This is an optimization exercise on Yosys and OpenROAD, whose aim is small area and a short achievable clock period, not a production implementation. At most, simulation tests tie the RTL to the original design; equivalence was not proved. Some runs may be left out. An edit can pass the tests and still lose a function that they never use. No functional check of the RTL was part of runs 2 to 4 and 9. Power is estimated from default activity; no workload was simulated.

===== config.mk =====
export PLATFORM = sky130hd
export DESIGN_NAME = top_module
export DESIGN_NICKNAME = top_module
export VERILOG_FILES = /design/flow/design.v
export SDC_FILE = /design/flow/constraint.sdc
export NUM_CORES = 4
export LEC_CHECK = 0
export CAP_MARGIN = 20
export CORE_MARGIN = 2
export CORE_UTILIZATION = 40
export PLACE_DENSITY = 0.6
export SLEW_MARGIN = 20

===== constraint.sdc =====
create_clock -name core_clock -period 5.0 [get_ports {clk}]
set_input_delay 1.0000 -clock core_clock [delete_from_list [all_inputs] [get_ports {clk}]]
set_output_delay 1.0000 -clock core_clock [all_outputs]
set_load 0.01 [all_outputs]

===== design.v =====
`timescale 1ns / 1ps
module CLA_4bit(
    input [3:0] a,b, input cin,
    output [3:0] sum, output carry );
    wire g0, g1, g2, g3, p0, p1, p2, p3;
    wire pc0, pc1, pc2, pc3, pg0, pg1, pg2, pg3, pg4, pg5;
    wire [2:0] c;
    and ab0(g0, a[0], b[0]), ab1(g1, a[1], b[1]), ab2(g2, a[2], b[2]), ab3(g3, a[3], b[3]);
    xor axb0(p0, a[0], b[0]), axb1(p1, a[1], b[1]),axb2(p2, a[2], b[2]), axb3(p3, a[3], b[3]);
    and (pc0, p0, cin);     or (c[0], g0, pc0);
    and (pc1, pc0, p1);  and (pg0, p1, g0); 
    or (c[1], g1, pg0, pc1);
    and (pc2, p2, pc1);   and (pg1, pg0, p2);  and (pg2, g1, p2);
    or (c[2], g2, pc2, pg1, pg2);
    and (pc3, p3, pc2);   and (pg3, pg1, p3);   and (pg4, pg2, p3);   and (pg5, p3, g2);
    or (carry, g3, pc3, pg3, pg4, pg5);
    xor s0(sum[0], p0, cin), s1(sum[1], p1, c[0]),
        s2(sum[2], p2, c[1]), s3(sum[3], p3, c[2]);
endmodule
`timescale 1ns / 1ps
module CLA_16bit(
    input [15:0] a,
    input [15:0] b,
    input cin,
    output [15:0] sum,
    output carry
    );
    wire [2:0] cout;
    CLA_4bit M1(a[3:0], b[3:0], cin, sum[3:0], cout[0]),
             M2(a[7:4], b[7:4], cout[0], sum[7:4], cout[1]),
             M3(a[11:8], b[11:8], cout[1], sum[11:8], cout[2]),
             M4(a[15:12], b[15:12], cout[2], sum[15:12], carry);
    endmodule
`timescale 1ns / 1ps
module ALU(
    input [15:0] A,
    input [15:0] B,
    input [2:0] ctrl,
    output zero,
    output reg [15:0] ALU_result
    );
    wire cout;
    wire [15:0] add_result;
    always @(*) begin
        case(ctrl)
        'b001: ALU_result = A[7:0]*B[7:0];
        'b010: ALU_result = A << B;
        'b011: ALU_result = A ^ B;
        'b100: ALU_result = add_result;
        default: ALU_result = 16'b0;
        endcase
   end
   CLA_16bit add(A, B, 1'b0, add_result, cout);
   assign zero = (ALU_result == 'b0)? 1'b1: 1'b0;                    
endmodule
`timescale 1ns / 1ps
module register_file(
    input [4:0] read_addA,
    input [4:0] read_addB,
    input [4:0] write_addC,
    input [15:0] write_dataC,
    input clk, rst, enable_A, enable_B, enable_C,
    output reg [15:0] read_dataA,
    output reg [15:0] read_dataB 
    );
    localparam [511:0] INIT = {
        {19{16'h0000}},
        16'h0000, 16'h765E, 16'h756F, 16'h0000, 16'h3721, 16'h856D, 16'h0000,
        16'h0040, 16'h0060, 16'h0000, 16'h0060, 16'h0040, 16'h0000 };
    reg [15:0] reg_file [31:0];
    genvar i;
    generate
        for (i = 0; i < 32; i = i + 1) begin : g_reg
            always @(posedge clk) begin
                if (rst) reg_file[i] <= INIT[16*i +: 16];
                else if (enable_C && write_addC == i) reg_file[i] <= write_dataC;
            end
        end
    endgenerate
    always @(posedge clk)
    begin
        if (rst) begin
            read_dataA <= 16'b0;
            read_dataB <= 16'b0;
        end else begin
            if (enable_A) read_dataA <= (enable_C && write_addC == read_addA) ? write_dataC : reg_file[read_addA];
            if (enable_B) read_dataB <= (enable_C && write_addC == read_addB) ? write_dataC : reg_file[read_addB];
        end
    end
endmodule
`timescale 1ns / 1ps
module top_module(
    input clk,
    input rst,
    input [31:0] instr,
    output [15:0] alu_out,
    output top_out
    );
    wire [15:0] ALU_result, read_dataA, read_dataB;
    wire zero;
    reg [31:0] ir;
    reg [4:0] write_add1;
    reg en_A, en_B, en_C1, en_C2, en_C3;
    reg [2:0] ctrl1, ctrl2;
    reg [15:0] pipe_A, pipe_B;
    reg [4:0] write_add2; 
    reg [15:0] ALU_out;
    reg z;
    reg [4:0] write_add3;
    assign top_out = z;
    assign alu_out = ALU_out;
    register_file rf1(.read_addA(ir[4:0]), .read_addB(ir[9:5]), .write_addC(write_add3), .write_dataC(ALU_out),
     .clk(clk), .rst(rst), .enable_A(en_A), .enable_B(en_B),.enable_C(en_C3), .read_dataA(read_dataA), .read_dataB(read_dataB));
    ALU a1(.A(pipe_A), .B(pipe_B), .ctrl(ctrl2), .zero(zero), .ALU_result(ALU_result));
    always @(posedge clk) begin
    if (rst) begin
    ir <= 32'b0;
    write_add1 <= 5'b0;
    ctrl1 <= 3'b0;
    en_A <= 1'b0;
    en_B <= 1'b0;
    en_C1 <= 1'b0;
    pipe_A <= 16'b0;
    pipe_B <= 16'b0;
    ctrl2 <= 3'b0;
    en_C2 <= 1'b0;
    write_add2 <= 5'b0;
    ALU_out <= 16'b0;
    z <= 1'b0;
    write_add3 <= 5'b0;
    en_C3 <= 1'b0;
    end else begin
    ir <= instr;
    write_add1 <= ir[14:10];
    ctrl1 <= ir[17:15];
    en_A <= 1'b1;
    en_B <= 1'b1;
    en_C1 <= 1'b1;
    pipe_A <= read_dataA;
    pipe_B <= read_dataB;
    ctrl2 <= ctrl1;
    en_C2 <= en_C1;
    write_add2 <= write_add1;
    ALU_out <= ALU_result;
    z <= zero;
    write_add3 <= write_add2;
    en_C3 <= en_C2;
    end
    end
    endmodule

===== run.sh =====
#!/bin/bash
# synth_recipe.tcl (not shown) runs the flow's synth.tcl, then flattens the netlist and writes it again
# the make line also repeats each setting of config.mk as NAME=value (left out here)
make -C /OpenROAD-flow-scripts/flow DESIGN_CONFIG=/design/flow/config.mk WORK_HOME=/design/flow/orfs CLKGATE_MAP_FILE= SYNTH_SCRIPT=/design/flow/synth_recipe.tcl finish

==> notes.md, run 1 <==
- Met1 usage: 0.4770
- Die area: 86,870 um2
- Clock latency on the worst-skew pair: 0.66 ns
- Worst Tran Pin Value: 1.345 ns
- Number of synthesized register bits: 635
- Die width: 294.7 um
- Post-CTS Repair Setup Buffers: 0
- Layout area overhead: 12.47%
- Core region area: 83,690 um2
- Post-CTS sizing: 0
- Status: timing/DRC/antenna clean
- Via/cell ratio: 6.616
- Type of the most critical hold path: reg -> reg
- Top_reg_cell synth: dfxtp_1
- Number of flops mapped to enable cells by yosys: 0
- I/O pin cnt: 51
- Worst setup path endpoint: z
- Met3 Wirelength: 26,500 um
- Relative max-transition margin: 0.1033
- Sequential area share after synthesis: 0.3760
- Mapped cell area: 33,810 um2
- Row count: 106
- Area taken by multi-input logic gates: 19,400 um2
- Die height: 294.7 um
- H-tree depth: 3
- Clock transition at path regs: 0.06 ns
- Synth Instances: 4,783
- Fraction of layout cells with a size suffix above 1: 0.07834
- Syn avg cell area: 7.069 um2
- Min-delay src: ir[13]
- Fmax: 211.2 MHz
- Post-Synthesis Net Count: 4,912
- Setup crit start kind: flip-flop
- Crit path arrival time: 5.30 ns
- RSZ-0062 raised after global routing: no
- Final hold viol count: 0
- Min cycle time layout: 4.735 ns
- Max_cap viols: 0
- Reg2reg path depth: 17
- Max Slew Vio Count: 0
- YS warnings: 4
- M1 WL: 61,320 um
- Max layer used: met5
- Clock root buffer: clkbuf_16
- Asr flop ratio synth: 0
- Final setup violation count: 0
- DR WL/cell: 29.15 um
- Pwr per Cell Area: 318.9 nW/um2
- Initial Utilization: 0.4040
- Reg-to-reg endpoint: z
- Yosys cell types: 64
- Crit end category: flip-flop
- # hold bufs at CTS: 0
- Antenna violations before repair: 14
- DRC viols: 0
- Crit. Startpoint: pipe_A[3]
- Worst Setup Path Type: reg -> reg
- Crit-path max FO: 7
- GRT met3 Usage: 0.1345
- Post-route ant nets: 0
- Maximum root-to-sink buffer count: 3
- Routed vias: 38.09k
- Fillers: 8,379
- Critical path required time: 5.56 ns
- Post-synth top area cell: dfxtp_1
- Top cells by area, synth: dfxtp_1, nand3_1, nand2_1
- Fin Clk Skew: 0.04824 ns
- Nets@finish: 4,690
- FF-to-FF setup slack: 0.26 ns
- Busiest grt layer: met2
- Post-place setup slack: 0.3273 ns
- First-pass GRT wire length: 239,700 um
- Synth top area share: 0.3760
- Overall Global Routing Usage: 0.3751
- CTS Sinks: 635
- Detailed Place HPWL: 98,060 um
- Fin worst setup slack: 0.2647 ns
- WHS: 0.4358 ns
- FF+latch area: 12,720 um2
- CTS buffer count: 73
- WHS Path Cells: 1
- Gpl congestion: 0.9447
- DRT Wirelength: 167,800 um
- 1st-pass router iterations: 10
- Drt first-iter violations: 7,517
- CTS tree: done
- Port Buffer Count: 36
- Post-route setup TNS: 0 ns
- Total grt overflow: 0
- Largest net degree at the start of global routing: 206
- Worst IR Drop VDD: 0.0002496 V
- Hold endpoint: write_add1[3]
- Vias in the first global route: 34.55k
- R2R Path Start: pipe_A[3]
- Post-route clock period utilization: 0.9471
run 1: power by group:
part	total (uW)	switching [uW]	leakage (uW)	internal, uW
Sequential	5170	59.0	0.00513	5110
Clock	6000	2420	0.00131	3580
Combinational	966	738	0.00683	228
run 1: area by class of cell:
cell class,count,share of cell area
multi-input cells,3617,0.5100
flip-flops and latches,635,0.3344
clock buffers,98,0.05587
repair buffers,172,0.04231
well taps,1134,0.03731
clock inverters,37,0.01382
inverters,62,0.006120
diodes,2,0.0001316
run 1: cell families after synthesis:
group	Yosys count	synth area share
AOI/OAI and AO/OA	624	0.1001
adders and majority gates	95	0.04403
buffers and inverters	531	0.06021
xor gates and xnor gates	26	0.006735
DFF	635	0.3760
and+or+nand+nor	2800	0.3887
muxes	72	0.02431
run 1: stage by stage:
stage	power [uW]	cells	cell area, um2	utilization
after CTS	12070	5752	37940	0.4534
final	12130	5757	38030	0.4544
after global placement	6181	5617	35290	0.4216
after global routing	12330	5755	38020	0.4544
after floorplan	5783	4783	33810	-
after detailed placement	6179	5617	35290	0.4217
run 1: worst max-delay path: stages (launching register included):
cell and delay, ns:
dfxtp_1 0.49, ha_1 0.25, inv_1 0.06, fa_1 0.39
fa_1 0.49, inv_1 0.06, fa_1 0.54, inv_1 0.06
fa_1 0.47, inv_1 0.05, ha_1 0.35, nand3_1 0.11
o2111ai_1 0.25, xnor2_1 0.19, o211ai_2 0.14, a2111oi_4 0.35
nand4_1 0.20, nor3_2 0.20
run 1: flip-flops by register name, indices dropped and copies added, names as in the netlist, 5 cells and up:
signal          cells
rf1.reg_file      512
write_add1          5
ALU_out            16
pipe_A             16
rf1.read_dataA     16
write_add3          5
pipe_B             16
write_add2          5
rf1.read_dataB     16
ir                 18
run 1: synth_stat cells, drive strengths merged (8+ instances only):
library cell and number:
nor2b 85, nand3 1055, nor3 17, nand2b 11, ha 55, clkbuf 400
inv 62, and2 33, mux2i 57, nor3b 8, nand2 1102, dfxtp 635
o21ai 17, fa 40, nor4 71, a211oi 38, buf 69, nand4 260
a21oi 521, nor2 133, mux2 9, xor2 14, xnor2 12
run 1: cells in the final DEF (no fill, tap or decap), types with 40 or more instances in the layout:
cell type     n
dfxtp_1     631
inv_1        61
nor2b_1      81
nand3_1    1051
nand4_1     260
nand2_1    1092
fa_1         40
nor2_1      107
mux2i_1      57
buf_4       120
ha_1         55
clkbuf_16    76
a21oi_1     521
nor4_1       71
**Run 1: PDN straps and rails**

(1.5 px per um) Pins as bars on the die edge. Tap cells in grey.
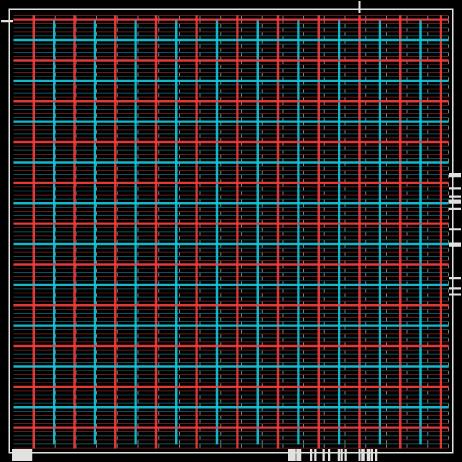
net	colour
VSS	red
VDD	cyan
tap cells	1,134
rows	106
signal pins	51
met5 straps	21
met4 straps	21

**Run 1: cells coloured by class**

(1.5 px per um) Fill, decap, tap and diode cells in grey.
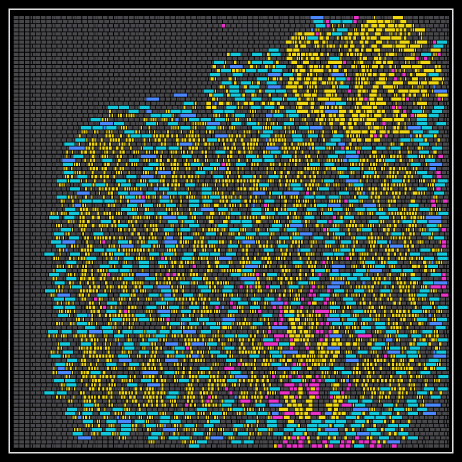
class	colour	cells	share of their area
sequential cells	cyan	635	35%
clock drivers and dummy loads	blue	135	7.2%
remaining buffers and delay cells	magenta	172	4.4%
combinational and other logic	yellow	3,679	54%

**Run 1: routed clock nets over the placement**

(2 px per um)
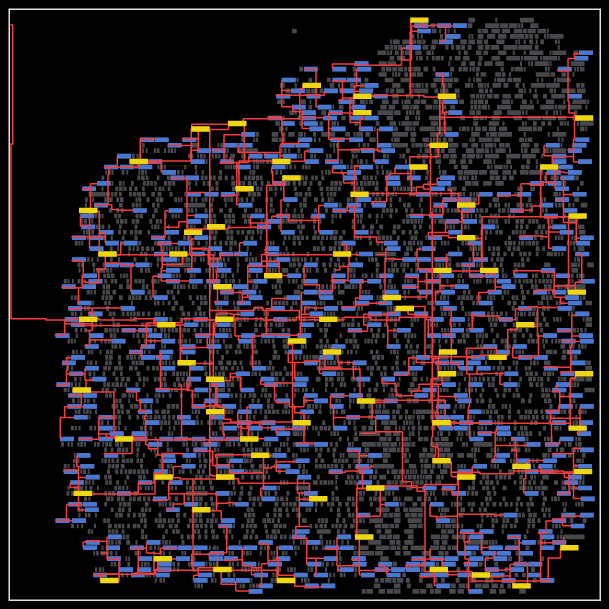
[clock drivers] yellow | count: 73
[clock wires] red | length: 9,010 um
[flip-flops] blue | count: 635
routed clock nets	74

==> run 1 -> run 2 <==
==> design.v (replaced) <==
`timescale 1ns / 1ps
module register_file(
    input clk,
    input rst,
    input we,
    input [4:0] wa,
    input [15:0] wd,
    input [4:0] ra,
    input [4:0] rb,
    output [15:0] rda,
    output [15:0] rdb
    );
    localparam [511:0] INIT = {
        {19{16'h0000}},
        16'h0000, 16'h765E, 16'h756F, 16'h0000, 16'h3721, 16'h856D, 16'h0000,
        16'h0040, 16'h0060, 16'h0000, 16'h0060, 16'h0040, 16'h0000 };
    reg [15:0] rf [0:31];
    wire [15:0] wd0 = wd & {16{~rst}};
    wire [15:0] wd1 = wd | {16{rst}};
    genvar i;
    generate
        for (i = 0; i < 32; i = i + 1) begin : g_reg
            localparam [15:0] IV = INIT[16*i +: 16];
            always @(posedge clk)
                if (rst || (we && wa == i))
                    rf[i] <= (wd0 & ~IV) | (wd1 & IV);
        end
    endgenerate
    assign rda = rf[ra];
    assign rdb = rf[rb];
endmodule
`timescale 1ns / 1ps
module top_module(
    input clk,
    input rst,
    input [31:0] instr,
    output [15:0] alu_out,
    output top_out
    );
    reg [4:0] ra1, rb1, rd1;
    reg [2:0] op1;
    reg v1, hitA1, hitB1;
    reg [15:0] A2, B2;
    reg [4:0] rd2;
    reg [2:0] op2;
    reg v2;
    reg [15:0] R3;
    reg [11:0] mp0_3, mp1_3;
    reg mul3, zmul3, v3;
    reg [4:0] rd3;
    reg [15:0] res4;
    reg z4, v4;
    reg [4:0] rd4;
    assign alu_out = res4;
    assign top_out = z4;
    wire [15:0] rda, rdb;
    register_file rf1(.clk(clk), .rst(rst), .we(v4), .wa(rd4), .wd(res4),
                      .ra(ra1), .rb(rb1), .rda(rda), .rdb(rdb));
    wire [15:0] opA = hitA1 ? res4 : rda;
    wire [15:0] opB = hitB1 ? res4 : rdb;
    wire [15:0] sh = (|B2[15:4]) ? 16'd0 : (A2 << B2[3:0]);
    wire [15:0] sum = A2 + B2;
    wire [15:0] x = A2 ^ B2;
    wire [11:0] mp0 = A2[7:0] * B2[3:0];
    wire [11:0] mp1 = A2[7:0] * B2[7:4];
    reg [15:0] r2;
    always @(*) begin
        case (op2)
            3'd1: r2 = {12'd0, mp0[3:0]};
            3'd2: r2 = sh;
            3'd3: r2 = x;
            3'd4: r2 = sum;
            default: r2 = 16'd0;
        endcase
    end
    wire [11:0] ph = {4'd0, mp0_3[11:4]} + mp1_3;
    wire [15:0] res = mul3 ? {ph, R3[3:0]} : R3;
    wire z = mul3 ? zmul3 : ~|R3;
    always @(posedge clk) begin
        if (rst) begin
            op1 <= 3'd0; v1 <= 1'b0; hitA1 <= 1'b0; hitB1 <= 1'b0;
            op2 <= 3'd0; v2 <= 1'b0;
            R3 <= 16'd0; mul3 <= 1'b0; v3 <= 1'b0;
            res4 <= 16'd0; z4 <= 1'b0; v4 <= 1'b0;
        end else begin
            op1 <= instr[17:15]; v1 <= 1'b1;
            hitA1 <= v3 && rd3 == instr[4:0];
            hitB1 <= v3 && rd3 == instr[9:5];
            op2 <= op1; v2 <= v1;
            R3 <= r2; mul3 <= (op2 == 3'd1); v3 <= v2;
            res4 <= res; z4 <= z; v4 <= v3;
        end
        ra1 <= instr[4:0]; rb1 <= instr[9:5]; rd1 <= instr[14:10];
        A2 <= opA; B2 <= opB; rd2 <= rd1;
        mp0_3 <= mp0; mp1_3 <= mp1; zmul3 <= ~|A2[7:0] || ~|B2[7:0]; rd3 <= rd2;
        rd4 <= rd3;
    end
endmodule
--- a/config.mk
+++ b/config.mk
@@ -11,2 +11,3 @@
 export PLACE_DENSITY = 0.6
+export SETUP_SLACK_MARGIN = 2.5
 export SLEW_MARGIN = 20
**Run 2: supply voltage drop heat map**

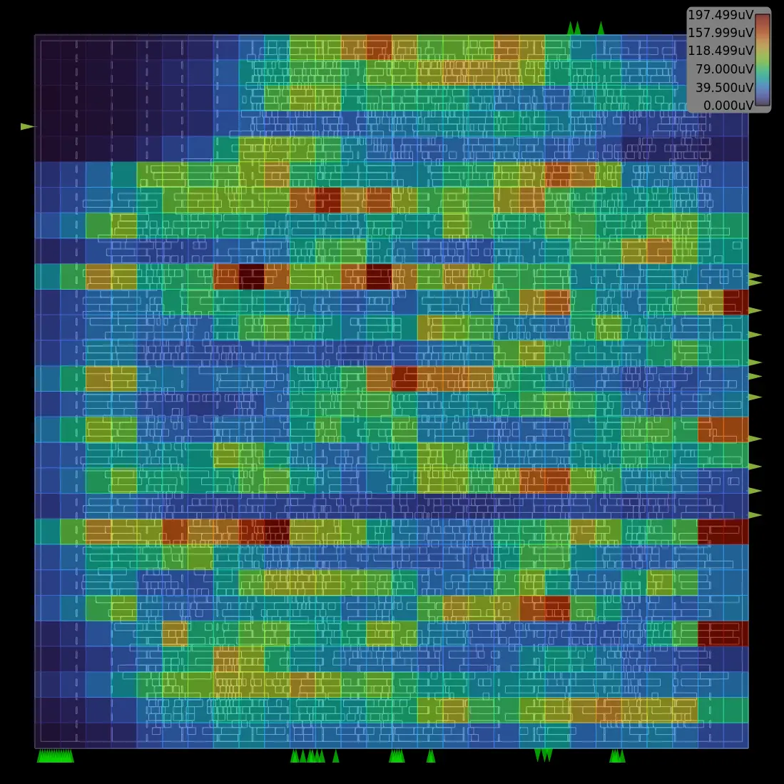
Pwr per Cell Area: 384.4 nW/um2
Power Internal: 10,560 uW

**Run 2: cells coloured by class**

(1.5 px per um) Fill, decap, tap and diode cells in grey.
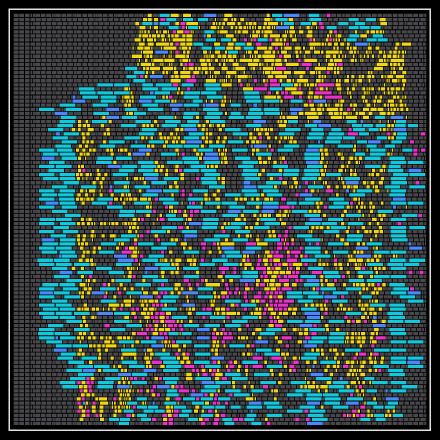
class	colour	cells	share of their area
combinational and other logic	yellow	1,746	35%
sequential cells	cyan	641	49%
remaining buffers and delay cells	magenta	372	9.4%
clock drivers and dummy loads	blue	129	7.0%

==> notes.md, run 2 <==
- Status: timing/DRC/antenna clean (unchanged)
- Gpl congestion: 1.015 (was 0.9447)
- Antenna violations before repair: 14 (unchanged)
- Fin worst setup slack: 1.852 ns (was 0.2647 ns)
- # hold bufs at CTS: 0 (unchanged)
- Cell Chain, Critical Path: buf_12, nand2_4, fa_1, inv_1, fa_1, ha_1, a21o_1, a21oi_4, o21ai_2, or4_4, a21o_1, o311ai_1 (was ha_1, inv_1, fa_1, fa_1, inv_1, fa_1, inv_1, fa_1, inv_1, ha_1, nand3_1, o2111ai_1, xnor2_1, o211ai_2, a2111oi_4, nand4_1, nor3_2)
- Fraction of layout cells with a size suffix above 1: 0.2566 (was 0.07834)
- Detailed Place HPWL: 101,900 um (was 98,060 um)
- H-tree depth: 3 (unchanged)
- Layout area overhead: 26.06% (was 12.47%)
- Core region area: 75,570 um2 (was 83,690 um2)
- Syn avg cell area: 11.95 um2 (was 7.069 um2)
- Drt first-iter violations: 5,773 (was 7,517)
- Max_cap viols: 0 (unchanged)
- Clock latency on the worst-skew pair: 0.63 ns (was 0.66 ns)
- Most flops, register: rf1.rf (was rf1.reg_file)
- WHS: 0.3205 ns (was 0.4358 ns)
- Most frequent cells in the layout: edfxtp_1, a22oi_1, buf_4 (was nand2_1, nand3_1, dfxtp_1)
- Post-synth top area cell: edfxtp_1 (was dfxtp_1)
- Number of flops mapped to enable cells by yosys: 512 (was 0)
- Die width: 279.7 um (was 294.7 um)
- Top cells by area, synth: edfxtp_1, a22oi_1, dfxtp_1 (was dfxtp_1, nand3_1, nand2_1)
- Min cycle time layout: 3.148 ns (was 4.735 ns)
- Max Slew Vio Count: 0 (unchanged)
- CTS Sinks: 641 (was 635)
- Clock transition at path regs: 0.06 ns (about the same)
- Crit path arrival time: 3.66 ns (was 5.30 ns)
- I/O pin cnt: 51 (unchanged)
- Type of the most critical hold path: reg -> reg (unchanged)
- Final setup violation count: 0 (unchanged)
- Post-Synthesis Net Count: 2,660 (was 4,912)
- Relative max-transition margin: 0.2297 (was 0.1033)
- Largest net degree at the start of global routing: 34 (was 206)
- Worst Setup Path Type: reg -> reg (unchanged)
- Die height: 279.7 um (was 294.7 um)
- Nets@finish: 2,948 (was 4,690)
- Post-route setup TNS: 0 ns (unchanged)
- CTS buffer count: 71 (was 73)
- DRT Wirelength: 164,700 um (was 167,800 um)
- Yosys cell types: 77 (was 64)
- Mapped cell area: 30,410 um2 (was 33,810 um2)
- Placed cell areas: 32,800 um2 (was 35,290 um2)
- Vias in the first global route: 25.90k (was 34.55k)
- Crit end category: flip-flop (unchanged)
- Worst path max stage delay: 0.50 ns (was 0.54 ns)
- Post-place setup slack: 1.440 ns (was 0.3273 ns)
- Overall Global Routing Usage: 0.4089 (was 0.3751)
- Post-route ant nets: 0 (unchanged)
- Worst Tran Pin Value: 1.154 ns (was 1.345 ns)
- Commonest non-fill, non-tap cell in the layout: edfxtp_1 (was nand2_1)
- Routed vias: 28.18k (was 38.09k)
- Row count: 101 (was 106)
- Fin Clk Skew: 0.02846 ns (was 0.04824 ns)
- Post-route cell area: 38,330 um2 (was 38,030 um2)
- Die area: 78,240 um2 (was 86,870 um2)
- Via/cell ratio: 7.282 (was 6.616)
- RSZ-0062 raised after global routing: yes (was no)
- Sequential area share after synthesis: 0.5905 (was 0.3760)
- Top_reg_cell synth: edfxtp_1 (was dfxtp_1)
- Post-route clock period utilization: 0.6296 (was 0.9471)
- Count leader, synth: edfxtp_1 (was nand2_1)
- LEAKAGE: 0.01453 uW (was 0.01327 uW)
- Asr flop ratio synth: 0 (unchanged)
- Critical path's slowest cell: fa_1 (unchanged)
- Initial Utilization: 0.4024 (was 0.4040)
- Crit-path max FO: 7 (unchanged)
- Critical path required time: 5.51 ns (was 5.56 ns)
- Port Buffer Count: 36 (unchanged)
- DRC viols: 0 (unchanged)
- Max reg flops: 512 (unchanged)
- Synth top area share: 0.5056 (was 0.3760)
- Synth Instances: 2,544 (was 4,783)
- Total grt overflow: 0 (unchanged)
- Fillers: 6,515 (was 8,379)
- Final hold viol count: 0 (unchanged)
- Synth top cells by count: edfxtp_1, a22oi_1, nand2_1, nor2_1, dfxtp_1 (was nand2_1, nand3_1, dfxtp_1, a21oi_1, clkbuf_1)
- Worst IR Drop VDD: 0.0002749 V (was 0.0002496 V)
- Clock root buffer: clkbuf_16 (unchanged)
- Maximum root-to-sink buffer count: 3 (unchanged)
- 1st-pass router iterations: 8 (was 10)
- Setup crit start kind: flip-flop (unchanged)
- YS warnings: 3 (was 4)
- Number of synthesized register bits: 641 (was 635)
- First-pass GRT wire length: 216,300 um (was 239,700 um)
- CTS tree: done (unchanged)
- Fmax: 317.7 MHz (was 211.2 MHz)
**Run 2: track usage over the die**

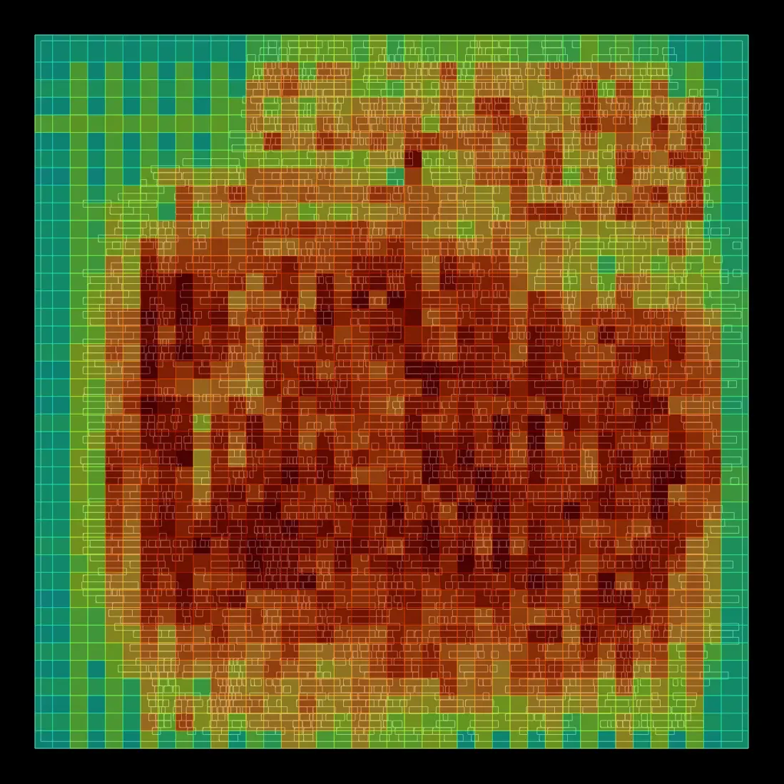
busiest grt layer: met2
DR WL/cell: 42.55 um
Final Core Density: 0.5073
GRT met2 Usage: 0.5584

**Run 2: PDN straps and rails**

(1.5 px per um) Pins as bars on the die edge. Tap cells in grey.
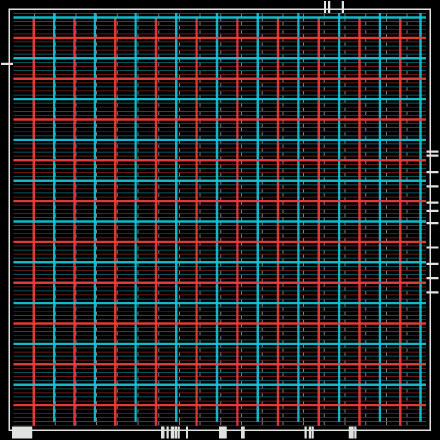
net	colour
VSS	red
VDD	cyan
tap cells	978
met1 rails	102
rows	101
met5 straps	20

run 2: changes by cell type after synthesis, sizes merged, moves of 56 or more:
cell	change
nand4	-191
and3	+56
a22oi	+364
nand3	-988
nand2	-915
clkbuf	-302
edfxtp	+512
a21oi	-459
dfxtp	-506
run 2: worst paths after layout:
kind	from	endpoint	slack, ns	cells after the start
setup / recovery	B2[2]	mp0_3[11]	1.85	12
hold reg to reg	rd1[2]	rd2[2]	0.32	0
hold / removal	rd1[2]	rd2[2]	0.32	0
setup reg to reg	B2[2]	mp0_3[11]	1.85	12
run 2: critical path, delay by kind of cell, from the launching register on:
kind	cells	cell delay, ns
AOI/OAI and AO/OA	5	0.70
and+or+nand+nor	2	0.50
buffers and inverters	2	0.19
DFF	1	0.36
adders and majority gates	3	1.29
run 2: power by group:
part           switching [uW]  total (uW)  leakage (uW)  internal, uW
clock network            2320        5860       0.00127          3540
logic                    1500        2440       0.00691           936
registers                 346        6430       0.00635          6090
run 2: layout make-up:
type	count	area, um2	share of cell area
Sequential cell	641	18070	0.4714
Multi-Input combinational cell	1674	12660	0.3303
Timing Repair Buffer	372	3502	0.09136
Clock buffer	89	2046	0.05337
Tap cell	978	1224	0.03192
Clock inverter	40	541.8	0.01413
Inverter	72	275.3	0.007181
Antenna cell	4	10.01	0.0002611
run 2: cells by family after synthesis:
family / Yosys count / synth area share
compound gates: 690 / 0.1661
xor+xnor: 32 / 0.009217
fa+ha+maj: 82 / 0.04016
buf+inv: 230 / 0.03148
flops: 641 / 0.5905
mux: 52 / 0.02271
simple gates: 817 / 0.1399
run 2: metal layers:
layer	vias to the layer above	GRT usage	wire length [um]
met1	13880	0.5225	58800
met2	2861	0.5584	64660
met3	834	0.1626	26090
met4	22	0.2951	14950
met5	-	0	152
li1	10590	-	-
run 2: what timing repair did:
item / CTS / global route
gates cloned: 3 / 2
resized for setup: 246 / 111
pin swaps: 64 / 58
endpoints found under the setup margin: 82 / 57
setup buffers: 111 / 59
run 2: through the flow:
step                total power [uW]  cells  utilization
finish                         14740   3870       0.5073
global route                   15020   3866       0.5071
CTS                            14420   3805       0.4940
detailed placement              8413   3562       0.4341
global placement                8405   3561       0.4339
floorplan                       7528   2544            -
## Run 3: files that changed since run 2, shown whole
==> design.v <==
`timescale 1ns / 1ps
module register_file(
    input clk,
    input rst,
    input we,
    input [4:0] wa,
    input [15:0] wd,
    input [31:0] sela,
    input [31:0] selb,
    input hita,
    input hitb,
    input [15:0] byp,
    output [15:0] rda,
    output [15:0] rdb
    );
    localparam [511:0] INIT = {
        {19{16'h0000}},
        16'h0000, 16'h765E, 16'h756F, 16'h0000, 16'h3721, 16'h856D, 16'h0000,
        16'h0040, 16'h0060, 16'h0000, 16'h0060, 16'h0040, 16'h0000 };
    reg [15:0] rf [0:31];
    wire [15:0] wd0 = wd & {16{~rst}};
    wire [15:0] wd1 = wd | {16{rst}};
    genvar i;
    generate
        for (i = 0; i < 32; i = i + 1) begin : g_reg
            localparam [15:0] IV = INIT[16*i +: 16];
            always @(posedge clk)
                if (rst || (we && wa == i))
                    rf[i] <= (wd0 & ~IV) | (wd1 & IV);
        end
    endgenerate
    reg [15:0] ora, orb;
    integer k;
    always @(*) begin
        ora = byp & {16{hita}};
        orb = byp & {16{hitb}};
        for (k = 0; k < 32; k = k + 1) begin
            ora = ora | (rf[k] & {16{sela[k]}});
            orb = orb | (rf[k] & {16{selb[k]}});
        end
    end
    assign rda = ora;
    assign rdb = orb;
endmodule
`timescale 1ns / 1ps
module top_module(
    input clk,
    input rst,
    input [31:0] instr,
    output [15:0] alu_out,
    output top_out
    );
    reg [31:0] selA1, selB1;
    reg hitA1, hitB1;
    reg [4:0] rd1;
    reg [2:0] op1;
    reg v1;
    reg [15:0] A2, B2;
    reg [4:0] rd2;
    reg [2:0] op2;
    reg v2;
    reg [15:0] R3, ps3, pc3, pd3;
    reg mul3, oth3, zmul3, v3;
    reg [4:0] rd3;
    reg [15:0] res4, res4w;
    reg z4, v4;
    reg [4:0] rd4;
    assign alu_out = res4;
    assign top_out = z4;
    wire [4:0] ra = instr[4:0];
    wire [4:0] rb = instr[9:5];
    wire hA = v3 && rd3 == ra;
    wire hB = v3 && rd3 == rb;
    wire [15:0] rda, rdb;
    register_file rf1(.clk(clk), .rst(rst), .we(v4), .wa(rd4), .wd(res4w),
                      .sela(selA1), .selb(selB1), .hita(hitA1), .hitb(hitB1),
                      .byp(res4w), .rda(rda), .rdb(rdb));
    wire [15:0] sh = (|B2[15:4]) ? 16'd0 : (A2 << B2[3:0]);
    wire [15:0] sum = A2 + B2;
    wire [15:0] x = A2 ^ B2;
    reg [15:0] r2;
    always @(*) begin
        case (op2)
            3'd2: r2 = sh;
            3'd3: r2 = x;
            default: r2 = sum;
        endcase
    end
    wire [15:0] pp [0:7];
    genvar j;
    generate
        for (j = 0; j < 8; j = j + 1) begin : g_pp
            assign pp[j] = {8'd0, A2[7:0] & {8{B2[j]}}} << j;
        end
    endgenerate
    wire [15:0] s0 = pp[0] ^ pp[1] ^ pp[2];
    wire [15:0] c0 = ((pp[0] & pp[1]) | (pp[0] & pp[2]) | (pp[1] & pp[2])) << 1;
    wire [15:0] s1 = pp[3] ^ pp[4] ^ pp[5];
    wire [15:0] c1 = ((pp[3] & pp[4]) | (pp[3] & pp[5]) | (pp[4] & pp[5])) << 1;
    wire [15:0] s2 = s0 ^ c0 ^ s1;
    wire [15:0] c2 = ((s0 & c0) | (s0 & s1) | (c0 & s1)) << 1;
    wire [15:0] s3 = c1 ^ pp[6] ^ pp[7];
    wire [15:0] c3 = ((c1 & pp[6]) | (c1 & pp[7]) | (pp[6] & pp[7])) << 1;
    wire [15:0] s4 = s2 ^ c2 ^ s3;
    wire [15:0] c4 = ((s2 & c2) | (s2 & s3) | (c2 & s3)) << 1;
    wire [15:0] t5 = ps3 ^ pc3 ^ pd3;
    wire [15:0] c5 = ((ps3 & pc3) | (ps3 & pd3) | (pc3 & pd3)) << 1;
    wire [15:0] prod = t5 + c5;
    wire [15:0] res = (prod & {16{mul3}}) | (R3 & {16{oth3}});
    wire z = mul3 ? zmul3 : (~oth3 | ~|R3);
    always @(posedge clk) begin
        if (rst) begin
            op1 <= 3'd0; v1 <= 1'b0; hitA1 <= 1'b0; hitB1 <= 1'b0;
            op2 <= 3'd0; v2 <= 1'b0;
            mul3 <= 1'b0; oth3 <= 1'b0; v3 <= 1'b0;
            res4 <= 16'd0; z4 <= 1'b0; v4 <= 1'b0;
        end else begin
            op1 <= instr[17:15]; v1 <= 1'b1;
            hitA1 <= hA; hitB1 <= hB;
            op2 <= op1; v2 <= v1;
            mul3 <= op2 == 3'd1;
            oth3 <= op2 == 3'd2 || op2 == 3'd3 || op2 == 3'd4;
            v3 <= v2;
            res4 <= res; z4 <= z; v4 <= v3;
        end
        selA1 <= (32'd1 << ra) & {32{~hA}};
        selB1 <= (32'd1 << rb) & {32{~hB}};
        rd1 <= instr[14:10];
        A2 <= rda; B2 <= rdb; rd2 <= rd1;
        R3 <= r2; ps3 <= s4; pc3 <= c4; pd3 <= c3;
        zmul3 <= ~|A2[7:0] || ~|B2[7:0]; rd3 <= rd2;
        res4w <= res; rd4 <= rd3;
    end
endmodule
==> config.mk <==
export PLATFORM = sky130hd
export DESIGN_NAME = top_module
export DESIGN_NICKNAME = top_module
export VERILOG_FILES = /design/flow/design.v
export SDC_FILE = /design/flow/constraint.sdc
export NUM_CORES = 4
export LEC_CHECK = 0
export CAP_MARGIN = 20
export CORE_MARGIN = 2
export CORE_UTILIZATION = 40
export PLACE_DENSITY = 0.6
export SETUP_SLACK_MARGIN = 2.8
export SLEW_MARGIN = 20
**Run 3: routed clock nets over the placement**

(2 px per um)
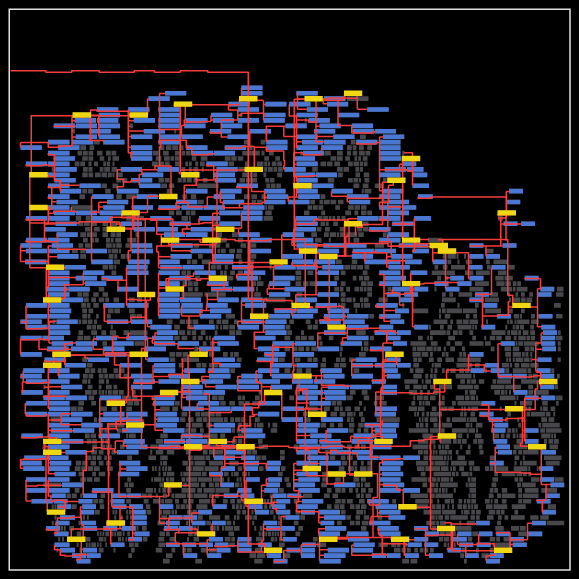
[flip-flops] blue | count: 725
[clock drivers] yellow | count: 75
[clock wires] red | length: 8,620 um
routed clock nets	76

**Run 3: PDN straps and rails**

(1.5 px per um) Pins as bars on the die edge. Tap cells in grey.
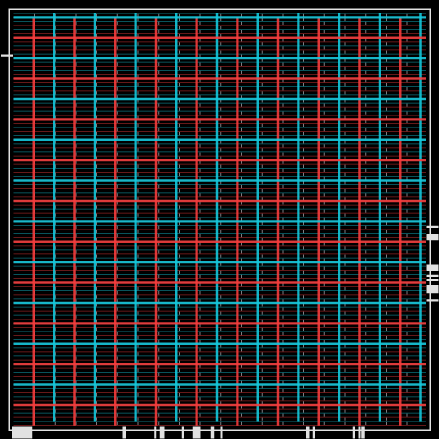
net	colour
VSS	red
VDD	cyan
met5 straps	20
signal pins	51
met4 straps	20

==> notes.md, run 3 <==
- Post-route setup TNS: 0 ns (unchanged)
- Synth top cells by count: edfxtp_1, a22oi_1, dfxtp_1, clkbuf_1, a22o_1 (was edfxtp_1, a22oi_1, nand2_1, nor2_1, dfxtp_1)
- DRT Wirelength: 133,100 um (was 164,700 um)
- Most flops, register: rf1.rf (unchanged)
- Top Registers: rf1.rf: 512 flops, selA1: 32 flops, selB1: 32 flops
- DRC viols: 0 (unchanged)
- Post-synth top area cell: edfxtp_1 (unchanged)
- Synth top area share: 0.5060 (was 0.5056)
- Top cells by area, synth: edfxtp_1, dfxtp_1, a22oi_1 (was edfxtp_1, a22oi_1, dfxtp_1)
- Antenna violations before repair: 3 (was 14)
- Worst Setup Path Type: reg -> reg (unchanged)
- Via/cell ratio: 7.253 (was 7.282)
- Row count: 101 (unchanged)
- Detailed Place HPWL: 71,270 um (was 101,900 um)
- Clock root buffer: clkbuf_16 (unchanged)
- Met3 Wirelength: 22,820 um (was 26,090 um)
- Largest net degree at the start of global routing: 46 (was 34)
- Synth Instances: 2,269 (was 2,544)
- Drt first-iter violations: 5,434 (was 5,773)
- Max reg flops: 512 (unchanged)
- Worst IR Drop VDD: 0.0003022 V (was 0.0002749 V)
- Yosys cell types: 68 (was 77)
- Flop pwr share: 0.480 (was 0.437)
- Final hold viol count: 0 (unchanged)
- H-tree depth: 3 (unchanged)
- Post-route clock period utilization: 0.5102 (was 0.6296)
- Final setup violation count: 0 (unchanged)
- Top_reg_cell synth: edfxtp_1 (unchanged)
- Relative max-transition margin: 0.2892 (was 0.2297)
- Nets@finish: 2,464 (was 2,948)
- Switching share of total power: 0.2730 (was 0.2832)
- Worst path buffer plus inverter count: 0 (was 2)
- Max_cap viols: 0 (unchanged)
- Status: timing/DRC/antenna clean (unchanged)
- CP top delay family: compound AO/OA/AOI/OAI gates (was adder cells)
- CTS tree: done (unchanged)
- Layout area overhead: 18.59% (was 26.06%)
- CTS Sinks: 725 (was 641)
- Placed cell areas: 32,160 um2 (was 32,800 um2)
- Clock share of power: 0.381 (was 0.398)
- Post-route cell area: 36,030 um2 (was 38,330 um2)
- Maximum root-to-sink buffer count: 3 (unchanged)
- First-pass GRT wire length: 180,500 um (was 216,300 um)
- Syn avg cell area: 13.39 um2 (was 11.95 um2)
- I/O pin cnt: 51 (unchanged)
- Number of flops mapped to enable cells by yosys: 512 (unchanged)
- Worst Tran Pin Value: 1.066 ns (was 1.154 ns)
- Routed vias: 24.62k (was 28.18k)
- Count leader, synth: edfxtp_1 (unchanged)
- Die height: 279.6 um (was 279.7 um)
- M1 WL: 43,810 um (was 58,800 um)
- Crit-path max FO: 4 (was 7)
- Mapped cell area: 30,380 um2 (was 30,410 um2)
- Type of the most critical hold path: reg -> reg (unchanged)
- Overall Global Routing Usage: 0.3351 (was 0.4089)
- Gpl congestion: 1.013 (was 1.015)
- LEAKAGE: 0.01303 uW (was 0.01453 uW)
- Critical path's slowest cell: fa_1 (unchanged)
**Run 3: supply voltage drop heat map**

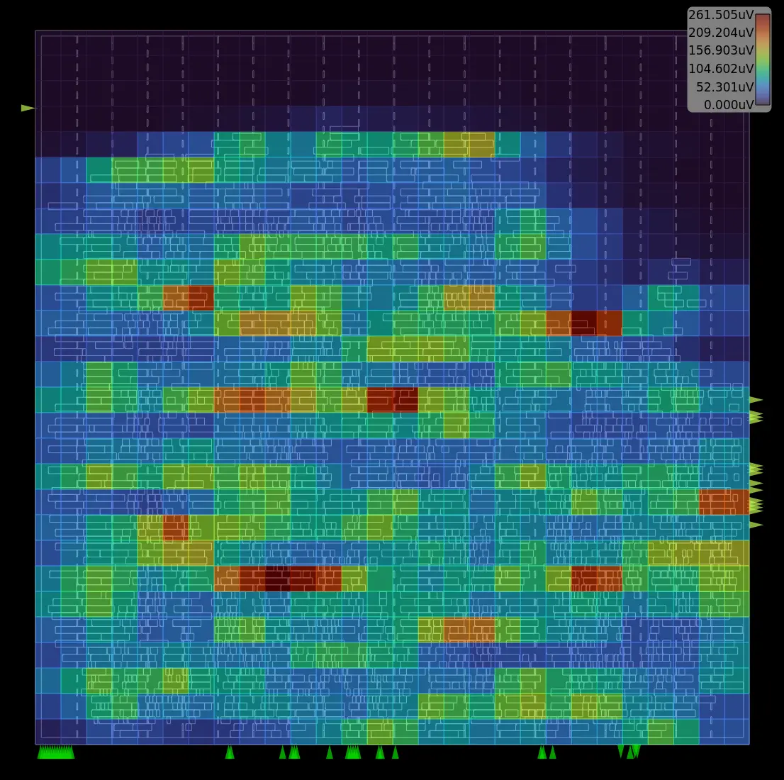
Pwr Total: 15,460 uW
Power Internal: 11,240 uW
Pwr per Cell Area: 429.0 nW/um2
sw power: 4219 uW

**Run 3: track usage over the die**

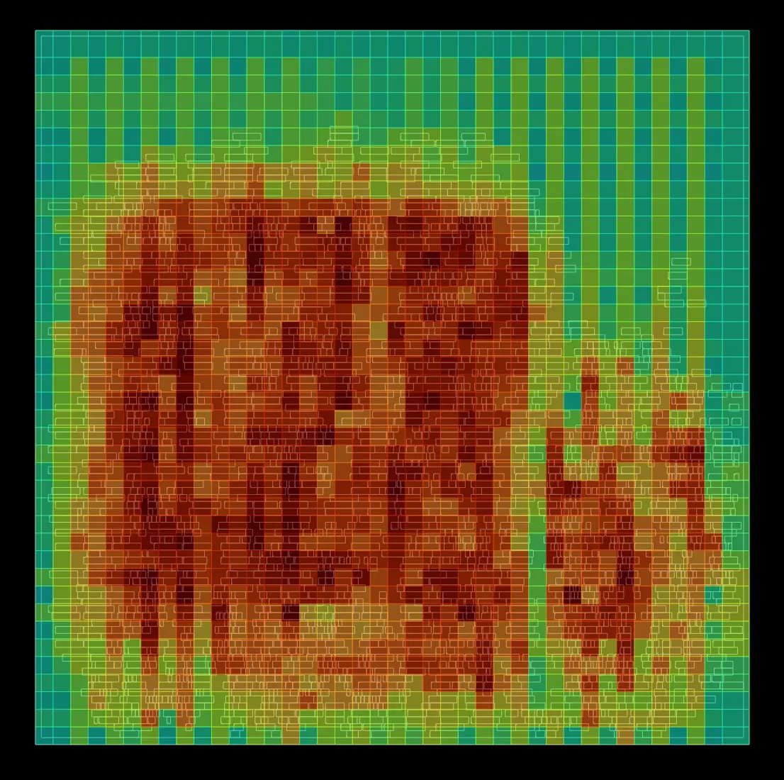
met1 usage: 0.3996
DR WL/cell: 39.21 um
Final Core Density: 0.4768
GRT met3 Usage: 0.1647

## run 3: kinds of logic (layout without fill, tap and decap cells)
group,after synthesis,in the layout,share of synthesized area
buffers and inverters,219,361,0.02780
and+or+nand+nor,542,542,0.09286
other,0,6,0
xor gates and xnor gates,15,15,0.004324
adders and majority gates,81,81,0.04324
AOI/OAI and AO/OA,662,662,0.1730
DFF,725,725,0.6464
muxes,25,25,0.01248
## run 3: layer usage
layer | track usage | up-vias
li1 | - | 9235
met1 | 0.3996 | 11760
met2 | 0.4806 | 2747
met3 | 0.1647 | 883
met4 | 0.2139 | 0
met5 | 0.003752 | -
## run 3: layout make-up
cell class | count | area (um2)
multi-input combinational | 1325 | 10680
timing repair buffer | 183 | 1673
tap | 978 | 1224
fill | 6502 | 39540
antenna | 6 | 15.01
clock inverter | 42 | 420.4
sequential | 725 | 19700
clock buffer | 97 | 2168
inverter | 39 | 152.6
## run 3: path summary, 6_finish.rpt
path / from / endpoint / slack [ns] / cells after the start
worst max-delay path: ps3[7] / res4w[15] / 2.45 / 8
worst min-delay path: rd1[4] / rd2[4] / 0.33 / 0
worst max register to register: ps3[7] / res4w[15] / 2.45 / 8
worst min register to register: rd1[4] / rd2[4] / 0.33 / 0
## run 3: worst register-to-register path, stage by stage, from the launching register on
cell,delay (ns)
dfxtp_2,0.32
fa_1,0.57
ha_4,0.22
nor2b_4,0.14
o31ai_4,0.21
a21o_1,0.22
a211oi_2,0.10
or3_4,0.37
a32o_2,0.29
## run 3: power by group through the flow
stage	sequential [uW]	clock [uW]	combinational (uW)
floorplan	7280	0	1160
global placement	7530	0	1660
finish	7420	5880	2150
detailed placement	7540	0	1680
CTS	7390	5900	1940
global route	7450	6130	2250
## run 3: repair_timing
item                       CTS  global route
setup endpoints to repair  456           369
gates cloned                 2             0
pin swaps                   36            31
hold buffers                 0             0
setup buffers               52            15
resized for setup          134            69
## run 3: metrics by stage
step | utilization | hold slack [ns] | cells
after floorplan | - | 0.3096 | 2269
after global placement | 0.4256 | 0.3110 | 3181
after detailed placement | 0.4256 | 0.3121 | 3181
after CTS | 0.4719 | 0.3262 | 3374
after global routing | 0.4766 | 0.3366 | 3389
final | 0.4768 | 0.3256 | 3395
==> run 3 -> run 4 <==
--- a/config.mk
+++ b/config.mk
@@ -11,3 +11,3 @@
 export PLACE_DENSITY = 0.6
-export SETUP_SLACK_MARGIN = 2.8
+export SETUP_SLACK_MARGIN = 2.3
 export SLEW_MARGIN = 20
**Run 4: wiring by layer**

(2 px per um) Two of the layers only.
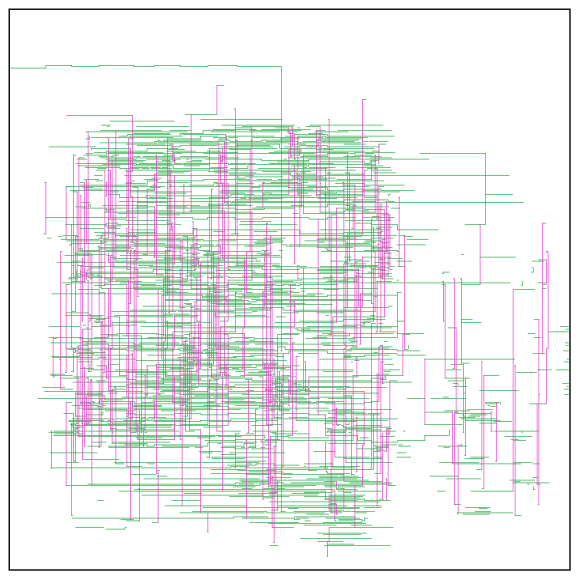
layer	colour	wire length
metal 3	green	22.3 mm
metal 4	magenta	10,900 um

**Run 4: cells coloured by class**

(1.5 px per um) Fill, decap, tap and diode cells in grey.
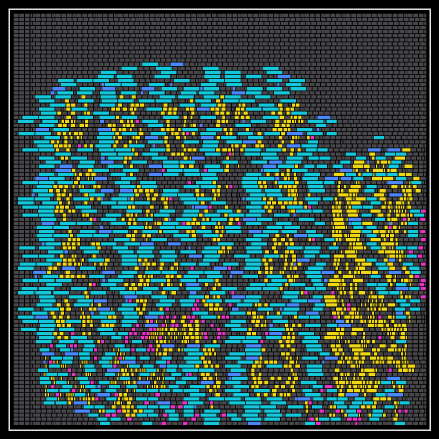
class	colour	cells	share of their area
sequential cells	cyan	725	59%
combinational and other logic	yellow	1,364	30%
remaining buffers and delay cells	magenta	139	3.4%
clock drivers and dummy loads	blue	140	7.6%

==> notes.md, run 4 <==
- Number of synthesized register bits: 725 (unchanged)
- Post-route clock period utilization: 0.5291 (was 0.5102)
- CTS tree: done (unchanged)
- Mapped cell area: 30,380 um2 (unchanged)
- WHS Path Cells: 0 (unchanged)
- Fillers: 6,667 (was 6,502)
- Synth top cells by count: edfxtp_1, a22oi_1, dfxtp_1, clkbuf_1, a22o_1 (unchanged)
- Final hold viol count: 0 (unchanged)
- Top cells by area, synth: edfxtp_1, dfxtp_1, a22oi_1 (unchanged)
- Min cycle time layout: 2.645 ns (was 2.551 ns)
- Maximum root-to-sink buffer count: 3 (unchanged)
- Worst Setup Path Type: reg -> reg (unchanged)
- Type of the most critical hold path: reg -> reg (unchanged)
- Via/cell ratio: 7.204 (was 7.253)
- First-pass GRT wire length: 180,400 um (was 180,500 um)
- Synth Instances: 2,269 (unchanged)
- Total grt overflow: 0 (unchanged)
- Gpl congestion: 0.9532 (was 1.013)
- Vias in the first global route: 22.80k (was 23.12k)
- Yosys cell types: 68 (unchanged)
- Switching share of total power: 0.2713 (was 0.2730)
- Sequential area share after synthesis: 0.6464 (unchanged)
- Top_reg_cell synth: edfxtp_1 (unchanged)
- Die height: 279.6 um (unchanged)
- CTS Sinks: 725 (unchanged)
- Clock latency on the worst-skew pair: 0.64 ns (was 0.66 ns)
- RSZ-0062 raised after global routing: yes (unchanged)
- Layout area overhead: 14.38% (was 18.59%)
- Fmax: 378.0 MHz (was 392.0 MHz)
- LEAKAGE: 0.01257 uW (was 0.01303 uW)
- DRT Wirelength: 133,800 um (was 133,100 um)
- Antenna violations before repair: 6 (was 3)
- I/O pin cnt: 51 (unchanged)
- Post-route ant nets: 0 (unchanged)
- # hold bufs at CTS: 0 (unchanged)
- Relative max-transition margin: 0.2784 (was 0.2892)
- YS warnings: 3 (unchanged)
- Most flops, register: rf1.rf (unchanged)
- Status: timing/DRC/antenna clean (unchanged)
- Worst Tran Pin Value: 1.082 ns (was 1.066 ns)
- CTS buffer count: 76 (was 75)
- Flop pwr share: 0.498 (was 0.480)
- Nets@finish: 2,421 (was 2,464)
- Fraction of layout cells with a size suffix above 1: 0.1381 (was 0.1937)
**Run 4: track usage over the die**

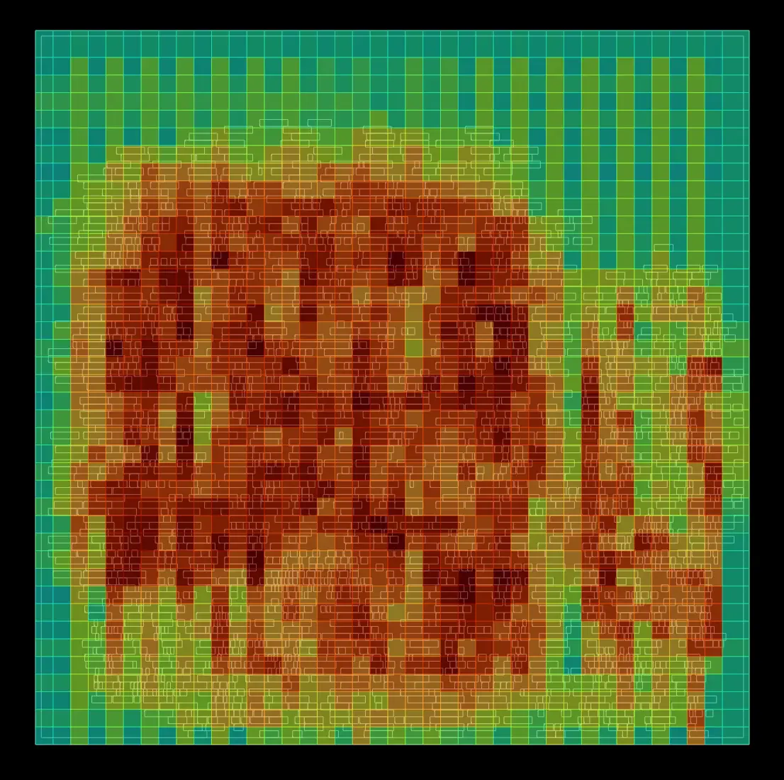
Overall Global Routing Usage: 0.3355
GRT met3 Usage: 0.1595
Final Core Density: 0.4599
GRT met2 Usage: 0.4774
DR WL/cell: 39.94 um

**Run 4: PDN straps and rails**

(1.5 px per um) Pins as bars on the die edge. Tap cells in grey.
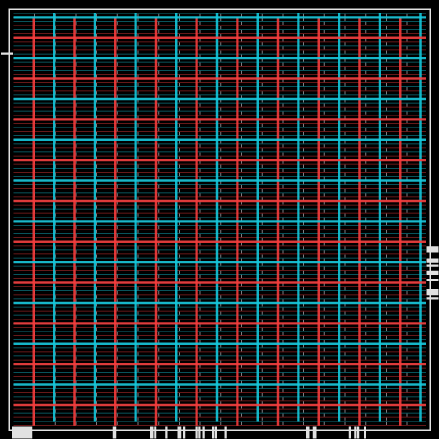
net	colour
VDD	cyan
VSS	red
rows	101
met1 rails	102
tap cells	978
met5 straps	20

[run 4: per-stage QoR]
stage	area [um2]	hold slack (ns)	setup slack, ns	utilization	instances
floorplan	30380	0.3096	2.220	-	2269
global placement	32090	0.3107	2.078	0.4246	3199
detailed placement	32090	0.3150	2.068	0.4246	3199
CTS	34660	0.3302	2.308	0.4586	3341
global route	34750	0.3371	2.261	0.4598	3346
finish	34750	0.3239	2.355	0.4599	3349
[run 4: critical path, cell delays in order (launching register included)]
cell and delay, ns:
dfxtp_1 0.32, fa_1 0.59, ha_4 0.23, nor2b_2 0.16, o31ai_2 0.24, a21o_1 0.22
a211oi_2 0.10, or3_4 0.36, a32o_1 0.32
[run 4: logic make-up (layout without fill, tap and decap cells)]
family                     after synthesis  count (layout)  synth area share
other                                    0               3                 0
xor gates and xnor gates                15              15          0.004324
muxes                                   25              25           0.01248
DFF                                    725             725            0.6464
adders and majority gates               81              81           0.04324
and+or+nand+nor                        542             542           0.09286
AOI/OAI and AO/OA                      662             662            0.1730
buffers and inverters                  219             318           0.02780
[run 4: cell type report]
class	count	area (um2)	share of cell area
Sequential cell	725	19690	0.5666
Clock inverter	47	461.7	0.01328
Tap cell	978	1224	0.03521
Multi-Input combinational cell	1325	10010	0.2879
Clock buffer	93	2079	0.05984
Antenna cell	3	7.507	0.0002160
Timing Repair Buffer	139	1136	0.03269
Inverter	39	146.4	0.004212
[run 4: routing by layer]
metal  up-vias  GRT usage  share of wire
met5         -   0.003127        0.00094
met4         8     0.2058          0.081
met3       755     0.1595           0.17
met2      2498     0.4774           0.41
met1     11730     0.4103           0.34
li1       9138          -              -
[run 4: timing repair]
item                       CTS  global route
setup buffers                2             5
setup endpoints to repair   17            15
pin swaps                    2             4
gates resized for setup      8            13
[run 4: path summary, 6_finish.rpt]
path	slack, ns	start	to
min reg2reg	0.32	rd1[2]	rd2[2]
max reg2reg	2.35	ps3[7]	res4w[15]
min	0.32	rd1[2]	rd2[2]
max	2.35	ps3[7]	res4w[15]
[run 4: power groups by stage]
stage | Combinational (uW) | Clock, uW | Sequential [uW]
5_1_grt | 1840 | 6060 | 7500
4_1_cts | 1640 | 5830 | 7450
3_5_place_dp | 1620 | 0 | 7570
2_1_floorplan | 1100 | 0 | 7290
3_3_place_gp | 1610 | 0 | 7570
6_report | 1720 | 5820 | 7480
==> run 5: a larger rewrite; changed files in full <==
==> design.v <==
`timescale 1ns / 1ps
module register_file(
    input clk,
    input rst_d,
    input we,
    input [4:0] wa,
    input [15:0] wd,
    input [31:0] sela,
    input [31:0] selb,
    input hita,
    input hitb,
    input [15:0] byp,
    output [15:0] rda,
    output [15:0] rdb
    );
    localparam [511:0] INIT = {
        {19{16'h0000}},
        16'h0000, 16'h765E, 16'h756F, 16'h0000, 16'h3721, 16'h856D, 16'h0000,
        16'h0040, 16'h0060, 16'h0000, 16'h0060, 16'h0040, 16'h0000 };
    reg [15:0] rf [0:31];
    wire [15:0] wd0 = wd & {16{~rst_d}};
    wire [15:0] wd1 = wd | {16{rst_d}};
    genvar i;
    generate
        for (i = 0; i < 32; i = i + 1) begin : g_reg
            localparam [15:0] IV = INIT[16*i +: 16];
            always @(posedge clk)
                if (rst_d || (we && wa == i))
                    rf[i] <= (wd0 & ~IV) | (wd1 & IV);
        end
    endgenerate
    reg [15:0] ora, orb;
    integer k;
    always @(*) begin
        ora = byp & {16{hita}};
        orb = byp & {16{hitb}};
        for (k = 0; k < 32; k = k + 1) begin
            ora = ora | (rf[k] & {16{sela[k]}});
            orb = orb | (rf[k] & {16{selb[k]}});
        end
    end
    assign rda = ora;
    assign rdb = orb;
endmodule
`timescale 1ns / 1ps
module top_module(
    input clk,
    input rst,
    input [31:0] instr,
    output [15:0] alu_out,
    output top_out
    );
    reg rst_d;
    reg [31:0] selA1, selB1;
    reg hitA1, hitB1;
    reg [4:0] rd1;
    reg mul1, shl1, xor1, add1, v1;
    reg [15:0] A2, B2;
    reg [7:0] Am2, Bm2;       
    reg [4:0] rd2;
    reg mul2, shl2, xor2, add2, v2;
    reg [15:0] ps3, pc3, pd3;
    reg z3, nz3, v3;
    reg [4:0] rd3;
    reg [15:0] res4, res4w;
    reg z4, v4;
    reg [4:0] rd4;
    assign alu_out = res4;
    assign top_out = z4;
    wire [4:0] ra = instr[4:0];
    wire [4:0] rb = instr[9:5];
    wire [2:0] op = instr[17:15];
    wire hA = v3 && rd3 == ra;
    wire hB = v3 && rd3 == rb;
    wire [15:0] rda, rdb;
    register_file rf1(.clk(clk), .rst_d(rst_d), .we(v4), .wa(rd4), .wd(res4w),
                      .sela(selA1), .selb(selB1), .hita(hitA1), .hitb(hitB1),
                      .byp(res4w), .rda(rda), .rdb(rdb));
    wire [15:0] sh = (|B2[15:4]) ? 16'd0 : (A2 << B2[3:0]);
    wire [15:0] sum = A2 + B2;
    wire [15:0] x = A2 ^ B2;
    wire [15:0] r2 = (sh & {16{shl2}}) | (x & {16{xor2}}) | (sum & {16{add2}});
    wire zsh = (|B2[15:4]) || ~|(A2 & (16'hffff >> B2[3:0]));
    wire zx = A2 == B2;
    wire zadd = x == {A2[14:0] | B2[14:0], 1'b0};    
    wire zmul = ~|Am2 || ~|Bm2;
    wire z2 = (mul2 && zmul) || (shl2 && zsh) || (xor2 && zx) || (add2 && zadd) ||
              !(mul2 || shl2 || xor2 || add2);
    wire [15:0] pp [0:7];
    genvar j;
    generate
        for (j = 0; j < 8; j = j + 1) begin : g_pp
            assign pp[j] = {8'd0, Am2 & {8{Bm2[j]}}} << j;
        end
    endgenerate
    wire [15:0] s0 = pp[0] ^ pp[1] ^ pp[2];
    wire [15:0] c0 = ((pp[0] & pp[1]) | (pp[0] & pp[2]) | (pp[1] & pp[2])) << 1;
    wire [15:0] s1 = pp[3] ^ pp[4] ^ pp[5];
    wire [15:0] c1 = ((pp[3] & pp[4]) | (pp[3] & pp[5]) | (pp[4] & pp[5])) << 1;
    wire [15:0] s2 = s0 ^ c0 ^ s1;
    wire [15:0] c2 = ((s0 & c0) | (s0 & s1) | (c0 & s1)) << 1;
    wire [15:0] s3 = c1 ^ pp[6] ^ pp[7];
    wire [15:0] c3 = ((c1 & pp[6]) | (c1 & pp[7]) | (pp[6] & pp[7])) << 1;
    wire [15:0] s4 = s2 ^ c2 ^ s3;
    wire [15:0] c4 = ((s2 & c2) | (s2 & s3) | (c2 & s3)) << 1;
    wire [15:0] t5 = ps3 ^ pc3 ^ pd3;
    wire [15:0] c5 = ((ps3 & pc3) | (ps3 & pd3) | (pc3 & pd3)) << 1;
    wire [15:0] res = t5 + c5;
    always @(posedge clk) begin
        rst_d <= rst;
        if (rst) begin
            mul1 <= 1'b0; shl1 <= 1'b0; xor1 <= 1'b0; add1 <= 1'b0; v1 <= 1'b0;
            hitA1 <= 1'b0; hitB1 <= 1'b0;
            Am2 <= 8'd0; Bm2 <= 8'd0;
            mul2 <= 1'b0; shl2 <= 1'b0; xor2 <= 1'b0; add2 <= 1'b0; v2 <= 1'b0;
            z3 <= 1'b1; nz3 <= 1'b0; v3 <= 1'b0;
            res4 <= 16'd0; z4 <= 1'b0; v4 <= 1'b0;
        end else begin
            mul1 <= op == 3'd1; shl1 <= op == 3'd2; xor1 <= op == 3'd3; add1 <= op == 3'd4;
            v1 <= 1'b1;
            hitA1 <= hA; hitB1 <= hB;
            Am2 <= rda[7:0] & {8{mul1}}; Bm2 <= rdb[7:0] & {8{mul1}};
            mul2 <= mul1; shl2 <= shl1; xor2 <= xor1; add2 <= add1; v2 <= v1;
            z3 <= z2; nz3 <= 1'b1; v3 <= v2;
            res4 <= res & {16{nz3}}; z4 <= z3; v4 <= v3;
        end
        selA1 <= (32'd1 << ra) & {32{~hA}};
        selB1 <= (32'd1 << rb) & {32{~hB}};
        rd1 <= instr[14:10];
        A2 <= rda; B2 <= rdb; rd2 <= rd1;
        ps3 <= s4; pc3 <= c4; pd3 <= c3 | r2; rd3 <= rd2;
        res4w <= res; rd4 <= rd3;
    end
endmodule
==> config.mk <==
export PLATFORM = sky130hd
export DESIGN_NAME = top_module
export DESIGN_NICKNAME = top_module
export VERILOG_FILES = /design/flow/design.v
export SDC_FILE = /design/flow/constraint.sdc
export NUM_CORES = 4
export LEC_CHECK = 0
export CAP_MARGIN = 20
export CORE_MARGIN = 2
export CORE_UTILIZATION = 40
export PLACE_DENSITY = 0.6
export SETUP_SLACK_MARGIN = 2.8
export SLEW_MARGIN = 20
**Run 5: PDN straps and rails**

(1.5 px per um) Pins as bars on the die edge. Tap cells in grey.
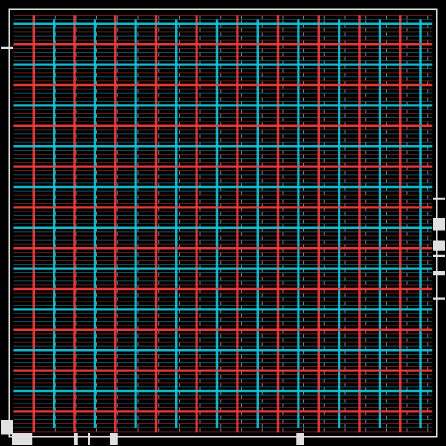
net	colour
VSS	red
VDD	cyan
met1 rails	103
tap cells	1,040
met5 straps	20

**Run 5: supply voltage drop heat map**

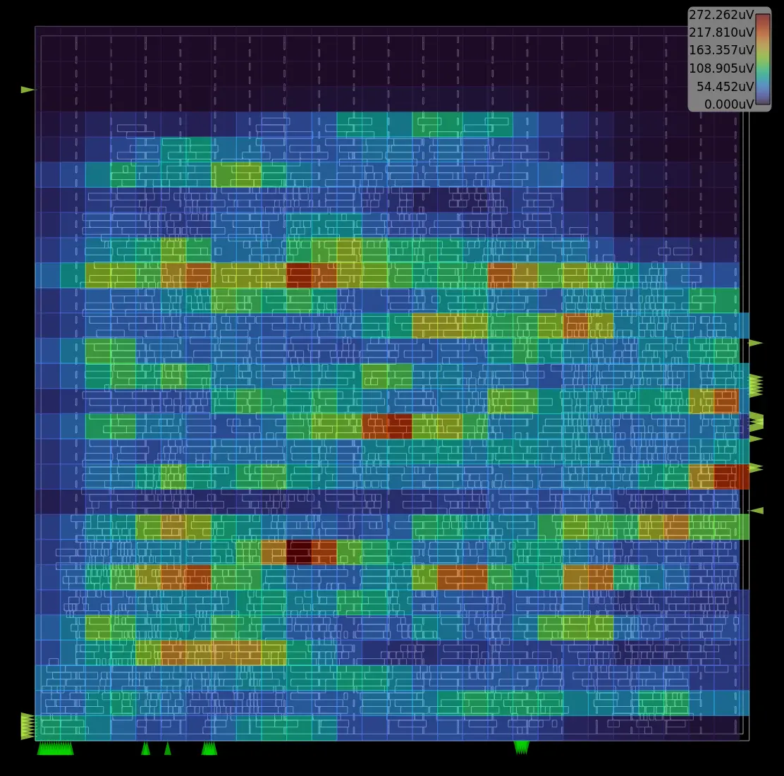
Pwr Total: 14,440 uW
Pwr per Cell Area: 393.2 nW/um2
sw power: 3837 uW
Power Internal: 10,600 uW

==> notes.md, run 5 <==
- Status: timing/DRC/antenna clean (unchanged)
- # hold bufs at CTS: 0 (unchanged)
- FF-to-FF setup slack: 2.55 ns (was 2.35 ns)
- CTS Sinks: 734 (was 725)
- Combinational group share of total power: 0.108 (was 0.114)
- Most frequent cells in the layout: edfxtp_1, a22oi_1, dfxtp_1 (unchanged)
- Final setup violation count: 0 (unchanged)
- Sequential area share after synthesis: 0.6323 (was 0.6464)
- Worst Tran Pin Value: 1.103 ns (was 1.082 ns)
- Gpl congestion: 0.9363 (was 0.9532)
- RSZ-0062 raised after global routing: yes (unchanged)
- Crit path arrival time: 3.01 ns (was 3.14 ns)
- Clock share of power: 0.393 (was 0.387)
- Overall Global Routing Usage: 0.3242 (was 0.3355)
- Routed vias: 24.88k (was 24.13k)
- Port Buffer Count: 36 (unchanged)
- YS warnings: 3 (unchanged)
- Fmax: 408.3 MHz (was 378.0 MHz)
- Nets@finish: 2,598 (was 2,421)
- Reg-to-reg endpoint: res4[12] (was res4w[15])
- Total grt overflow: 0 (unchanged)
- Hold endpoint: rd3[4] (was rd2[2])
- First-pass GRT wire length: 182,600 um (was 180,400 um)
- Worst IR Drop VDD: 0.0002666 V (was 0.0002230 V)
- Worst Setup Path Type: reg -> reg (unchanged)
- Synth top cells by count: edfxtp_1, a22oi_1, dfxtp_1, clkbuf_1, nand2_1 (was edfxtp_1, a22oi_1, dfxtp_1, clkbuf_1, a22o_1)
- Post-synth top area cell: edfxtp_1 (unchanged)
- Flop pwr share: 0.499 (was 0.498)
- Layout area overhead: 17.13% (was 14.38%)
- Number of synthesized register bits: 734 (was 725)
- Clock latency on the worst-skew pair: 0.64 ns (about the same)
- Fillers: 6,826 (was 6,667)
- DRC viols: 0 (unchanged)
- Type of the most critical hold path: reg -> reg (unchanged)
- Fin Clk Skew: 0.03237 ns (was 0.03452 ns)
- H-tree depth: 3 (unchanged)
- Count leader, synth: edfxtp_1 (unchanged)
- Crit-path max FO: 5 (was 4)
- Via/cell ratio: 6.980 (was 7.204)
- I/O pin cnt: 51 (unchanged)
- Antenna violations before repair: 3 (was 6)
- Min cycle time layout: 2.449 ns (was 2.645 ns)
- Yosys cell types: 70 (was 68)
- Drt first-iter violations: 5,054 (was 4,399)
- Detailed Place HPWL: 73,730 um (was 75,700 um)
- Syn avg cell area: 13.08 um2 (was 13.39 um2)
- Max_cap viols: 0 (unchanged)
- WHS Path Cells: 0 (unchanged)
- CTS buffer count: 75 (was 76)
- DRT Wirelength: 134,400 um (was 133,800 um)
- Vias in the first global route: 23.91k (was 22.80k)
- Number of flops mapped to enable cells by yosys: 512 (unchanged)
- 1st-pass router iterations: 10 (was 9)
- Mapped cell area: 31,350 um2 (was 30,380 um2)
- Max reg flops: 512 (unchanged)
- Setup crit start kind: flip-flop (unchanged)
- Max Slew Vio Count: 0 (unchanged)
- Area taken by multi-input logic gates: 11,360 um2 (was 10,010 um2)
- Top_reg_cell synth: edfxtp_1 (unchanged)
- Post-route clock period utilization: 0.4898 (was 0.5291)
- Clock transition at path regs: 0.07 ns (was 0.06 ns)
- Synth Instances: 2,396 (was 2,269)
- Relative max-transition margin: 0.2644 (was 0.2784)
- Fraction of layout cells with a size suffix above 1: 0.1884 (was 0.1381)
- R2R Path Start: ps3[6] (was ps3[7])
- Die area: 80,620 um2 (was 78,180 um2)
- FF+latch area: 19,940 um2 (was 19,690 um2)
- Core region area: 77,470 um2 (was 75,570 um2)
- CTS tree: done (unchanged)
- Most flops, register: rf1.rf (unchanged)
- Final hold viol count: 0 (unchanged)
- Synth top area share: 0.4905 (was 0.5060)
- Die height: 283.9 um (was 279.6 um)
- Post-route setup TNS: 0 ns (unchanged)
- LEAKAGE: 0.01339 uW (was 0.01257 uW)
- Row count: 102 (was 101)
- Critical path required time: 5.56 ns (was 5.50 ns)
- Commonest non-fill, non-tap cell in the layout: edfxtp_1 (unchanged)
- Top cells by area, synth: edfxtp_1, dfxtp_1, a22oi_1 (unchanged)
- Top Registers: rf1.rf: 512 flops, selA1: 32 flops, selB1: 32 flops (unchanged)
- Maximum root-to-sink buffer count: 3 (unchanged)
- Post-Synthesis Net Count: 2,534 (was 2,384)
- DR WL/cell: 37.70 um (was 39.94 um)
- Clock root buffer: clkbuf_16 (unchanged)
- Min-delay src: rd2[4] (was rd1[2])
- Die width: 283.9 um (was 279.6 um)
- Initial Utilization: 0.4046 (was 0.4021)
- Switching share of total power: 0.2658 (was 0.2713)
- Post-route ant nets: 0 (unchanged)
- Reg2reg path depth: 8 (unchanged)
- Crit end category: flip-flop (unchanged)
- Largest net degree at the start of global routing: 33 (was 46)
- Asr flop ratio synth: 0 (unchanged)
**Run 5: wiring by layer**

(2 px per um) Two of the layers only.
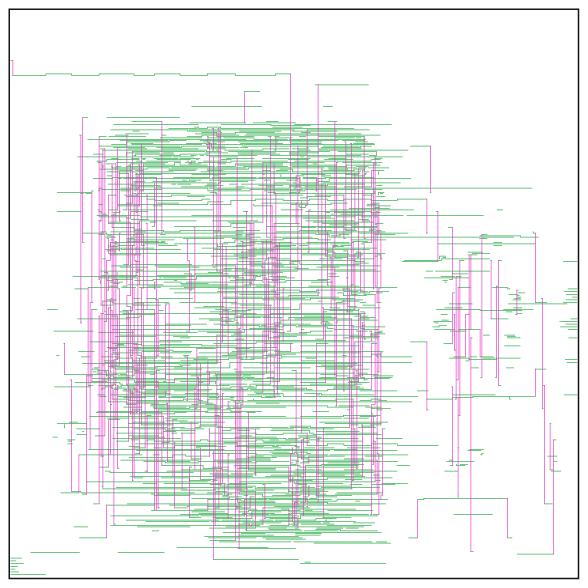
layer	colour	wire length
metal 3	green	22.9 mm
metal 4	magenta	10,600 um

**Run 5: routed clock nets over the placement**

(2 px per um)
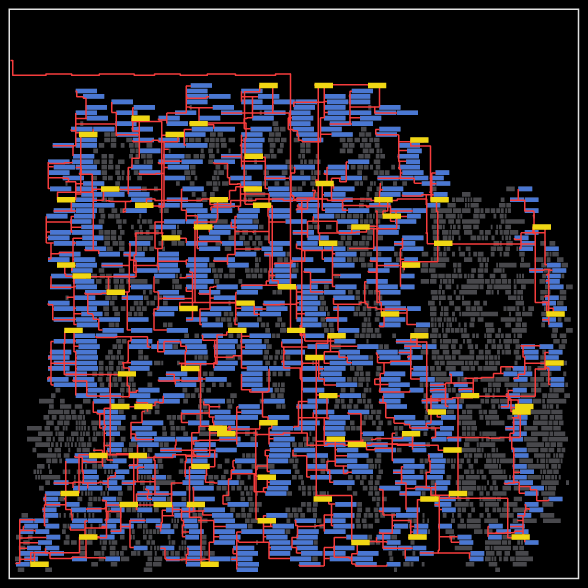
[clock wires] red | length: 8,470 um
[clock drivers] yellow | count: 75
[flip-flops] blue | count: 734
routed clock nets	76

## run 5: worst max path at each step
stage	slack [ns]	to	start	cells past startpoint
6_report	2.55	res4[12]	ps3[6]	8
5_1_grt	2.46	res4[12]	ps3[6]	8
4_1_cts	2.53	res4[13]	ps3[8]	8
3_5_place_dp	2.03	res4[6]	rst	5
3_3_place_gp	2.08	res4[6]	rst	5
2_1_floorplan	2.33	rf1.rf[21][0]	rd4[0]	4
## run 5: kinds of logic after synthesis
logic type	share of synthesized area
AOI/OAI and AO/OA	0.1664
xor gates and xnor gates	0.01313
adders and majority gates	0.05213
buffers and inverters	0.03038
DFF	0.6323
muxes	0.01062
and+or+nand+nor	0.09504
## run 5: stage by stage
stage	worst slack [ns]	instance area, um2	utilization	hold slack, ns	std cells
floorplan	2.331	31490	-	0.3096	2396
global placement	2.083	33190	0.4284	0.3119	3378
detailed placement	2.027	33190	0.4284	0.3121	3378
CTS	2.525	36450	0.4706	0.3255	3556
global route	2.465	36700	0.4738	0.3350	3561
finish	2.551	36710	0.4739	0.3233	3565
## run 5: worst max-delay path, stage by stage, from the launching register on
cell and delay (ns):
dfxtp_1 0.32, fa_1 0.47, ha_1 0.42, nand4_1 0.19
nor2_2 0.23, a211o_1 0.22, a31oi_4 0.14, xnor2_4 0.22
and2_4 0.16
## run 5: power by group through the flow
stage / combinational, uW / clock [uW] / sequential (uW)
floorplan: 865 / 0 / 7130
global placement: 1290 / 0 / 7310
detailed placement: 1300 / 0 / 7310
CTS: 1460 / 5690 / 7170
global route: 1610 / 5950 / 7210
finish: 1560 / 5670 / 7200
## run 5: area by class of cell
cell class	instances	area share
Antenna cell	4	0.0002726
Clock buffer	91	0.05589
Clock inverter	47	0.01186
Inverter	59	0.006237
Multi-Input combinational cell	1421	0.3093
Sequential cell	734	0.5430
Tap cell	1040	0.03544
Timing Repair Buffer	169	0.03793
## run 5: layer usage
layer	routed length, um	part of all wire	GRT usage
met1	45630	0.34	0.3961
met2	55060	0.41	0.4693
met3	22950	0.17	0.1493
met4	10580	0.079	0.1901
met5	165	0.0012	0
## run 5: repair_timing
action | in CTS | in global routing
pin swaps | 42 | 32
endpoints found under the setup margin | 301 | 224
gates resized for setup | 170 | 80
buffers inserted | 40 | 5
==> run 5 -> run 6 <==
--- a/config.mk
+++ b/config.mk
@@ -10,2 +10,5 @@
 export CORE_UTILIZATION = 40
+export CTS_BUF_LIST = sky130_fd_sc_hd__clkbuf_16
+export CTS_CLUSTER_DIAMETER = 80
+export CTS_CLUSTER_SIZE = 22
 export PLACE_DENSITY = 0.6
**Run 6: track usage over the die**

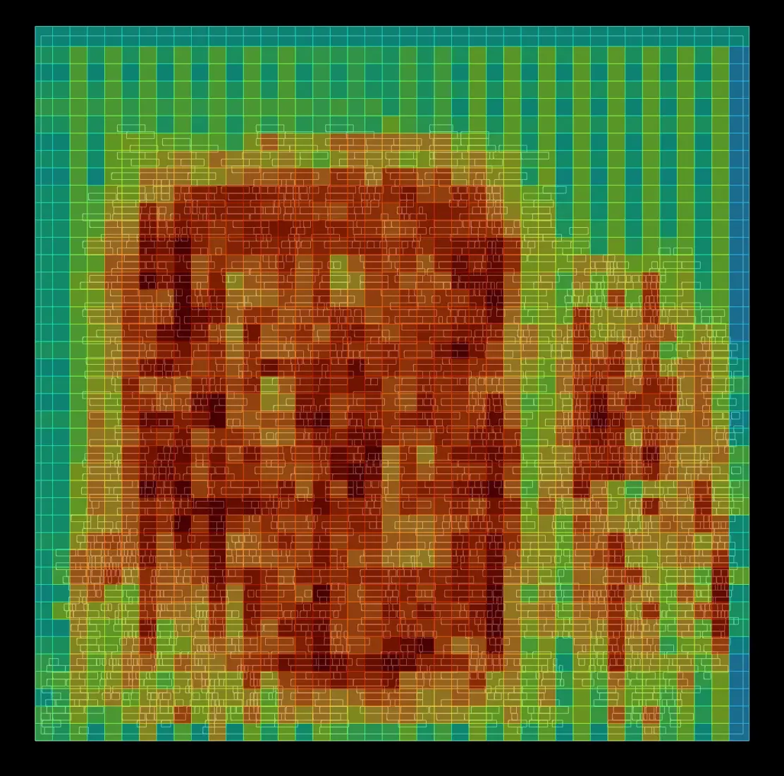
GRT met2 Usage: 0.4661
met1 usage: 0.3930

**Run 6: cells coloured by class**

(1.5 px per um) Fill, decap, tap and diode cells in grey.
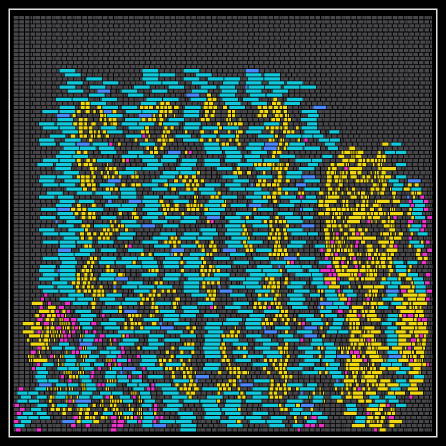
class	colour	cells	share of their area
combinational and other logic	yellow	1,480	34%
sequential cells	cyan	734	58%
clock drivers and dummy loads	blue	66	3.5%
remaining buffers and delay cells	magenta	178	4.4%

==> notes.md, run 6 <==
- Port Buffer Count: 36 (unchanged)
- Fraction of layout cells with a size suffix above 1: 0.1684 (was 0.1884)
- DR WL/cell: 38.12 um (was 37.70 um)
- Via/cell ratio: 7.031 (was 6.980)
- Pwr per Cell Area: 346.7 nW/um2 (was 393.2 nW/um2)
- Largest net degree at the start of global routing: 33 (unchanged)
- H-tree depth: 2 (was 3)
- First-pass GRT wire length: 180,600 um (was 182,600 um)
- CTS Sinks: 734 (unchanged)
- Number of synthesized register bits: 734 (unchanged)
- 1st-pass router iterations: 9 (was 10)
- Placed insts: 3,378 (unchanged)
- Die height: 283.9 um (unchanged)
- Crit. Startpoint: pd3[8] (was ps3[6])
- R2R Path Start: pd3[8] (was ps3[6])
- Critical path required time: 5.49 ns (was 5.56 ns)
- Worst Setup Path Type: reg -> reg (unchanged)
- Die area: 80,620 um2 (unchanged)
- Top Registers: rf1.rf: 512 flops, selA1: 32 flops, selB1: 32 flops (unchanged)
- Post-route setup TNS: 0 ns (unchanged)
- Top cells by area, synth: edfxtp_1, dfxtp_1, a22oi_1 (unchanged)
- I/O pin cnt: 51 (unchanged)
- DRC viols: 0 (unchanged)
- Max_cap viols: 0 (unchanged)
- Synth Instances: 2,396 (unchanged)
- Min-delay src: rd2[4] (unchanged)
- DRT Wirelength: 133,500 um (was 134,400 um)
- Final Non-Filler Cells: 3,502 (was 3,565)
- Nets@finish: 2,572 (was 2,598)
- Min cycle time layout: 2.506 ns (was 2.449 ns)
- Overall Global Routing Usage: 0.3202 (was 0.3242)
- Top_reg_cell synth: edfxtp_1 (unchanged)
- Synth top cells by count: edfxtp_1, a22oi_1, dfxtp_1, clkbuf_1, nand2_1 (unchanged)
- Syn avg cell area: 13.08 um2 (unchanged)
- Gpl congestion: 0.9363 (unchanged)
- Die width: 283.9 um (unchanged)
- Clock root buffer: clkbuf_16 (unchanged)
- Worst Tran Pin Value: 1.116 ns (was 1.103 ns)
- Core region area: 77,470 um2 (unchanged)
- Fillers: 6,913 (was 6,826)
- Final hold viol count: 0 (unchanged)
- Most flops, register: rf1.rf (unchanged)
- Crit end category: flip-flop (unchanged)
- Commonest non-fill, non-tap cell in the layout: edfxtp_1 (unchanged)
- Layout area overhead: 13.47% (was 17.13%)
- Maximum root-to-sink buffer count: 3 (unchanged)
- Relative max-transition margin: 0.2558 (was 0.2644)
- Synth top area share: 0.4905 (unchanged)
- CTS buffer count: 40 (was 75)
- Final Core Density: 0.4591 (was 0.4739)
- Crit path arrival time: 2.99 ns (was 3.01 ns)
- Detailed Place HPWL: 73,730 um (unchanged)
- Post-synth top area cell: edfxtp_1 (unchanged)
- Number of flops mapped to enable cells by yosys: 512 (unchanged)
- Fin Clk Skew: 0.03946 ns (was 0.03237 ns)
- Crit-path max FO: 3 (was 5)
- CTS tree: done (unchanged)
- Total grt overflow: 0 (unchanged)
- Antenna violations before repair: 4 (was 3)
- Max reg flops: 512 (unchanged)
- LEAKAGE: 0.01288 uW (was 0.01339 uW)
- RSZ-0062 raised after global routing: yes (unchanged)
- Max Slew Vio Count: 0 (unchanged)
- Asr flop ratio synth: 0 (unchanged)
- Post-route ant nets: 0 (unchanged)
- YS warnings: 3 (unchanged)
- Count leader, synth: edfxtp_1 (unchanged)
- Vias in the first global route: 23.41k (was 23.91k)
- Sequential area share after synthesis: 0.6323 (unchanged)
- Worst IR Drop VDD: 0.0002161 V (was 0.0002666 V)
- Setup crit start kind: flip-flop (unchanged)
- Clock transition at path regs: 0.08 ns (was 0.07 ns)
- Row count: 102 (unchanged)
- Fmax: 399.0 MHz (was 408.3 MHz)
- Most frequent cells in the layout: edfxtp_1, a22oi_1, dfxtp_1 (unchanged)
- # hold bufs at CTS: 0 (unchanged)
- Clock latency on the worst-skew pair: 0.63 ns (was 0.64 ns)
- Status: timing/DRC/antenna clean (unchanged)
- Initial Utilization: 0.4046 (unchanged)
- Type of the most critical hold path: reg -> reg (unchanged)
- Routed vias: 24.62k (was 24.88k)
- Yosys cell types: 70 (unchanged)
- Post-route clock period utilization: 0.5012 (was 0.4898)
- Drt first-iter violations: 5,314 (was 5,054)
- Post-Synthesis Net Count: 2,534 (unchanged)
- Final setup violation count: 0 (unchanged)
- Mapped cell area: 31,350 um2 (unchanged)
**Run 6: supply voltage drop heat map**

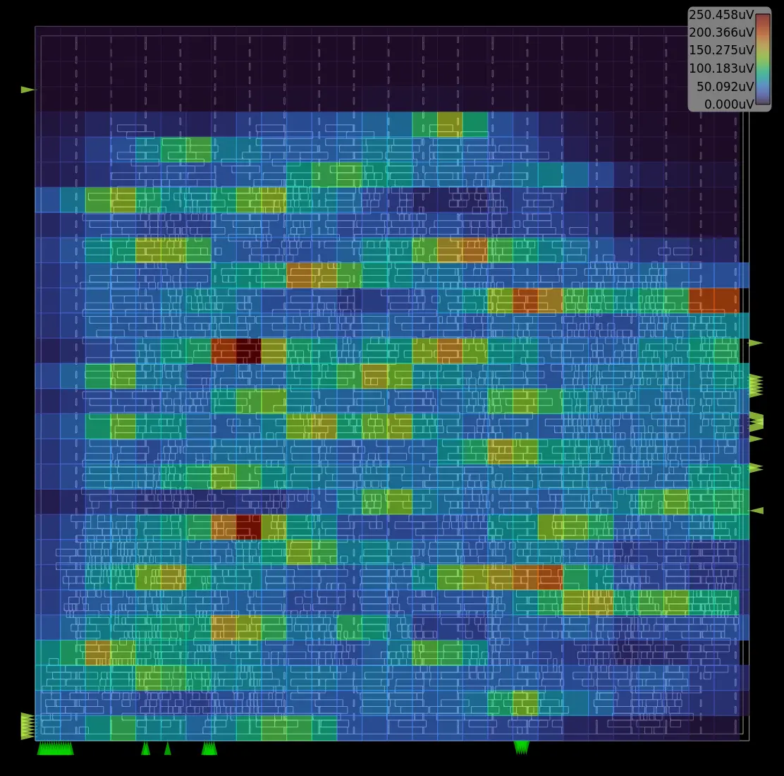
Power Internal: 8996 uW
Pwr Total: 12,330 uW

**Run 6: wiring by layer**

(2 px per um) Two of the layers only.
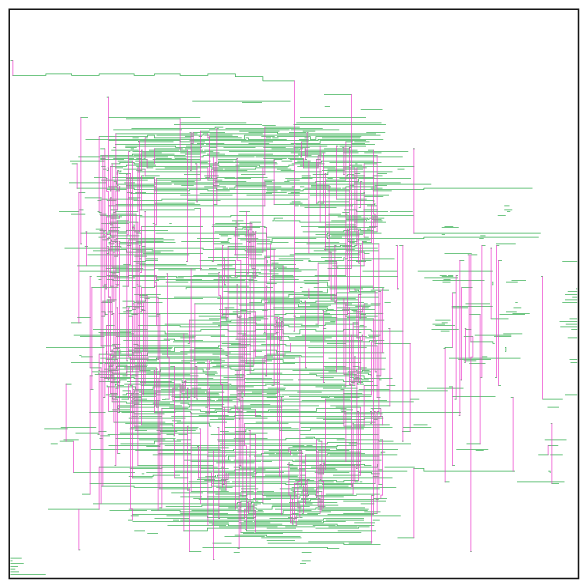
layer	colour	wire length
metal 3	green	22.0 mm
metal 4	magenta	10,200 um

==> run 6: cell type report <==
cell class	instances	area (um2)	share of cell area
diodes	4	10.01	0.0002814
clock inverters	24	151.4	0.004257
repair buffers	178	1505	0.04232
multi-input cells	1421	11380	0.3200
clock buffers	42	1051	0.02955
well taps	1040	1301	0.03659
inverters	59	229.0	0.006438
flip-flops and latches	734	19940	0.5605
==> run 6: power by group <==
| part | switching (uW) | total, uW | leakage (uW) | internal, uW |
|---|---|---|---|---|
| Combinational | 1000 | 1560 | 0.00512 | 551 |
| Sequential | 338 | 7190 | 0.00710 | 6850 |
| Clock | 1990 | 3580 | 0.000651 | 1590 |
==> run 6: through the flow <==
| stage | cell area (um2) | total power (uW) | worst slack [ns] | hold slack [ns] |
|---|---|---|---|---|
| floorplan | 31490 | 7991 | 2.331 | 0.3096 |
| global placement | 33190 | 8601 | 2.083 | 0.3119 |
| detailed placement | 33190 | 8615 | 2.027 | 0.3121 |
| CTS | 35170 | 12230 | 2.534 | 0.3285 |
| global route | 35560 | 12640 | 2.408 | 0.3399 |
| finish | 35570 | 12330 | 2.494 | 0.3290 |
==> run 6: repair_timing <==
action	in CTS	in global routing
pin swaps	44	37
buffers inserted	41	13
resized for setup	157	88
endpoints found under the setup margin	299	168
==> run 6: cells by family (layout without fill, tap and decap cells) <==
kind of cell             Yosys count  in the layout  synth area share
multiplexers                      28             28           0.01062
adder cells (fa/ha/maj)          105            105           0.05213
other                              0              4                 0
AND/OR/NAND/NOR                  562            562           0.09504
flip-flops                       734            734            0.6323
XOR/XNOR                          47             47           0.01313
AO/OA/AOI/OAI                    679            679            0.1664
buffers and inverters            241            303           0.03038
==> run 6: routing by layer <==
metal,track usage,wire length (um),share of wire
met3,0.1447,22010,0.16
met2,0.4661,55470,0.42
met4,0.1817,10240,0.077
met1,0.3930,45690,0.34
met5,0,91,0.00068
==> run 6: worst max-delay path, stage by stage, from the launching register on <==
cell	delay (ns)
dfxtp_2	0.33
fa_1	0.58
ha_4	0.22
buf_6	0.11
nand4_1	0.14
nor2_2	0.09
a211o_1	0.36
buf_6	0.14
buf_6	0.11
xor2_4	0.16
and2_1	0.14
==> run 6: path summary, 6_finish.rpt <==
path / cells after the start / endpoint / slack [ns]
worst max-delay path: 10 / res4[10] / 2.49
worst min-delay path: 0 / rd3[4] / 0.33
worst max register to register: 10 / res4[10] / 2.49
worst min register to register: 0 / rd3[4] / 0.33
==> run 6 -> run 7 <==
--- a/config.mk
+++ b/config.mk
@@ -14,3 +14,3 @@
 export PLACE_DENSITY = 0.6
-export SETUP_SLACK_MARGIN = 2.8
+export SETUP_SLACK_MARGIN = 2.55
 export SLEW_MARGIN = 20
**Run 7: PDN straps and rails**

(1.5 px per um) Pins as bars on the die edge. Tap cells in grey.
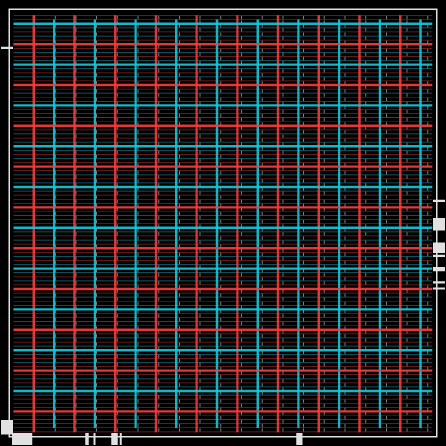
net	colour
VSS	red
VDD	cyan
rows	102
tap cells	1,040
met1 rails	103

**Run 7: cells coloured by class**

(1.5 px per um) Fill, decap, tap and diode cells in grey.
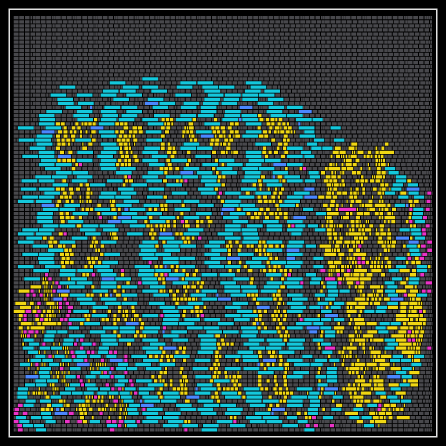
class	colour	cells	share of their area
sequential cells	cyan	734	59%
remaining buffers and delay cells	magenta	147	3.7%
combinational and other logic	yellow	1,480	34%
clock drivers and dummy loads	blue	66	3.5%

==> notes.md, run 7 <==
- Commonest non-fill, non-tap cell in the layout: edfxtp_1 (unchanged)
- Most frequent cells in the layout: edfxtp_1, a22oi_1, dfxtp_1 (unchanged)
- DR WL/cell: 38.14 um (was 38.12 um)
- Type of the most critical hold path: reg -> reg (unchanged)
- Crit path arrival time: 3.00 ns (was 2.99 ns)
- RSZ-0062 raised after global routing: yes (unchanged)
- Nets@finish: 2,541 (was 2,572)
- Pwr Total: 12,220 uW (was 12,330 uW)
- Clock latency on the worst-skew pair: 0.63 ns (about the same)
- Worst Tran Pin Value: 1.125 ns (was 1.116 ns)
- Non-clock buffer share: 0.03559 (was 0.04232)
- Worst IR Drop VDD: 0.0003036 V (was 0.0002161 V)
- Met2 Wirelength: 54,230 um (was 55,470 um)
- Vias in the first global route: 23.28k (was 23.41k)
- DRC viols: 0 (unchanged)
- Most flops, register: rf1.rf (unchanged)
- CTS tree: done (unchanged)
- M1 WL: 44,130 um (was 45,690 um)
- Layout area overhead: 11.38% (was 13.47%)
- Synth top cells by count: edfxtp_1, a22oi_1, dfxtp_1, clkbuf_1, nand2_1 (unchanged)
- Clock transition at path regs: 0.08 ns (about the same)
- CTS Sinks: 734 (unchanged)
- Post-route setup TNS: 0 ns (unchanged)
- Die height: 283.9 um (unchanged)
- Total grt overflow: 0 (unchanged)
- DRT Wirelength: 132,400 um (was 133,500 um)
- Clock buf/inv share: 0.03383 (was 0.03381)
- Routed vias: 24.51k (was 24.62k)
- Gpl congestion: 0.9703 (was 0.9363)
- Largest net degree at the start of global routing: 33 (unchanged)
- Worst path max stage delay: 0.65 ns (was 0.58 ns)
- I/O pin cnt: 51 (unchanged)
- Die area: 80,620 um2 (unchanged)
- Min cycle time layout: 2.511 ns (was 2.506 ns)
- Crit-path max FO: 9 (was 3)
- Row count: 102 (unchanged)
- Clock root buffer: clkbuf_16 (unchanged)
- Number of synthesized register bits: 734 (unchanged)
- YS warnings: 3 (unchanged)
- Critical path's slowest cell: dfxtp_1 (was fa_1)
- Max reg flops: 512 (unchanged)
- Synth Instances: 2,396 (unchanged)
- Fillers: 6,893 (was 6,913)
- FF-to-FF setup slack: 2.49 ns (about the same)
- Top cells by area, synth: edfxtp_1, dfxtp_1, a22oi_1 (unchanged)
- Max_cap viols: 0 (unchanged)
- Detailed Place HPWL: 74,240 um (was 73,730 um)
- Tapcell Cnt: 1,040 (unchanged)
- Pwr per Cell Area: 349.9 nW/um2 (was 346.7 nW/um2)
- Yosys cell types: 70 (unchanged)
- Antenna Cells: 5 (was 4)
- Worst Setup Path Type: reg -> reg (unchanged)
- Cell Chain, Critical Path: buf_4, a22oi_1, nand4_1, nor4_1, nand2_1, and2_1 (was fa_1, ha_4, buf_6, nand4_1, nor2_2, a211o_1, buf_6, buf_6, xor2_4, and2_1)
- Post-route ant nets: 0 (unchanged)
- Post-synth top area cell: edfxtp_1 (unchanged)
- Status: timing/DRC/antenna clean (unchanged)
- H-tree depth: 2 (unchanged)
- Initial Utilization: 0.4046 (unchanged)
- Multi-input combinational area share: 0.3171 (was 0.3200)
- Critical path required time: 5.49 ns (about the same)
- Post-route clock period utilization: 0.5022 (was 0.5012)
- Max Slew Vio Count: 0 (unchanged)
- # hold bufs at CTS: 0 (unchanged)
- Fmax: 398.3 MHz (was 399.0 MHz)
- Final setup violation count: 0 (unchanged)
- 1st-pass router iterations: 13 (was 9)
- Relative max-transition margin: 0.2499 (was 0.2558)
- Maximum root-to-sink buffer count: 3 (unchanged)
- Die width: 283.9 um (unchanged)
- Fin Clk Skew: 0.04281 ns (was 0.03946 ns)
- Core region area: 77,470 um2 (unchanged)
- Clock buf count: 40 (was 42)
- Post-Synthesis Net Count: 2,534 (unchanged)
- Drt first-iter violations: 4,843 (was 5,314)
- Max layer used: met5 (unchanged)
- Top Registers: rf1.rf: 512 flops, selA1: 32 flops, selB1: 32 flops (unchanged)
- Antenna violations before repair: 4 (unchanged)
- Synth top area share: 0.4905 (unchanged)
- Area taken by multi-input logic gates: 11,070 um2 (was 11,380 um2)
- Number of flops mapped to enable cells by yosys: 512 (unchanged)
- Met3 Wirelength: 23,630 um (was 22,010 um)
- Fraction of layout cells with a size suffix above 1: 0.1224 (was 0.1684)
- CTS buffer count: 40 (unchanged)
- Signal buffers: 147 (was 178)
- Dominant class by area: flip-flops and latches (unchanged)
- FF+latch area: 19,870 um2 (was 19,940 um2)
- Mapped cell area: 31,350 um2 (unchanged)
- Setup crit start kind: flip-flop (unchanged)
- First-pass GRT wire length: 179,500 um (was 180,600 um)
- Via/cell ratio: 7.060 (was 7.031)
- Syn avg cell area: 13.08 um2 (unchanged)
- Final hold viol count: 0 (unchanged)
**Run 7: wiring by layer**

(2 px per um) Two of the layers only.
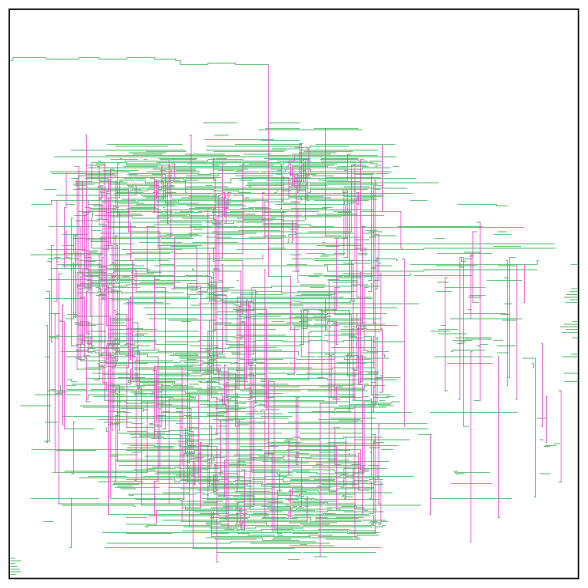
layer	colour	wire length
metal 3	green	23.6 mm
metal 4	magenta	10,300 um

**Run 7: track usage over the die**

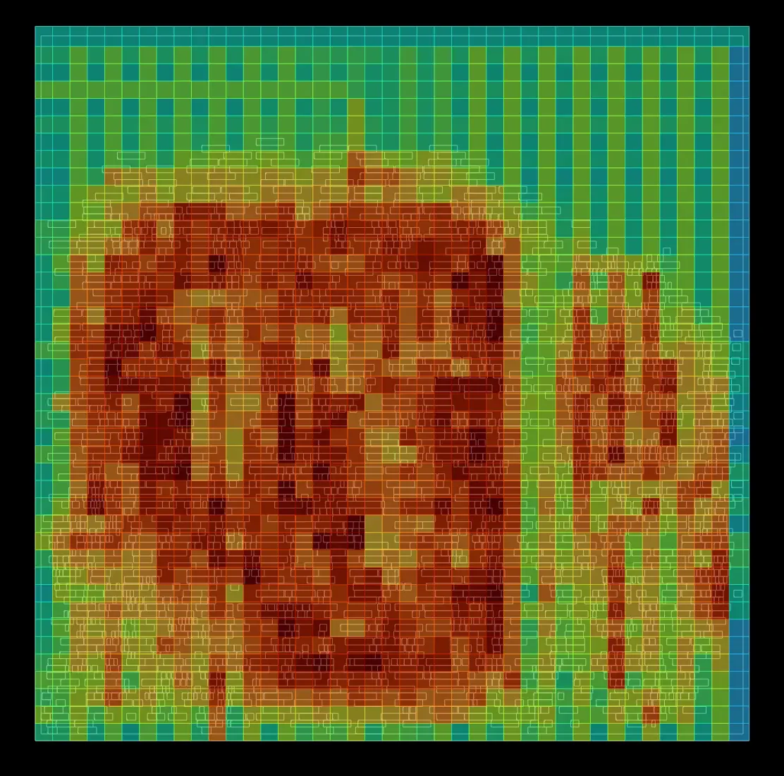
Overall Global Routing Usage: 0.3184
GRT met2 Usage: 0.4578
Final Core Density: 0.4507

==> run 7: changes by cell type in the layout (fill, tap and decap cells not counted), sizes merged <==
cell,delta
clkinvlp,+3
diode,+1
clkdlybuf4s15,-10
clkdlybuf4s50,+6
bufbuf,+1
dlymetal6s2s,-3
clkbuf,-5
bufinv,+1
buf,-31
dlygate4sd2,+9
inv,-1
clkinv,-1
==> run 7: routing by layer <==
layer,vias up,global-route usage
met5,-,0
met4,8,0.1868
met3,745,0.1599
met2,2543,0.4578
met1,11840,0.3827
li1,9380,-
==> run 7: path summary, 6_finish.rpt <==
path / start / to / cells past startpoint
min: rd2[1] / rd3[1] / 0
max reg2reg: selB1[4] / Bm2[7] / 6
min reg2reg: rd2[1] / rd3[1] / 0
max: selB1[4] / Bm2[7] / 6
==> run 7: cells by family (layout without fill, tap and decap cells) <==
family | after synthesis | in the layout | synth area share
other | 0 | 5 | 0
AND/OR/NAND/NOR | 562 | 562 | 0.09504
adder cells (fa/ha/maj) | 105 | 105 | 0.05213
AO/OA/AOI/OAI | 679 | 679 | 0.1664
flip-flops | 734 | 734 | 0.6323
buffers and inverters | 241 | 272 | 0.03038
multiplexers | 28 | 28 | 0.01062
XOR/XNOR | 47 | 47 | 0.01313
==> run 7: per-stage QoR <==
step | cells | instance area, um2 | setup slack [ns] | utilization | hold slack (ns)
6_report | 3472 | 34910 | 2.489 | 0.4507 | 0.3321
5_1_grt | 3467 | 34900 | 2.481 | 0.4505 | 0.3396
4_1_cts | 3455 | 34590 | 2.489 | 0.4466 | 0.3352
3_5_place_dp | 3381 | 33150 | 2.024 | 0.4279 | 0.3144
3_3_place_gp | 3381 | 33150 | 2.048 | 0.4279 | 0.3118
2_1_floorplan | 2396 | 31370 | 2.374 | - | 0.3096
==> run 7: power by group <==
part	internal [uW]	switching (uW)	total [uW]
sequential	6850	328	7180
combinational	507	986	1490
clock	1540	2000	3540
total	8900	3320	12200
==> run 7: worst max-delay path, delay by kind of cell (launching register included) <==
kind                   cells  cell delay [ns]
buffers and inverters      1             0.40
flip-flops                 1             0.65
AO/OA/AOI/OAI              1             0.22
AND/OR/NAND/NOR            4             1.08
==> run 7: what timing repair did <==
action                     in CTS  in global routing
buffers inserted                7                 12
pin swaps                      16                 24
resized for setup              59                 49
gates cloned                    1                  0
setup endpoints to repair      77                131
==> run 7 -> run 8 <==
--- a/config.mk
+++ b/config.mk
@@ -9,3 +9,3 @@
 export CORE_MARGIN = 2
-export CORE_UTILIZATION = 40
+export CORE_UTILIZATION = 55
 export CTS_BUF_LIST = sky130_fd_sc_hd__clkbuf_16
@@ -13,4 +13,4 @@
 export CTS_CLUSTER_SIZE = 22
-export PLACE_DENSITY = 0.6
-export SETUP_SLACK_MARGIN = 2.55
+export PLACE_DENSITY = 0.7
+export SETUP_SLACK_MARGIN = 2.8
 export SLEW_MARGIN = 20
**Run 8: cells coloured by class**

(2 px per um) Fill, decap, tap and diode cells in grey.
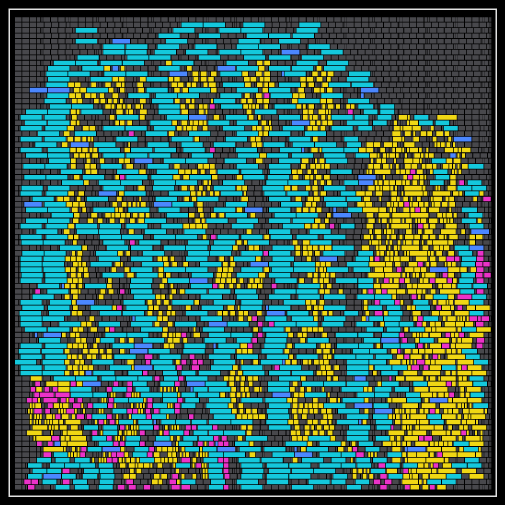
class	colour	cells	share of their area
combinational and other logic	yellow	1,480	34%
clock drivers and dummy loads	blue	67	3.6%
remaining buffers and delay cells	magenta	208	5.1%
sequential cells	cyan	734	58%

**Run 8: wiring by layer**

(2 px per um) Two of the layers only.
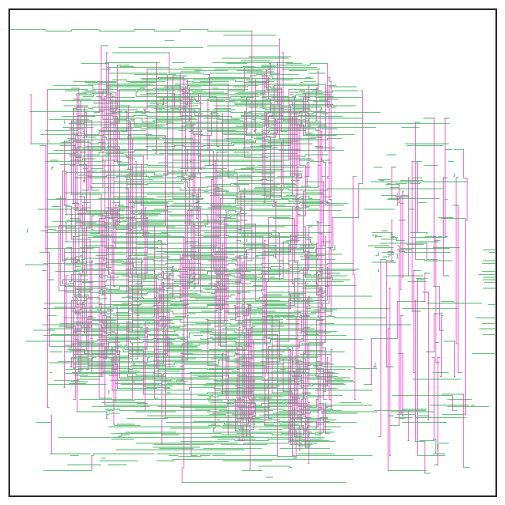
layer	colour	wire length
metal 4	magenta	12,600 um
metal 3	green	23.5 mm

==> notes.md, run 8 <==
- Relative max-transition margin: 0.3094 (was 0.2499)
- Post-Synthesis Net Count: 2,534 (unchanged)
- Mapped cell area: 31,350 um2 (unchanged)
- Met3 Wirelength: 23,520 um (was 23,630 um)
- Final Core Density: 0.6304 (was 0.4507)
- Routed vias: 25.38k (was 24.51k)
- Post-route ant nets: 0 (unchanged)
- Commonest non-fill, non-tap cell in the layout: edfxtp_1 (unchanged)
- Post-route clock period utilization: 0.4998 (was 0.5022)
- # hold bufs at CTS: 0 (unchanged)
- CTS buffer count: 41 (was 40)
- Drt first-iter violations: 5,711 (was 4,843)
- Top cells by area, synth: edfxtp_1, dfxtp_1, a22oi_1 (unchanged)
- Fmax: 400.2 MHz (was 398.3 MHz)
- Row count: 87 (was 102)
- YS warnings: 3 (unchanged)
- Min cycle time layout: 2.499 ns (was 2.511 ns)
- DRT Wirelength: 129,300 um (was 132,400 um)
- Critical path required time: 5.52 ns (was 5.49 ns)
- Number of flops mapped to enable cells by yosys: 512 (unchanged)
- Vias in the first global route: 24.05k (was 23.28k)
- Max Slew Vio Count: 0 (unchanged)
- Final hold viol count: 0 (unchanged)
- Status: timing/DRC/antenna clean (unchanged)
- I/O pin cnt: 51 (unchanged)
- Most frequent cells in the layout: edfxtp_1, a22oi_1, dfxtp_1 (unchanged)
- Most flops, register: rf1.rf (unchanged)
- Max_cap viols: 0 (unchanged)
- Syn avg cell area: 13.08 um2 (unchanged)
- H-tree depth: 2 (unchanged)
- Clock latency on the worst-skew pair: 0.65 ns (was 0.63 ns)
- Top_reg_cell synth: edfxtp_1 (unchanged)
- Layout area overhead: 13.41% (was 11.38%)
- Sequential area share after synthesis: 0.6323 (unchanged)
- Clock transition at path regs: 0.09 ns (was 0.08 ns)
- Largest net degree at the start of global routing: 33 (unchanged)
- Number of synthesized register bits: 734 (unchanged)
- Worst Tran Pin Value: 1.031 ns (was 1.125 ns)
- Top Registers: rf1.rf: 512 flops, selA1: 32 flops, selB1: 32 flops (unchanged)
- Overall Global Routing Usage: 0.4273 (was 0.3184)
- DRC viols: 0 (unchanged)
- First-pass GRT wire length: 175,800 um (was 179,500 um)
- Worst Setup Path Type: reg -> reg (unchanged)
- Crit-path max FO: 6 (was 9)
- Count leader, synth: edfxtp_1 (unchanged)
- Setup crit start kind: flip-flop (unchanged)
- Asr flop ratio synth: 0 (unchanged)
- WHS: 0.3177 ns (was 0.3321 ns)
- Max reg flops: 512 (unchanged)
- Crit path arrival time: 3.02 ns (was 3.00 ns)
- Initial Utilization: 0.5559 (was 0.4046)
- Type of the most critical hold path: reg -> reg (unchanged)
- RSZ-0062 raised after global routing: yes (unchanged)
- M1 WL: 40,750 um (was 44,130 um)
- Via/cell ratio: 7.805 (was 7.060)
- Final setup violation count: 0 (unchanged)
- Crit end category: flip-flop (unchanged)
- Die area: 58,920 um2 (was 80,620 um2)
- Yosys cell types: 70 (unchanged)
- Fin worst setup slack: 2.501 ns (was 2.489 ns)
- Gpl congestion: 0.9944 (was 0.9703)
- Synth top area share: 0.4905 (unchanged)
- CTS tree: done (unchanged)
- Fraction of layout cells with a size suffix above 1: 0.1703 (was 0.1224)
- Detailed Place HPWL: 71,620 um (was 74,240 um)
- CTS Sinks: 734 (unchanged)
- Clock root buffer: clkbuf_16 (unchanged)
- Post-place setup slack: 2.032 ns (was 2.024 ns)
**Run 8: supply voltage drop heat map**

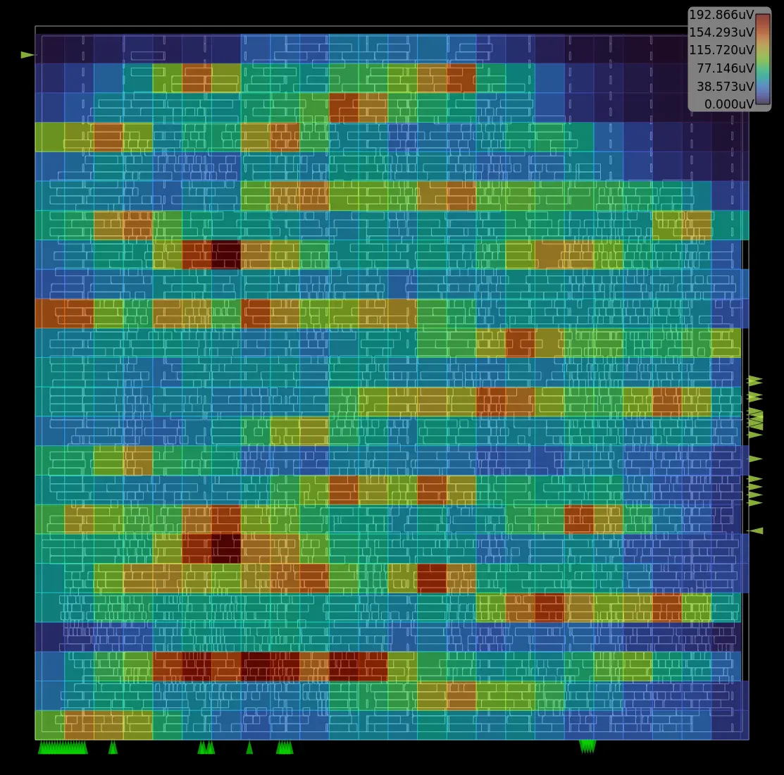
Power Internal: 9019 uW
sw power: 3355 uW
Pwr per Cell Area: 348.1 nW/um2
Pwr Total: 12,380 uW

**Run 8: routed clock nets over the placement**

(3 px per um)
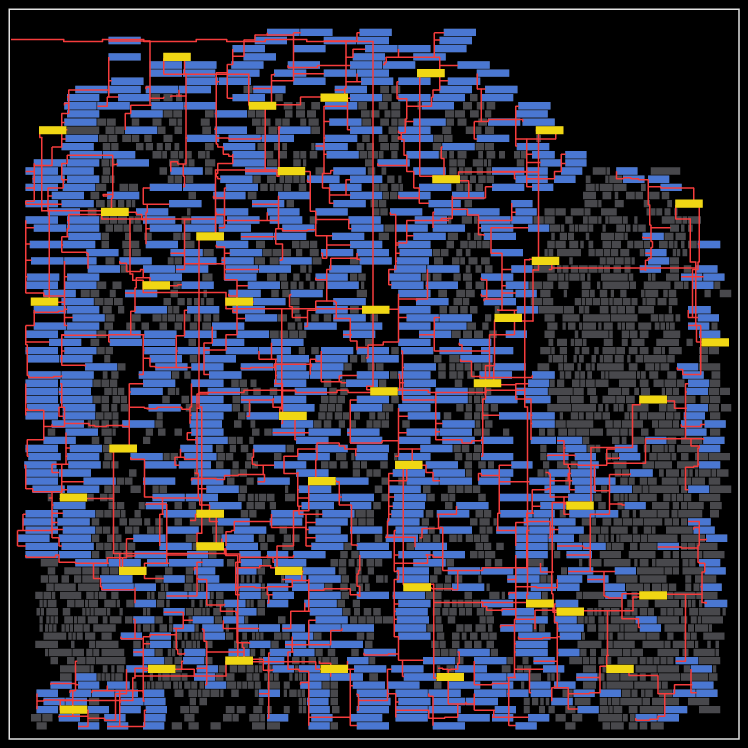
[flip-flops] blue | count: 734
[clock drivers] yellow | count: 41
[clock wires] red | length: 7,390 um
flops lie	all over the die
routed clock nets	42

[run 8: cell counts after synthesis]
No cell type changed its count.
[run 8: final timing paths]
check | startpoint | endpoint | slack [ns] | cells after the start
min reg2reg | rd1[0] | rd2[0] | 0.32 | 0
max | pd3[10] | res4w[13] | 2.50 | 9
min | rd1[0] | rd2[0] | 0.32 | 0
max reg2reg | pd3[10] | res4w[13] | 2.50 | 9
[run 8: cell type report]
class,instances,area (um2),area share
Clock inverter,25,187.7,0.005280
Clock buffer,42,1051,0.02957
Antenna cell,7,17.52,0.0004928
Multi-Input combinational cell,1421,11440,0.3217
Inverter,59,230.2,0.006476
Sequential cell,734,19930,0.5606
Tap cell,756,945.9,0.02661
Timing Repair Buffer,208,1753,0.04931
[run 8: cell families (layout without fill, tap and decap cells)]
group / after synthesis / count (layout) / share of synthesized area
XOR/XNOR: 47 / 47 / 0.01313
AO/OA/AOI/OAI: 679 / 679 / 0.1664
flip-flops: 734 / 734 / 0.6323
buffers and inverters: 241 / 334 / 0.03038
AND/OR/NAND/NOR: 562 / 562 / 0.09504
multiplexers: 28 / 28 / 0.01062
adder cells (fa/ha/maj): 105 / 105 / 0.05213
other: 0 / 7 / 0
[run 8: power breakdown]
group / switching [uW] / internal [uW]
Clock: 2020 / 1610
Combinational: 1040 / 554
Sequential: 290 / 6850
[run 8: per-layer routing]
| layer | vias to the layer above | GRT usage |
|---|---|---|
| met5 | - | 0.01471 |
| met4 | 4 | 0.3069 |
| met3 | 945 | 0.2061 |
| met2 | 2890 | 0.6050 |
| met1 | 12030 | 0.5066 |
| li1 | 9511 | - |
[run 8: repair_timing]
action,in CTS,in global routing
buffers inserted,46,14
hold endpoints to repair,0,0
endpoints found under the setup margin,290,347
gates resized for setup,171,85
pin swaps,50,39
[run 8: worst max-delay path: stages, from the launching register on]
cell and delay (ns):
dfxtp_2 0.33, fa_1 0.59, ha_4 0.24, a21o_1 0.16, a31o_1 0.19, or3_1 0.32
o21ai_2 0.18, buf_4 0.15, xnor2_2 0.07, buf_4 0.15
[run 8: per-stage QoR]
stage,cell area (um2),instances
final,35550,3252
after global routing,35530,3245
after CTS,35080,3231
after detailed placement,32990,3118
after global placement,32990,3118
after floorplan,31490,2396
==> run 8 -> run 9 <==
--- a/design.v
+++ b/design.v
@@ -58,3 +58,2 @@
     reg [15:0] A2, B2;
-    reg [7:0] Am2, Bm2;       
     reg [4:0] rd2;
@@ -85,5 +84,6 @@
     wire zadd = x == {A2[14:0] | B2[14:0], 1'b0};    
-    wire zmul = ~|Am2 || ~|Bm2;
+    wire zmul = ~|A2[7:0] || ~|B2[7:0];
     wire z2 = (mul2 && zmul) || (shl2 && zsh) || (xor2 && zx) || (add2 && zadd) ||
               !(mul2 || shl2 || xor2 || add2);
+    wire [7:0] bm = B2[7:0] & {8{mul2}};
     wire [15:0] pp [0:7];
@@ -92,3 +92,3 @@
         for (j = 0; j < 8; j = j + 1) begin : g_pp
-            assign pp[j] = {8'd0, Am2 & {8{Bm2[j]}}} << j;
+            assign pp[j] = {8'd0, A2[7:0] & {8{bm[j]}}} << j;
         end
@@ -113,3 +113,2 @@
             hitA1 <= 1'b0; hitB1 <= 1'b0;
-            Am2 <= 8'd0; Bm2 <= 8'd0;
             mul2 <= 1'b0; shl2 <= 1'b0; xor2 <= 1'b0; add2 <= 1'b0; v2 <= 1'b0;
@@ -121,3 +120,2 @@
             hitA1 <= hA; hitB1 <= hB;
-            Am2 <= rda[7:0] & {8{mul1}}; Bm2 <= rdb[7:0] & {8{mul1}};
             mul2 <= mul1; shl2 <= shl1; xor2 <= xor1; add2 <= add1; v2 <= v1;
--- a/config.mk
+++ b/config.mk
@@ -9,3 +9,3 @@
 export CORE_MARGIN = 2
-export CORE_UTILIZATION = 55
+export CORE_UTILIZATION = 40
 export CTS_BUF_LIST = sky130_fd_sc_hd__clkbuf_16
@@ -13,3 +13,3 @@
 export CTS_CLUSTER_SIZE = 22
-export PLACE_DENSITY = 0.7
+export PLACE_DENSITY = 0.6
 export SETUP_SLACK_MARGIN = 2.8
**Run 9: PDN straps and rails**

(1.5 px per um) Pins as bars on the die edge. Tap cells in grey.
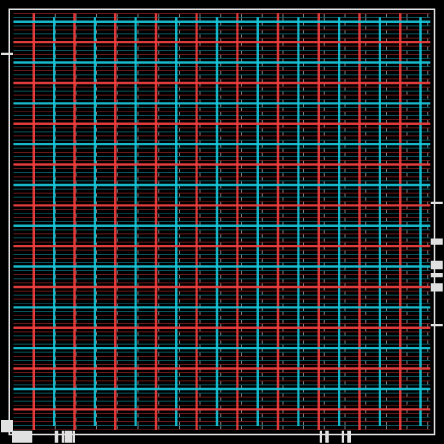
net	colour
VSS	red
VDD	cyan
met1 rails	103
met5 straps	20
met4 straps	20

**Run 9: track usage over the die**

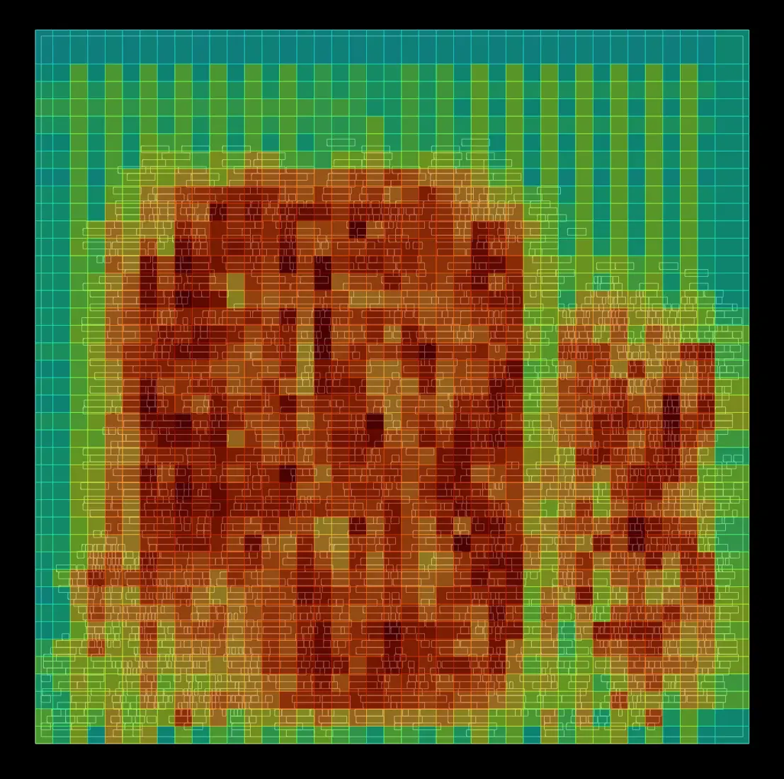
GRT met2 Usage: 0.4743
Overall Global Routing Usage: 0.3317
DR WL/cell: 38.16 um
met1 usage: 0.4037
GRT met3 Usage: 0.1540

==> notes.md, run 9 <==
- Die area: 79,830 um2 (was 58,920 um2)
- Die width: 282.5 um (was 242.7 um)
- Clock transition at path regs: 0.08 ns (was 0.09 ns)
- Final Core Density: 0.4706 (was 0.6304)
- Clock share of power: 0.282 (was 0.294)
- Count leader, synth: edfxtp_1 (unchanged)
- Fin Clk Skew: 0.03640 ns (was 0.03991 ns)
- RSZ-0062 raised after global routing: yes (unchanged)
- Crit end category: flip-flop (unchanged)
- Syn avg cell area: 13.08 um2 (about the same)
- Busiest grt layer: met2 (unchanged)
- Max reg flops: 512 (unchanged)
- Top Registers: rf1.rf: 512 flops, selA1: 32 flops, selB1: 32 flops (unchanged)
- Clock root buffer: clkbuf_16 (unchanged)
- WHS: 0.3311 ns (was 0.3177 ns)
- Post-place setup slack: 2.046 ns (was 2.032 ns)
- Yosys cell types: 66 (was 70)
- Layout area overhead: 16.90% (was 13.41%)
- Post-route clock period utilization: 0.5168 (was 0.4998)
- Synth top area share: 0.4954 (was 0.4905)
- Placed cell areas: 33,050 um2 (was 32,990 um2)
- Top cells by area, synth: edfxtp_1, dfxtp_1, a22oi_1 (unchanged)
- Number of synthesized register bits: 718 (was 734)
- Post-synth top area cell: edfxtp_1 (unchanged)
- Commonest non-fill, non-tap cell in the layout: edfxtp_1 (unchanged)
- Min cycle time layout: 2.584 ns (was 2.499 ns)
- Mapped cell area: 31,030 um2 (was 31,350 um2)
- Sw power: 3510 uW (was 3355 uW)
- Flop pwr share: 0.564 (was 0.577)
- Final setup violation count: 0 (unchanged)
- FF-to-FF setup slack: 2.42 ns (was 2.50 ns)
- Max_cap viols: 0 (unchanged)
- Placed insts: 3,358 (was 3,118)
- # hold bufs at CTS: 0 (unchanged)
- Crit-path max FO: 3 (was 6)
- Setup crit start kind: flip-flop (unchanged)
- Post-route ant nets: 0 (unchanged)
- Worst Tran Pin Value: 1.096 ns (was 1.031 ns)
- Type of the most critical hold path: reg -> reg (unchanged)
- Synth top cells by count: edfxtp_1, a22oi_1, dfxtp_1, clkbuf_1, a221oi_1 (was edfxtp_1, a22oi_1, dfxtp_1, clkbuf_1, nand2_1)
- Drt first-iter violations: 5,460 (was 5,711)
- First-pass GRT wire length: 182,100 um (was 175,800 um)
- I/O pin cnt: 51 (unchanged)
- Final Non-Filler Cells: 3,541 (was 3,252)
- Asr flop ratio synth: 0 (unchanged)
- Gpl congestion: 0.9421 (was 0.9944)
- Number of flops mapped to enable cells by yosys: 512 (unchanged)
- Via/cell ratio: 7.103 (was 7.805)
- H-tree depth: 2 (unchanged)
- Worst setup path endpoint: res4[14] (was res4w[13])
- Core region area: 77,080 um2 (was 56,390 um2)
- Synth Instances: 2,373 (was 2,396)
- R2R Path Start: pc3[8] (was pd3[10])
- Nets@finish: 2,608 (was 2,603)
- DRC viols: 0 (unchanged)
- Routed vias: 25.15k (was 25.38k)
- Final hold viol count: 0 (unchanged)
- Top_reg_cell synth: edfxtp_1 (unchanged)
- Total grt overflow: 0 (unchanged)
- LEAKAGE: 0.01328 uW (was 0.01302 uW)
- Crit path arrival time: 3.08 ns (was 3.02 ns)
- Worst IR Drop VDD: 0.0002641 V (was 0.0003451 V)
- Sequential area share after synthesis: 0.6283 (was 0.6323)
- Initial Utilization: 0.4026 (was 0.5559)
- Maximum root-to-sink buffer count: 3 (unchanged)
- Max Slew Vio Count: 0 (unchanged)
- Post-route cell area: 36,280 um2 (was 35,550 um2)
- 1st-pass router iterations: 9 (was 12)
- Fraction of layout cells with a size suffix above 1: 0.2079 (was 0.1703)
- Fillers: 6,760 (was 4,145)
- Most frequent cells in the layout: edfxtp_1, a22oi_1, buf_4 (was edfxtp_1, a22oi_1, dfxtp_1)
- Status: timing/DRC/antenna clean (unchanged)
- Row count: 102 (was 87)
- YS warnings: 3 (unchanged)
- Critical path required time: 5.50 ns (was 5.52 ns)
- Die height: 282.5 um (was 242.7 um)
- Post-route setup TNS: 0 ns (unchanged)
- Worst Setup Path Type: reg -> reg (unchanged)
- DRT Wirelength: 135,100 um (was 129,300 um)
- Reg2reg path depth: 9 (unchanged)
- CTS buffer count: 40 (was 41)
- Relative max-transition margin: 0.2691 (was 0.3094)
- Antenna violations before repair: 7 (was 1)
- Combinational group share of total power: 0.155 (was 0.129)
- Reg-to-reg endpoint: res4[14] (was res4w[13])
- Detailed Place HPWL: 72,250 um (was 71,620 um)
- Fin worst setup slack: 2.416 ns (was 2.501 ns)
- Largest net degree at the start of global routing: 33 (unchanged)
- CTS tree: done (unchanged)
- CTS Sinks: 718 (was 734)
- Port Buffer Count: 36 (unchanged)
- Fmax: 387.0 MHz (was 400.2 MHz)
- Post-Synthesis Net Count: 2,511 (was 2,534)
- Switching share of total power: 0.2784 (was 0.2711)
- Clock latency on the worst-skew pair: 0.63 ns (was 0.65 ns)
- Pwr Total: 12,610 uW (was 12,380 uW)
- Most flops, register: rf1.rf (unchanged)
- Vias in the first global route: 23.68k (was 24.05k)
- Crit. Startpoint: pc3[8] (was pd3[10])
**Run 9: supply voltage drop heat map**

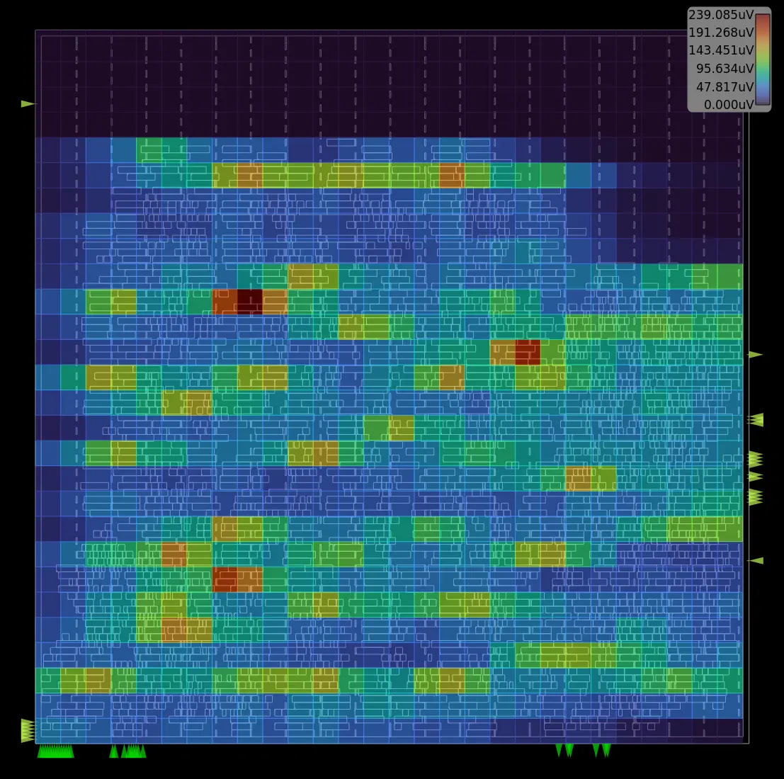
Power Internal: 9095 uW
Pwr per Cell Area: 347.5 nW/um2

**Run 9: wiring by layer**

(2 px per um) Two of the layers only.
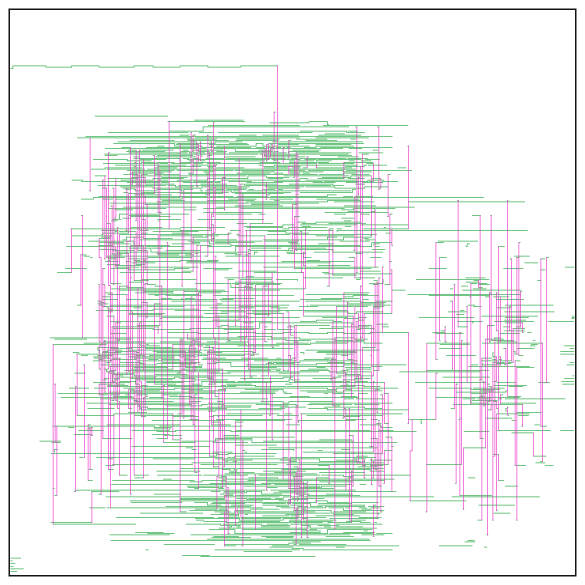
layer	colour	wire length
metal 3	green	23.0 mm
metal 4	magenta	10,900 um

-- run 9: how the worst min path moves through the flow --
| stage | from | endpoint | cells after the start | slack, ns |
|---|---|---|---|---|
| 2_1_floorplan | rd1[0] | rd2[0] | 0 | 0.31 |
| 3_3_place_gp | rd1[3] | rd2[3] | 0 | 0.31 |
| 3_5_place_dp | rd1[4] | rd2[4] | 0 | 0.31 |
| 4_1_cts | rd1[4] | rd2[4] | 0 | 0.33 |
| 5_1_grt | rd1[3] | rd2[3] | 0 | 0.34 |
| 6_report | rd1[3] | rd2[3] | 0 | 0.33 |
-- run 9: cell families after synthesis --
| family | share of synthesized area |
|---|---|
| xor gates and xnor gates | 0.01355 |
| and+or+nand+nor | 0.08898 |
| adders and majority gates | 0.05233 |
| buffers and inverters | 0.03274 |
| DFF | 0.6283 |
| AOI/OAI and AO/OA | 0.1717 |
| muxes | 0.01246 |
-- run 9: area by class of cell --
class                   count  area, um2  area share
clock inverters            23      191.4    0.005277
flip-flops and latches    718      19590      0.5401
diodes                     10      25.02   0.0006898
clock buffers              40       1001     0.02759
multi-input cells        1394      11570      0.3191
well taps                1040       1301     0.03587
repair buffers            256       2346     0.06467
inverters                  60      245.2    0.006760
-- run 9: worst max-delay path: stages (launching register included) --
cell and delay, ns:
dfxtp_2 0.33, fa_1 0.60, ha_4 0.23, and3_4 0.17, a221o_1 0.36, a31oi_4 0.22
o31ai_4 0.09, xor2_2 0.19, buf_6 0.15, and2_4 0.13
-- run 9: what timing repair did --
| action | 4_1_cts | 5_1_grt |
|---|---|---|
| buffers inserted | 79 | 25 |
| resized for setup | 200 | 85 |
| setup endpoints to repair | 275 | 185 |
| gates cloned | 4 | 2 |
| pin swaps | 59 | 48 |
-- run 9: layer usage --
metal	part of all wire	wire, um
met5	0.00039	53
met2	0.41	55670
met3	0.17	22960
met4	0.081	10900
met1	0.34	45560
-- run 9: power by group through the flow --
stage	Sequential [uW]	Clock, uW	Combinational (uW)
after floorplan	7040	0	981
after global placement	7240	0	1440
after detailed placement	7250	0	1440
after CTS	7080	3560	1760
after global routing	7120	3760	2010
final	7110	3550	1950
==> run 9 -> run 10 <==
--- a/design.v
+++ b/design.v
@@ -58,2 +58,3 @@
     reg [15:0] A2, B2;
+    reg [7:0] Am2, Bm2;       
     reg [4:0] rd2;
@@ -61,8 +62,8 @@
     reg [15:0] ps3, pc3, pd3;
-    reg z3, nz3, v3;
+    reg z3, v3;
     reg [4:0] rd3;
-    reg [15:0] res4, res4w;
-    reg z4, v4;
+    reg [15:0] res4;
+    reg ok4, z4, v4;
     reg [4:0] rd4;
-    assign alu_out = res4;
+    assign alu_out = res4 & {16{ok4}};
     assign top_out = z4;
@@ -74,5 +75,5 @@
     wire [15:0] rda, rdb;
-    register_file rf1(.clk(clk), .rst_d(rst_d), .we(v4), .wa(rd4), .wd(res4w),
+    register_file rf1(.clk(clk), .rst_d(rst_d), .we(v4), .wa(rd4), .wd(res4),
                       .sela(selA1), .selb(selB1), .hita(hitA1), .hitb(hitB1),
-                      .byp(res4w), .rda(rda), .rdb(rdb));
+                      .byp(res4), .rda(rda), .rdb(rdb));
     wire [15:0] sh = (|B2[15:4]) ? 16'd0 : (A2 << B2[3:0]);
@@ -84,6 +85,5 @@
     wire zadd = x == {A2[14:0] | B2[14:0], 1'b0};    
-    wire zmul = ~|A2[7:0] || ~|B2[7:0];
+    wire zmul = ~|Am2 || ~|Bm2;
     wire z2 = (mul2 && zmul) || (shl2 && zsh) || (xor2 && zx) || (add2 && zadd) ||
               !(mul2 || shl2 || xor2 || add2);
-    wire [7:0] bm = B2[7:0] & {8{mul2}};
     wire [15:0] pp [0:7];
@@ -92,3 +92,3 @@
         for (j = 0; j < 8; j = j + 1) begin : g_pp
-            assign pp[j] = {8'd0, A2[7:0] & {8{bm[j]}}} << j;
+            assign pp[j] = {8'd0, Am2 & {8{Bm2[j]}}} << j;
         end
@@ -113,5 +113,6 @@
             hitA1 <= 1'b0; hitB1 <= 1'b0;
+            Am2 <= 8'd0; Bm2 <= 8'd0;
             mul2 <= 1'b0; shl2 <= 1'b0; xor2 <= 1'b0; add2 <= 1'b0; v2 <= 1'b0;
-            z3 <= 1'b1; nz3 <= 1'b0; v3 <= 1'b0;
-            res4 <= 16'd0; z4 <= 1'b0; v4 <= 1'b0;
+            z3 <= 1'b1; v3 <= 1'b0;
+            z4 <= 1'b0; v4 <= 1'b0;
         end else begin
@@ -120,5 +121,6 @@
             hitA1 <= hA; hitB1 <= hB;
+            Am2 <= rda[7:0] & {8{mul1}}; Bm2 <= rdb[7:0] & {8{mul1}};
             mul2 <= mul1; shl2 <= shl1; xor2 <= xor1; add2 <= add1; v2 <= v1;
-            z3 <= z2; nz3 <= 1'b1; v3 <= v2;
-            res4 <= res & {16{nz3}}; z4 <= z3; v4 <= v3;
+            z3 <= z2; v3 <= v2;
+            z4 <= z3; v4 <= v3;
         end
@@ -129,3 +131,3 @@
         ps3 <= s4; pc3 <= c4; pd3 <= c3 | r2; rd3 <= rd2;
-        res4w <= res; rd4 <= rd3;
+        res4 <= res; ok4 <= ~rst && ~rst_d; rd4 <= rd3;
     end
**Run 10: cells coloured by class**

(1.5 px per um) Fill, decap, tap and diode cells in grey.
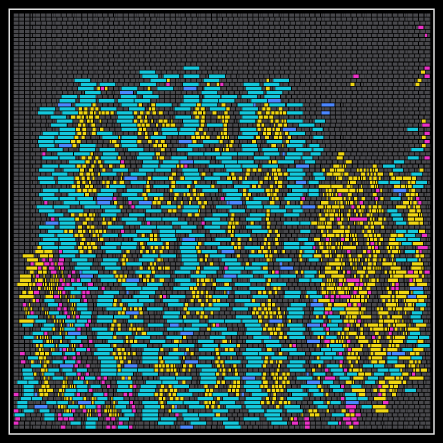
class	colour	cells	share of their area
sequential cells	cyan	719	58%
remaining buffers and delay cells	magenta	198	5.1%
combinational and other logic	yellow	1,493	34%
clock drivers and dummy loads	blue	65	3.6%

**Run 10: wiring by layer**

(2 px per um) Two of the layers only.
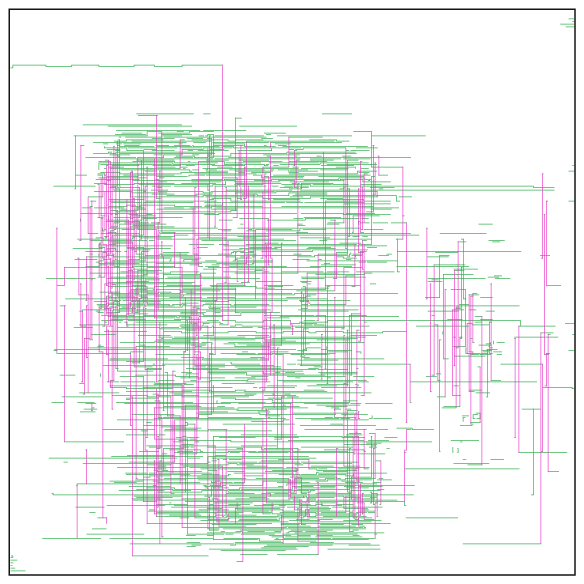
layer	colour	wire length
metal 4	magenta	10,300 um
metal 3	green	23.0 mm

==> notes.md, run 10 <==
- Worst Setup Path Type: reg -> reg (unchanged)
- WHS: 0.3309 ns (was 0.3311 ns)
- H-tree depth: 2 (unchanged)
- Status: timing/DRC/antenna clean (unchanged)
- Min-delay src: rd1[4] (was rd1[3])
- Clock buf count: 41 (was 40)
- GRT met2 Usage: 0.4756 (was 0.4743)
- Tapcell Cnt: 1,040 (unchanged)
- DRC viols: 0 (unchanged)
- Fillers: 6,904 (was 6,760)
- Top Registers: rf1.rf: 512 flops, selA1: 32 flops, selB1: 32 flops (unchanged)
**Run 10: PDN straps and rails**

(1.5 px per um) Pins as bars on the die edge. Tap cells in grey.
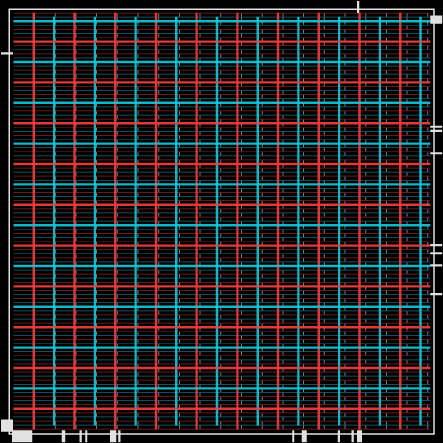
net	colour
VDD	cyan
VSS	red
signal pins	51
tap cells	1,040
met1 rails	103

**Run 10: supply voltage drop heat map**

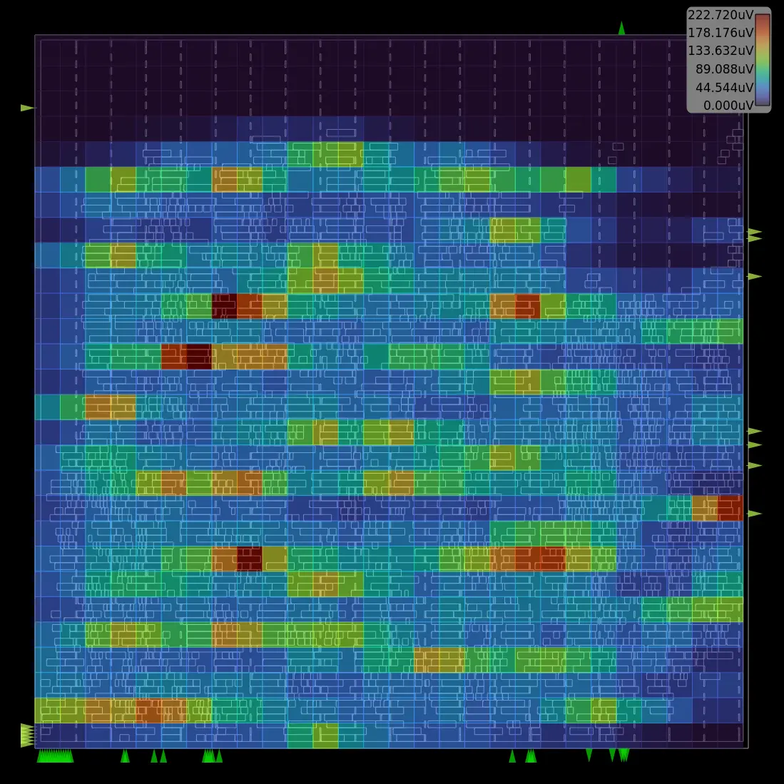
Pwr per Cell Area: 342.6 nW/um2
Pwr Total: 12,100 uW
sw power: 3269 uW

==> run 10: worst max-delay path by stage <==
stage            from             to  slack (ns)  cells after the start
3_5_place_dp    B2[2]        pd3[15]        1.87                      9
6_report       ps3[1]       res4[15]        2.28                     11
4_1_cts        ps3[1]       res4[15]        2.27                     11
3_3_place_gp    B2[2]        pd3[15]        1.96                      9
5_1_grt        ps3[1]       res4[15]        2.16                     11
2_1_floorplan  rd4[0]  rf1.rf[21][0]        2.33                      4
==> run 10: report_power, final <==
group | internal [uW] | switching, uW
sequential | 6680 | 286
combinational | 551 | 1010
clock | 1600 | 1970

Setup slack of run 10, layout unchanged: 2.280 ns with ideal ports, 2.280 ns with driving cells assumed (clock clkbuf_16, inputs buf_2), 2.280 ns with port delays also shifted by the 0.669 ns mid clock arrival.
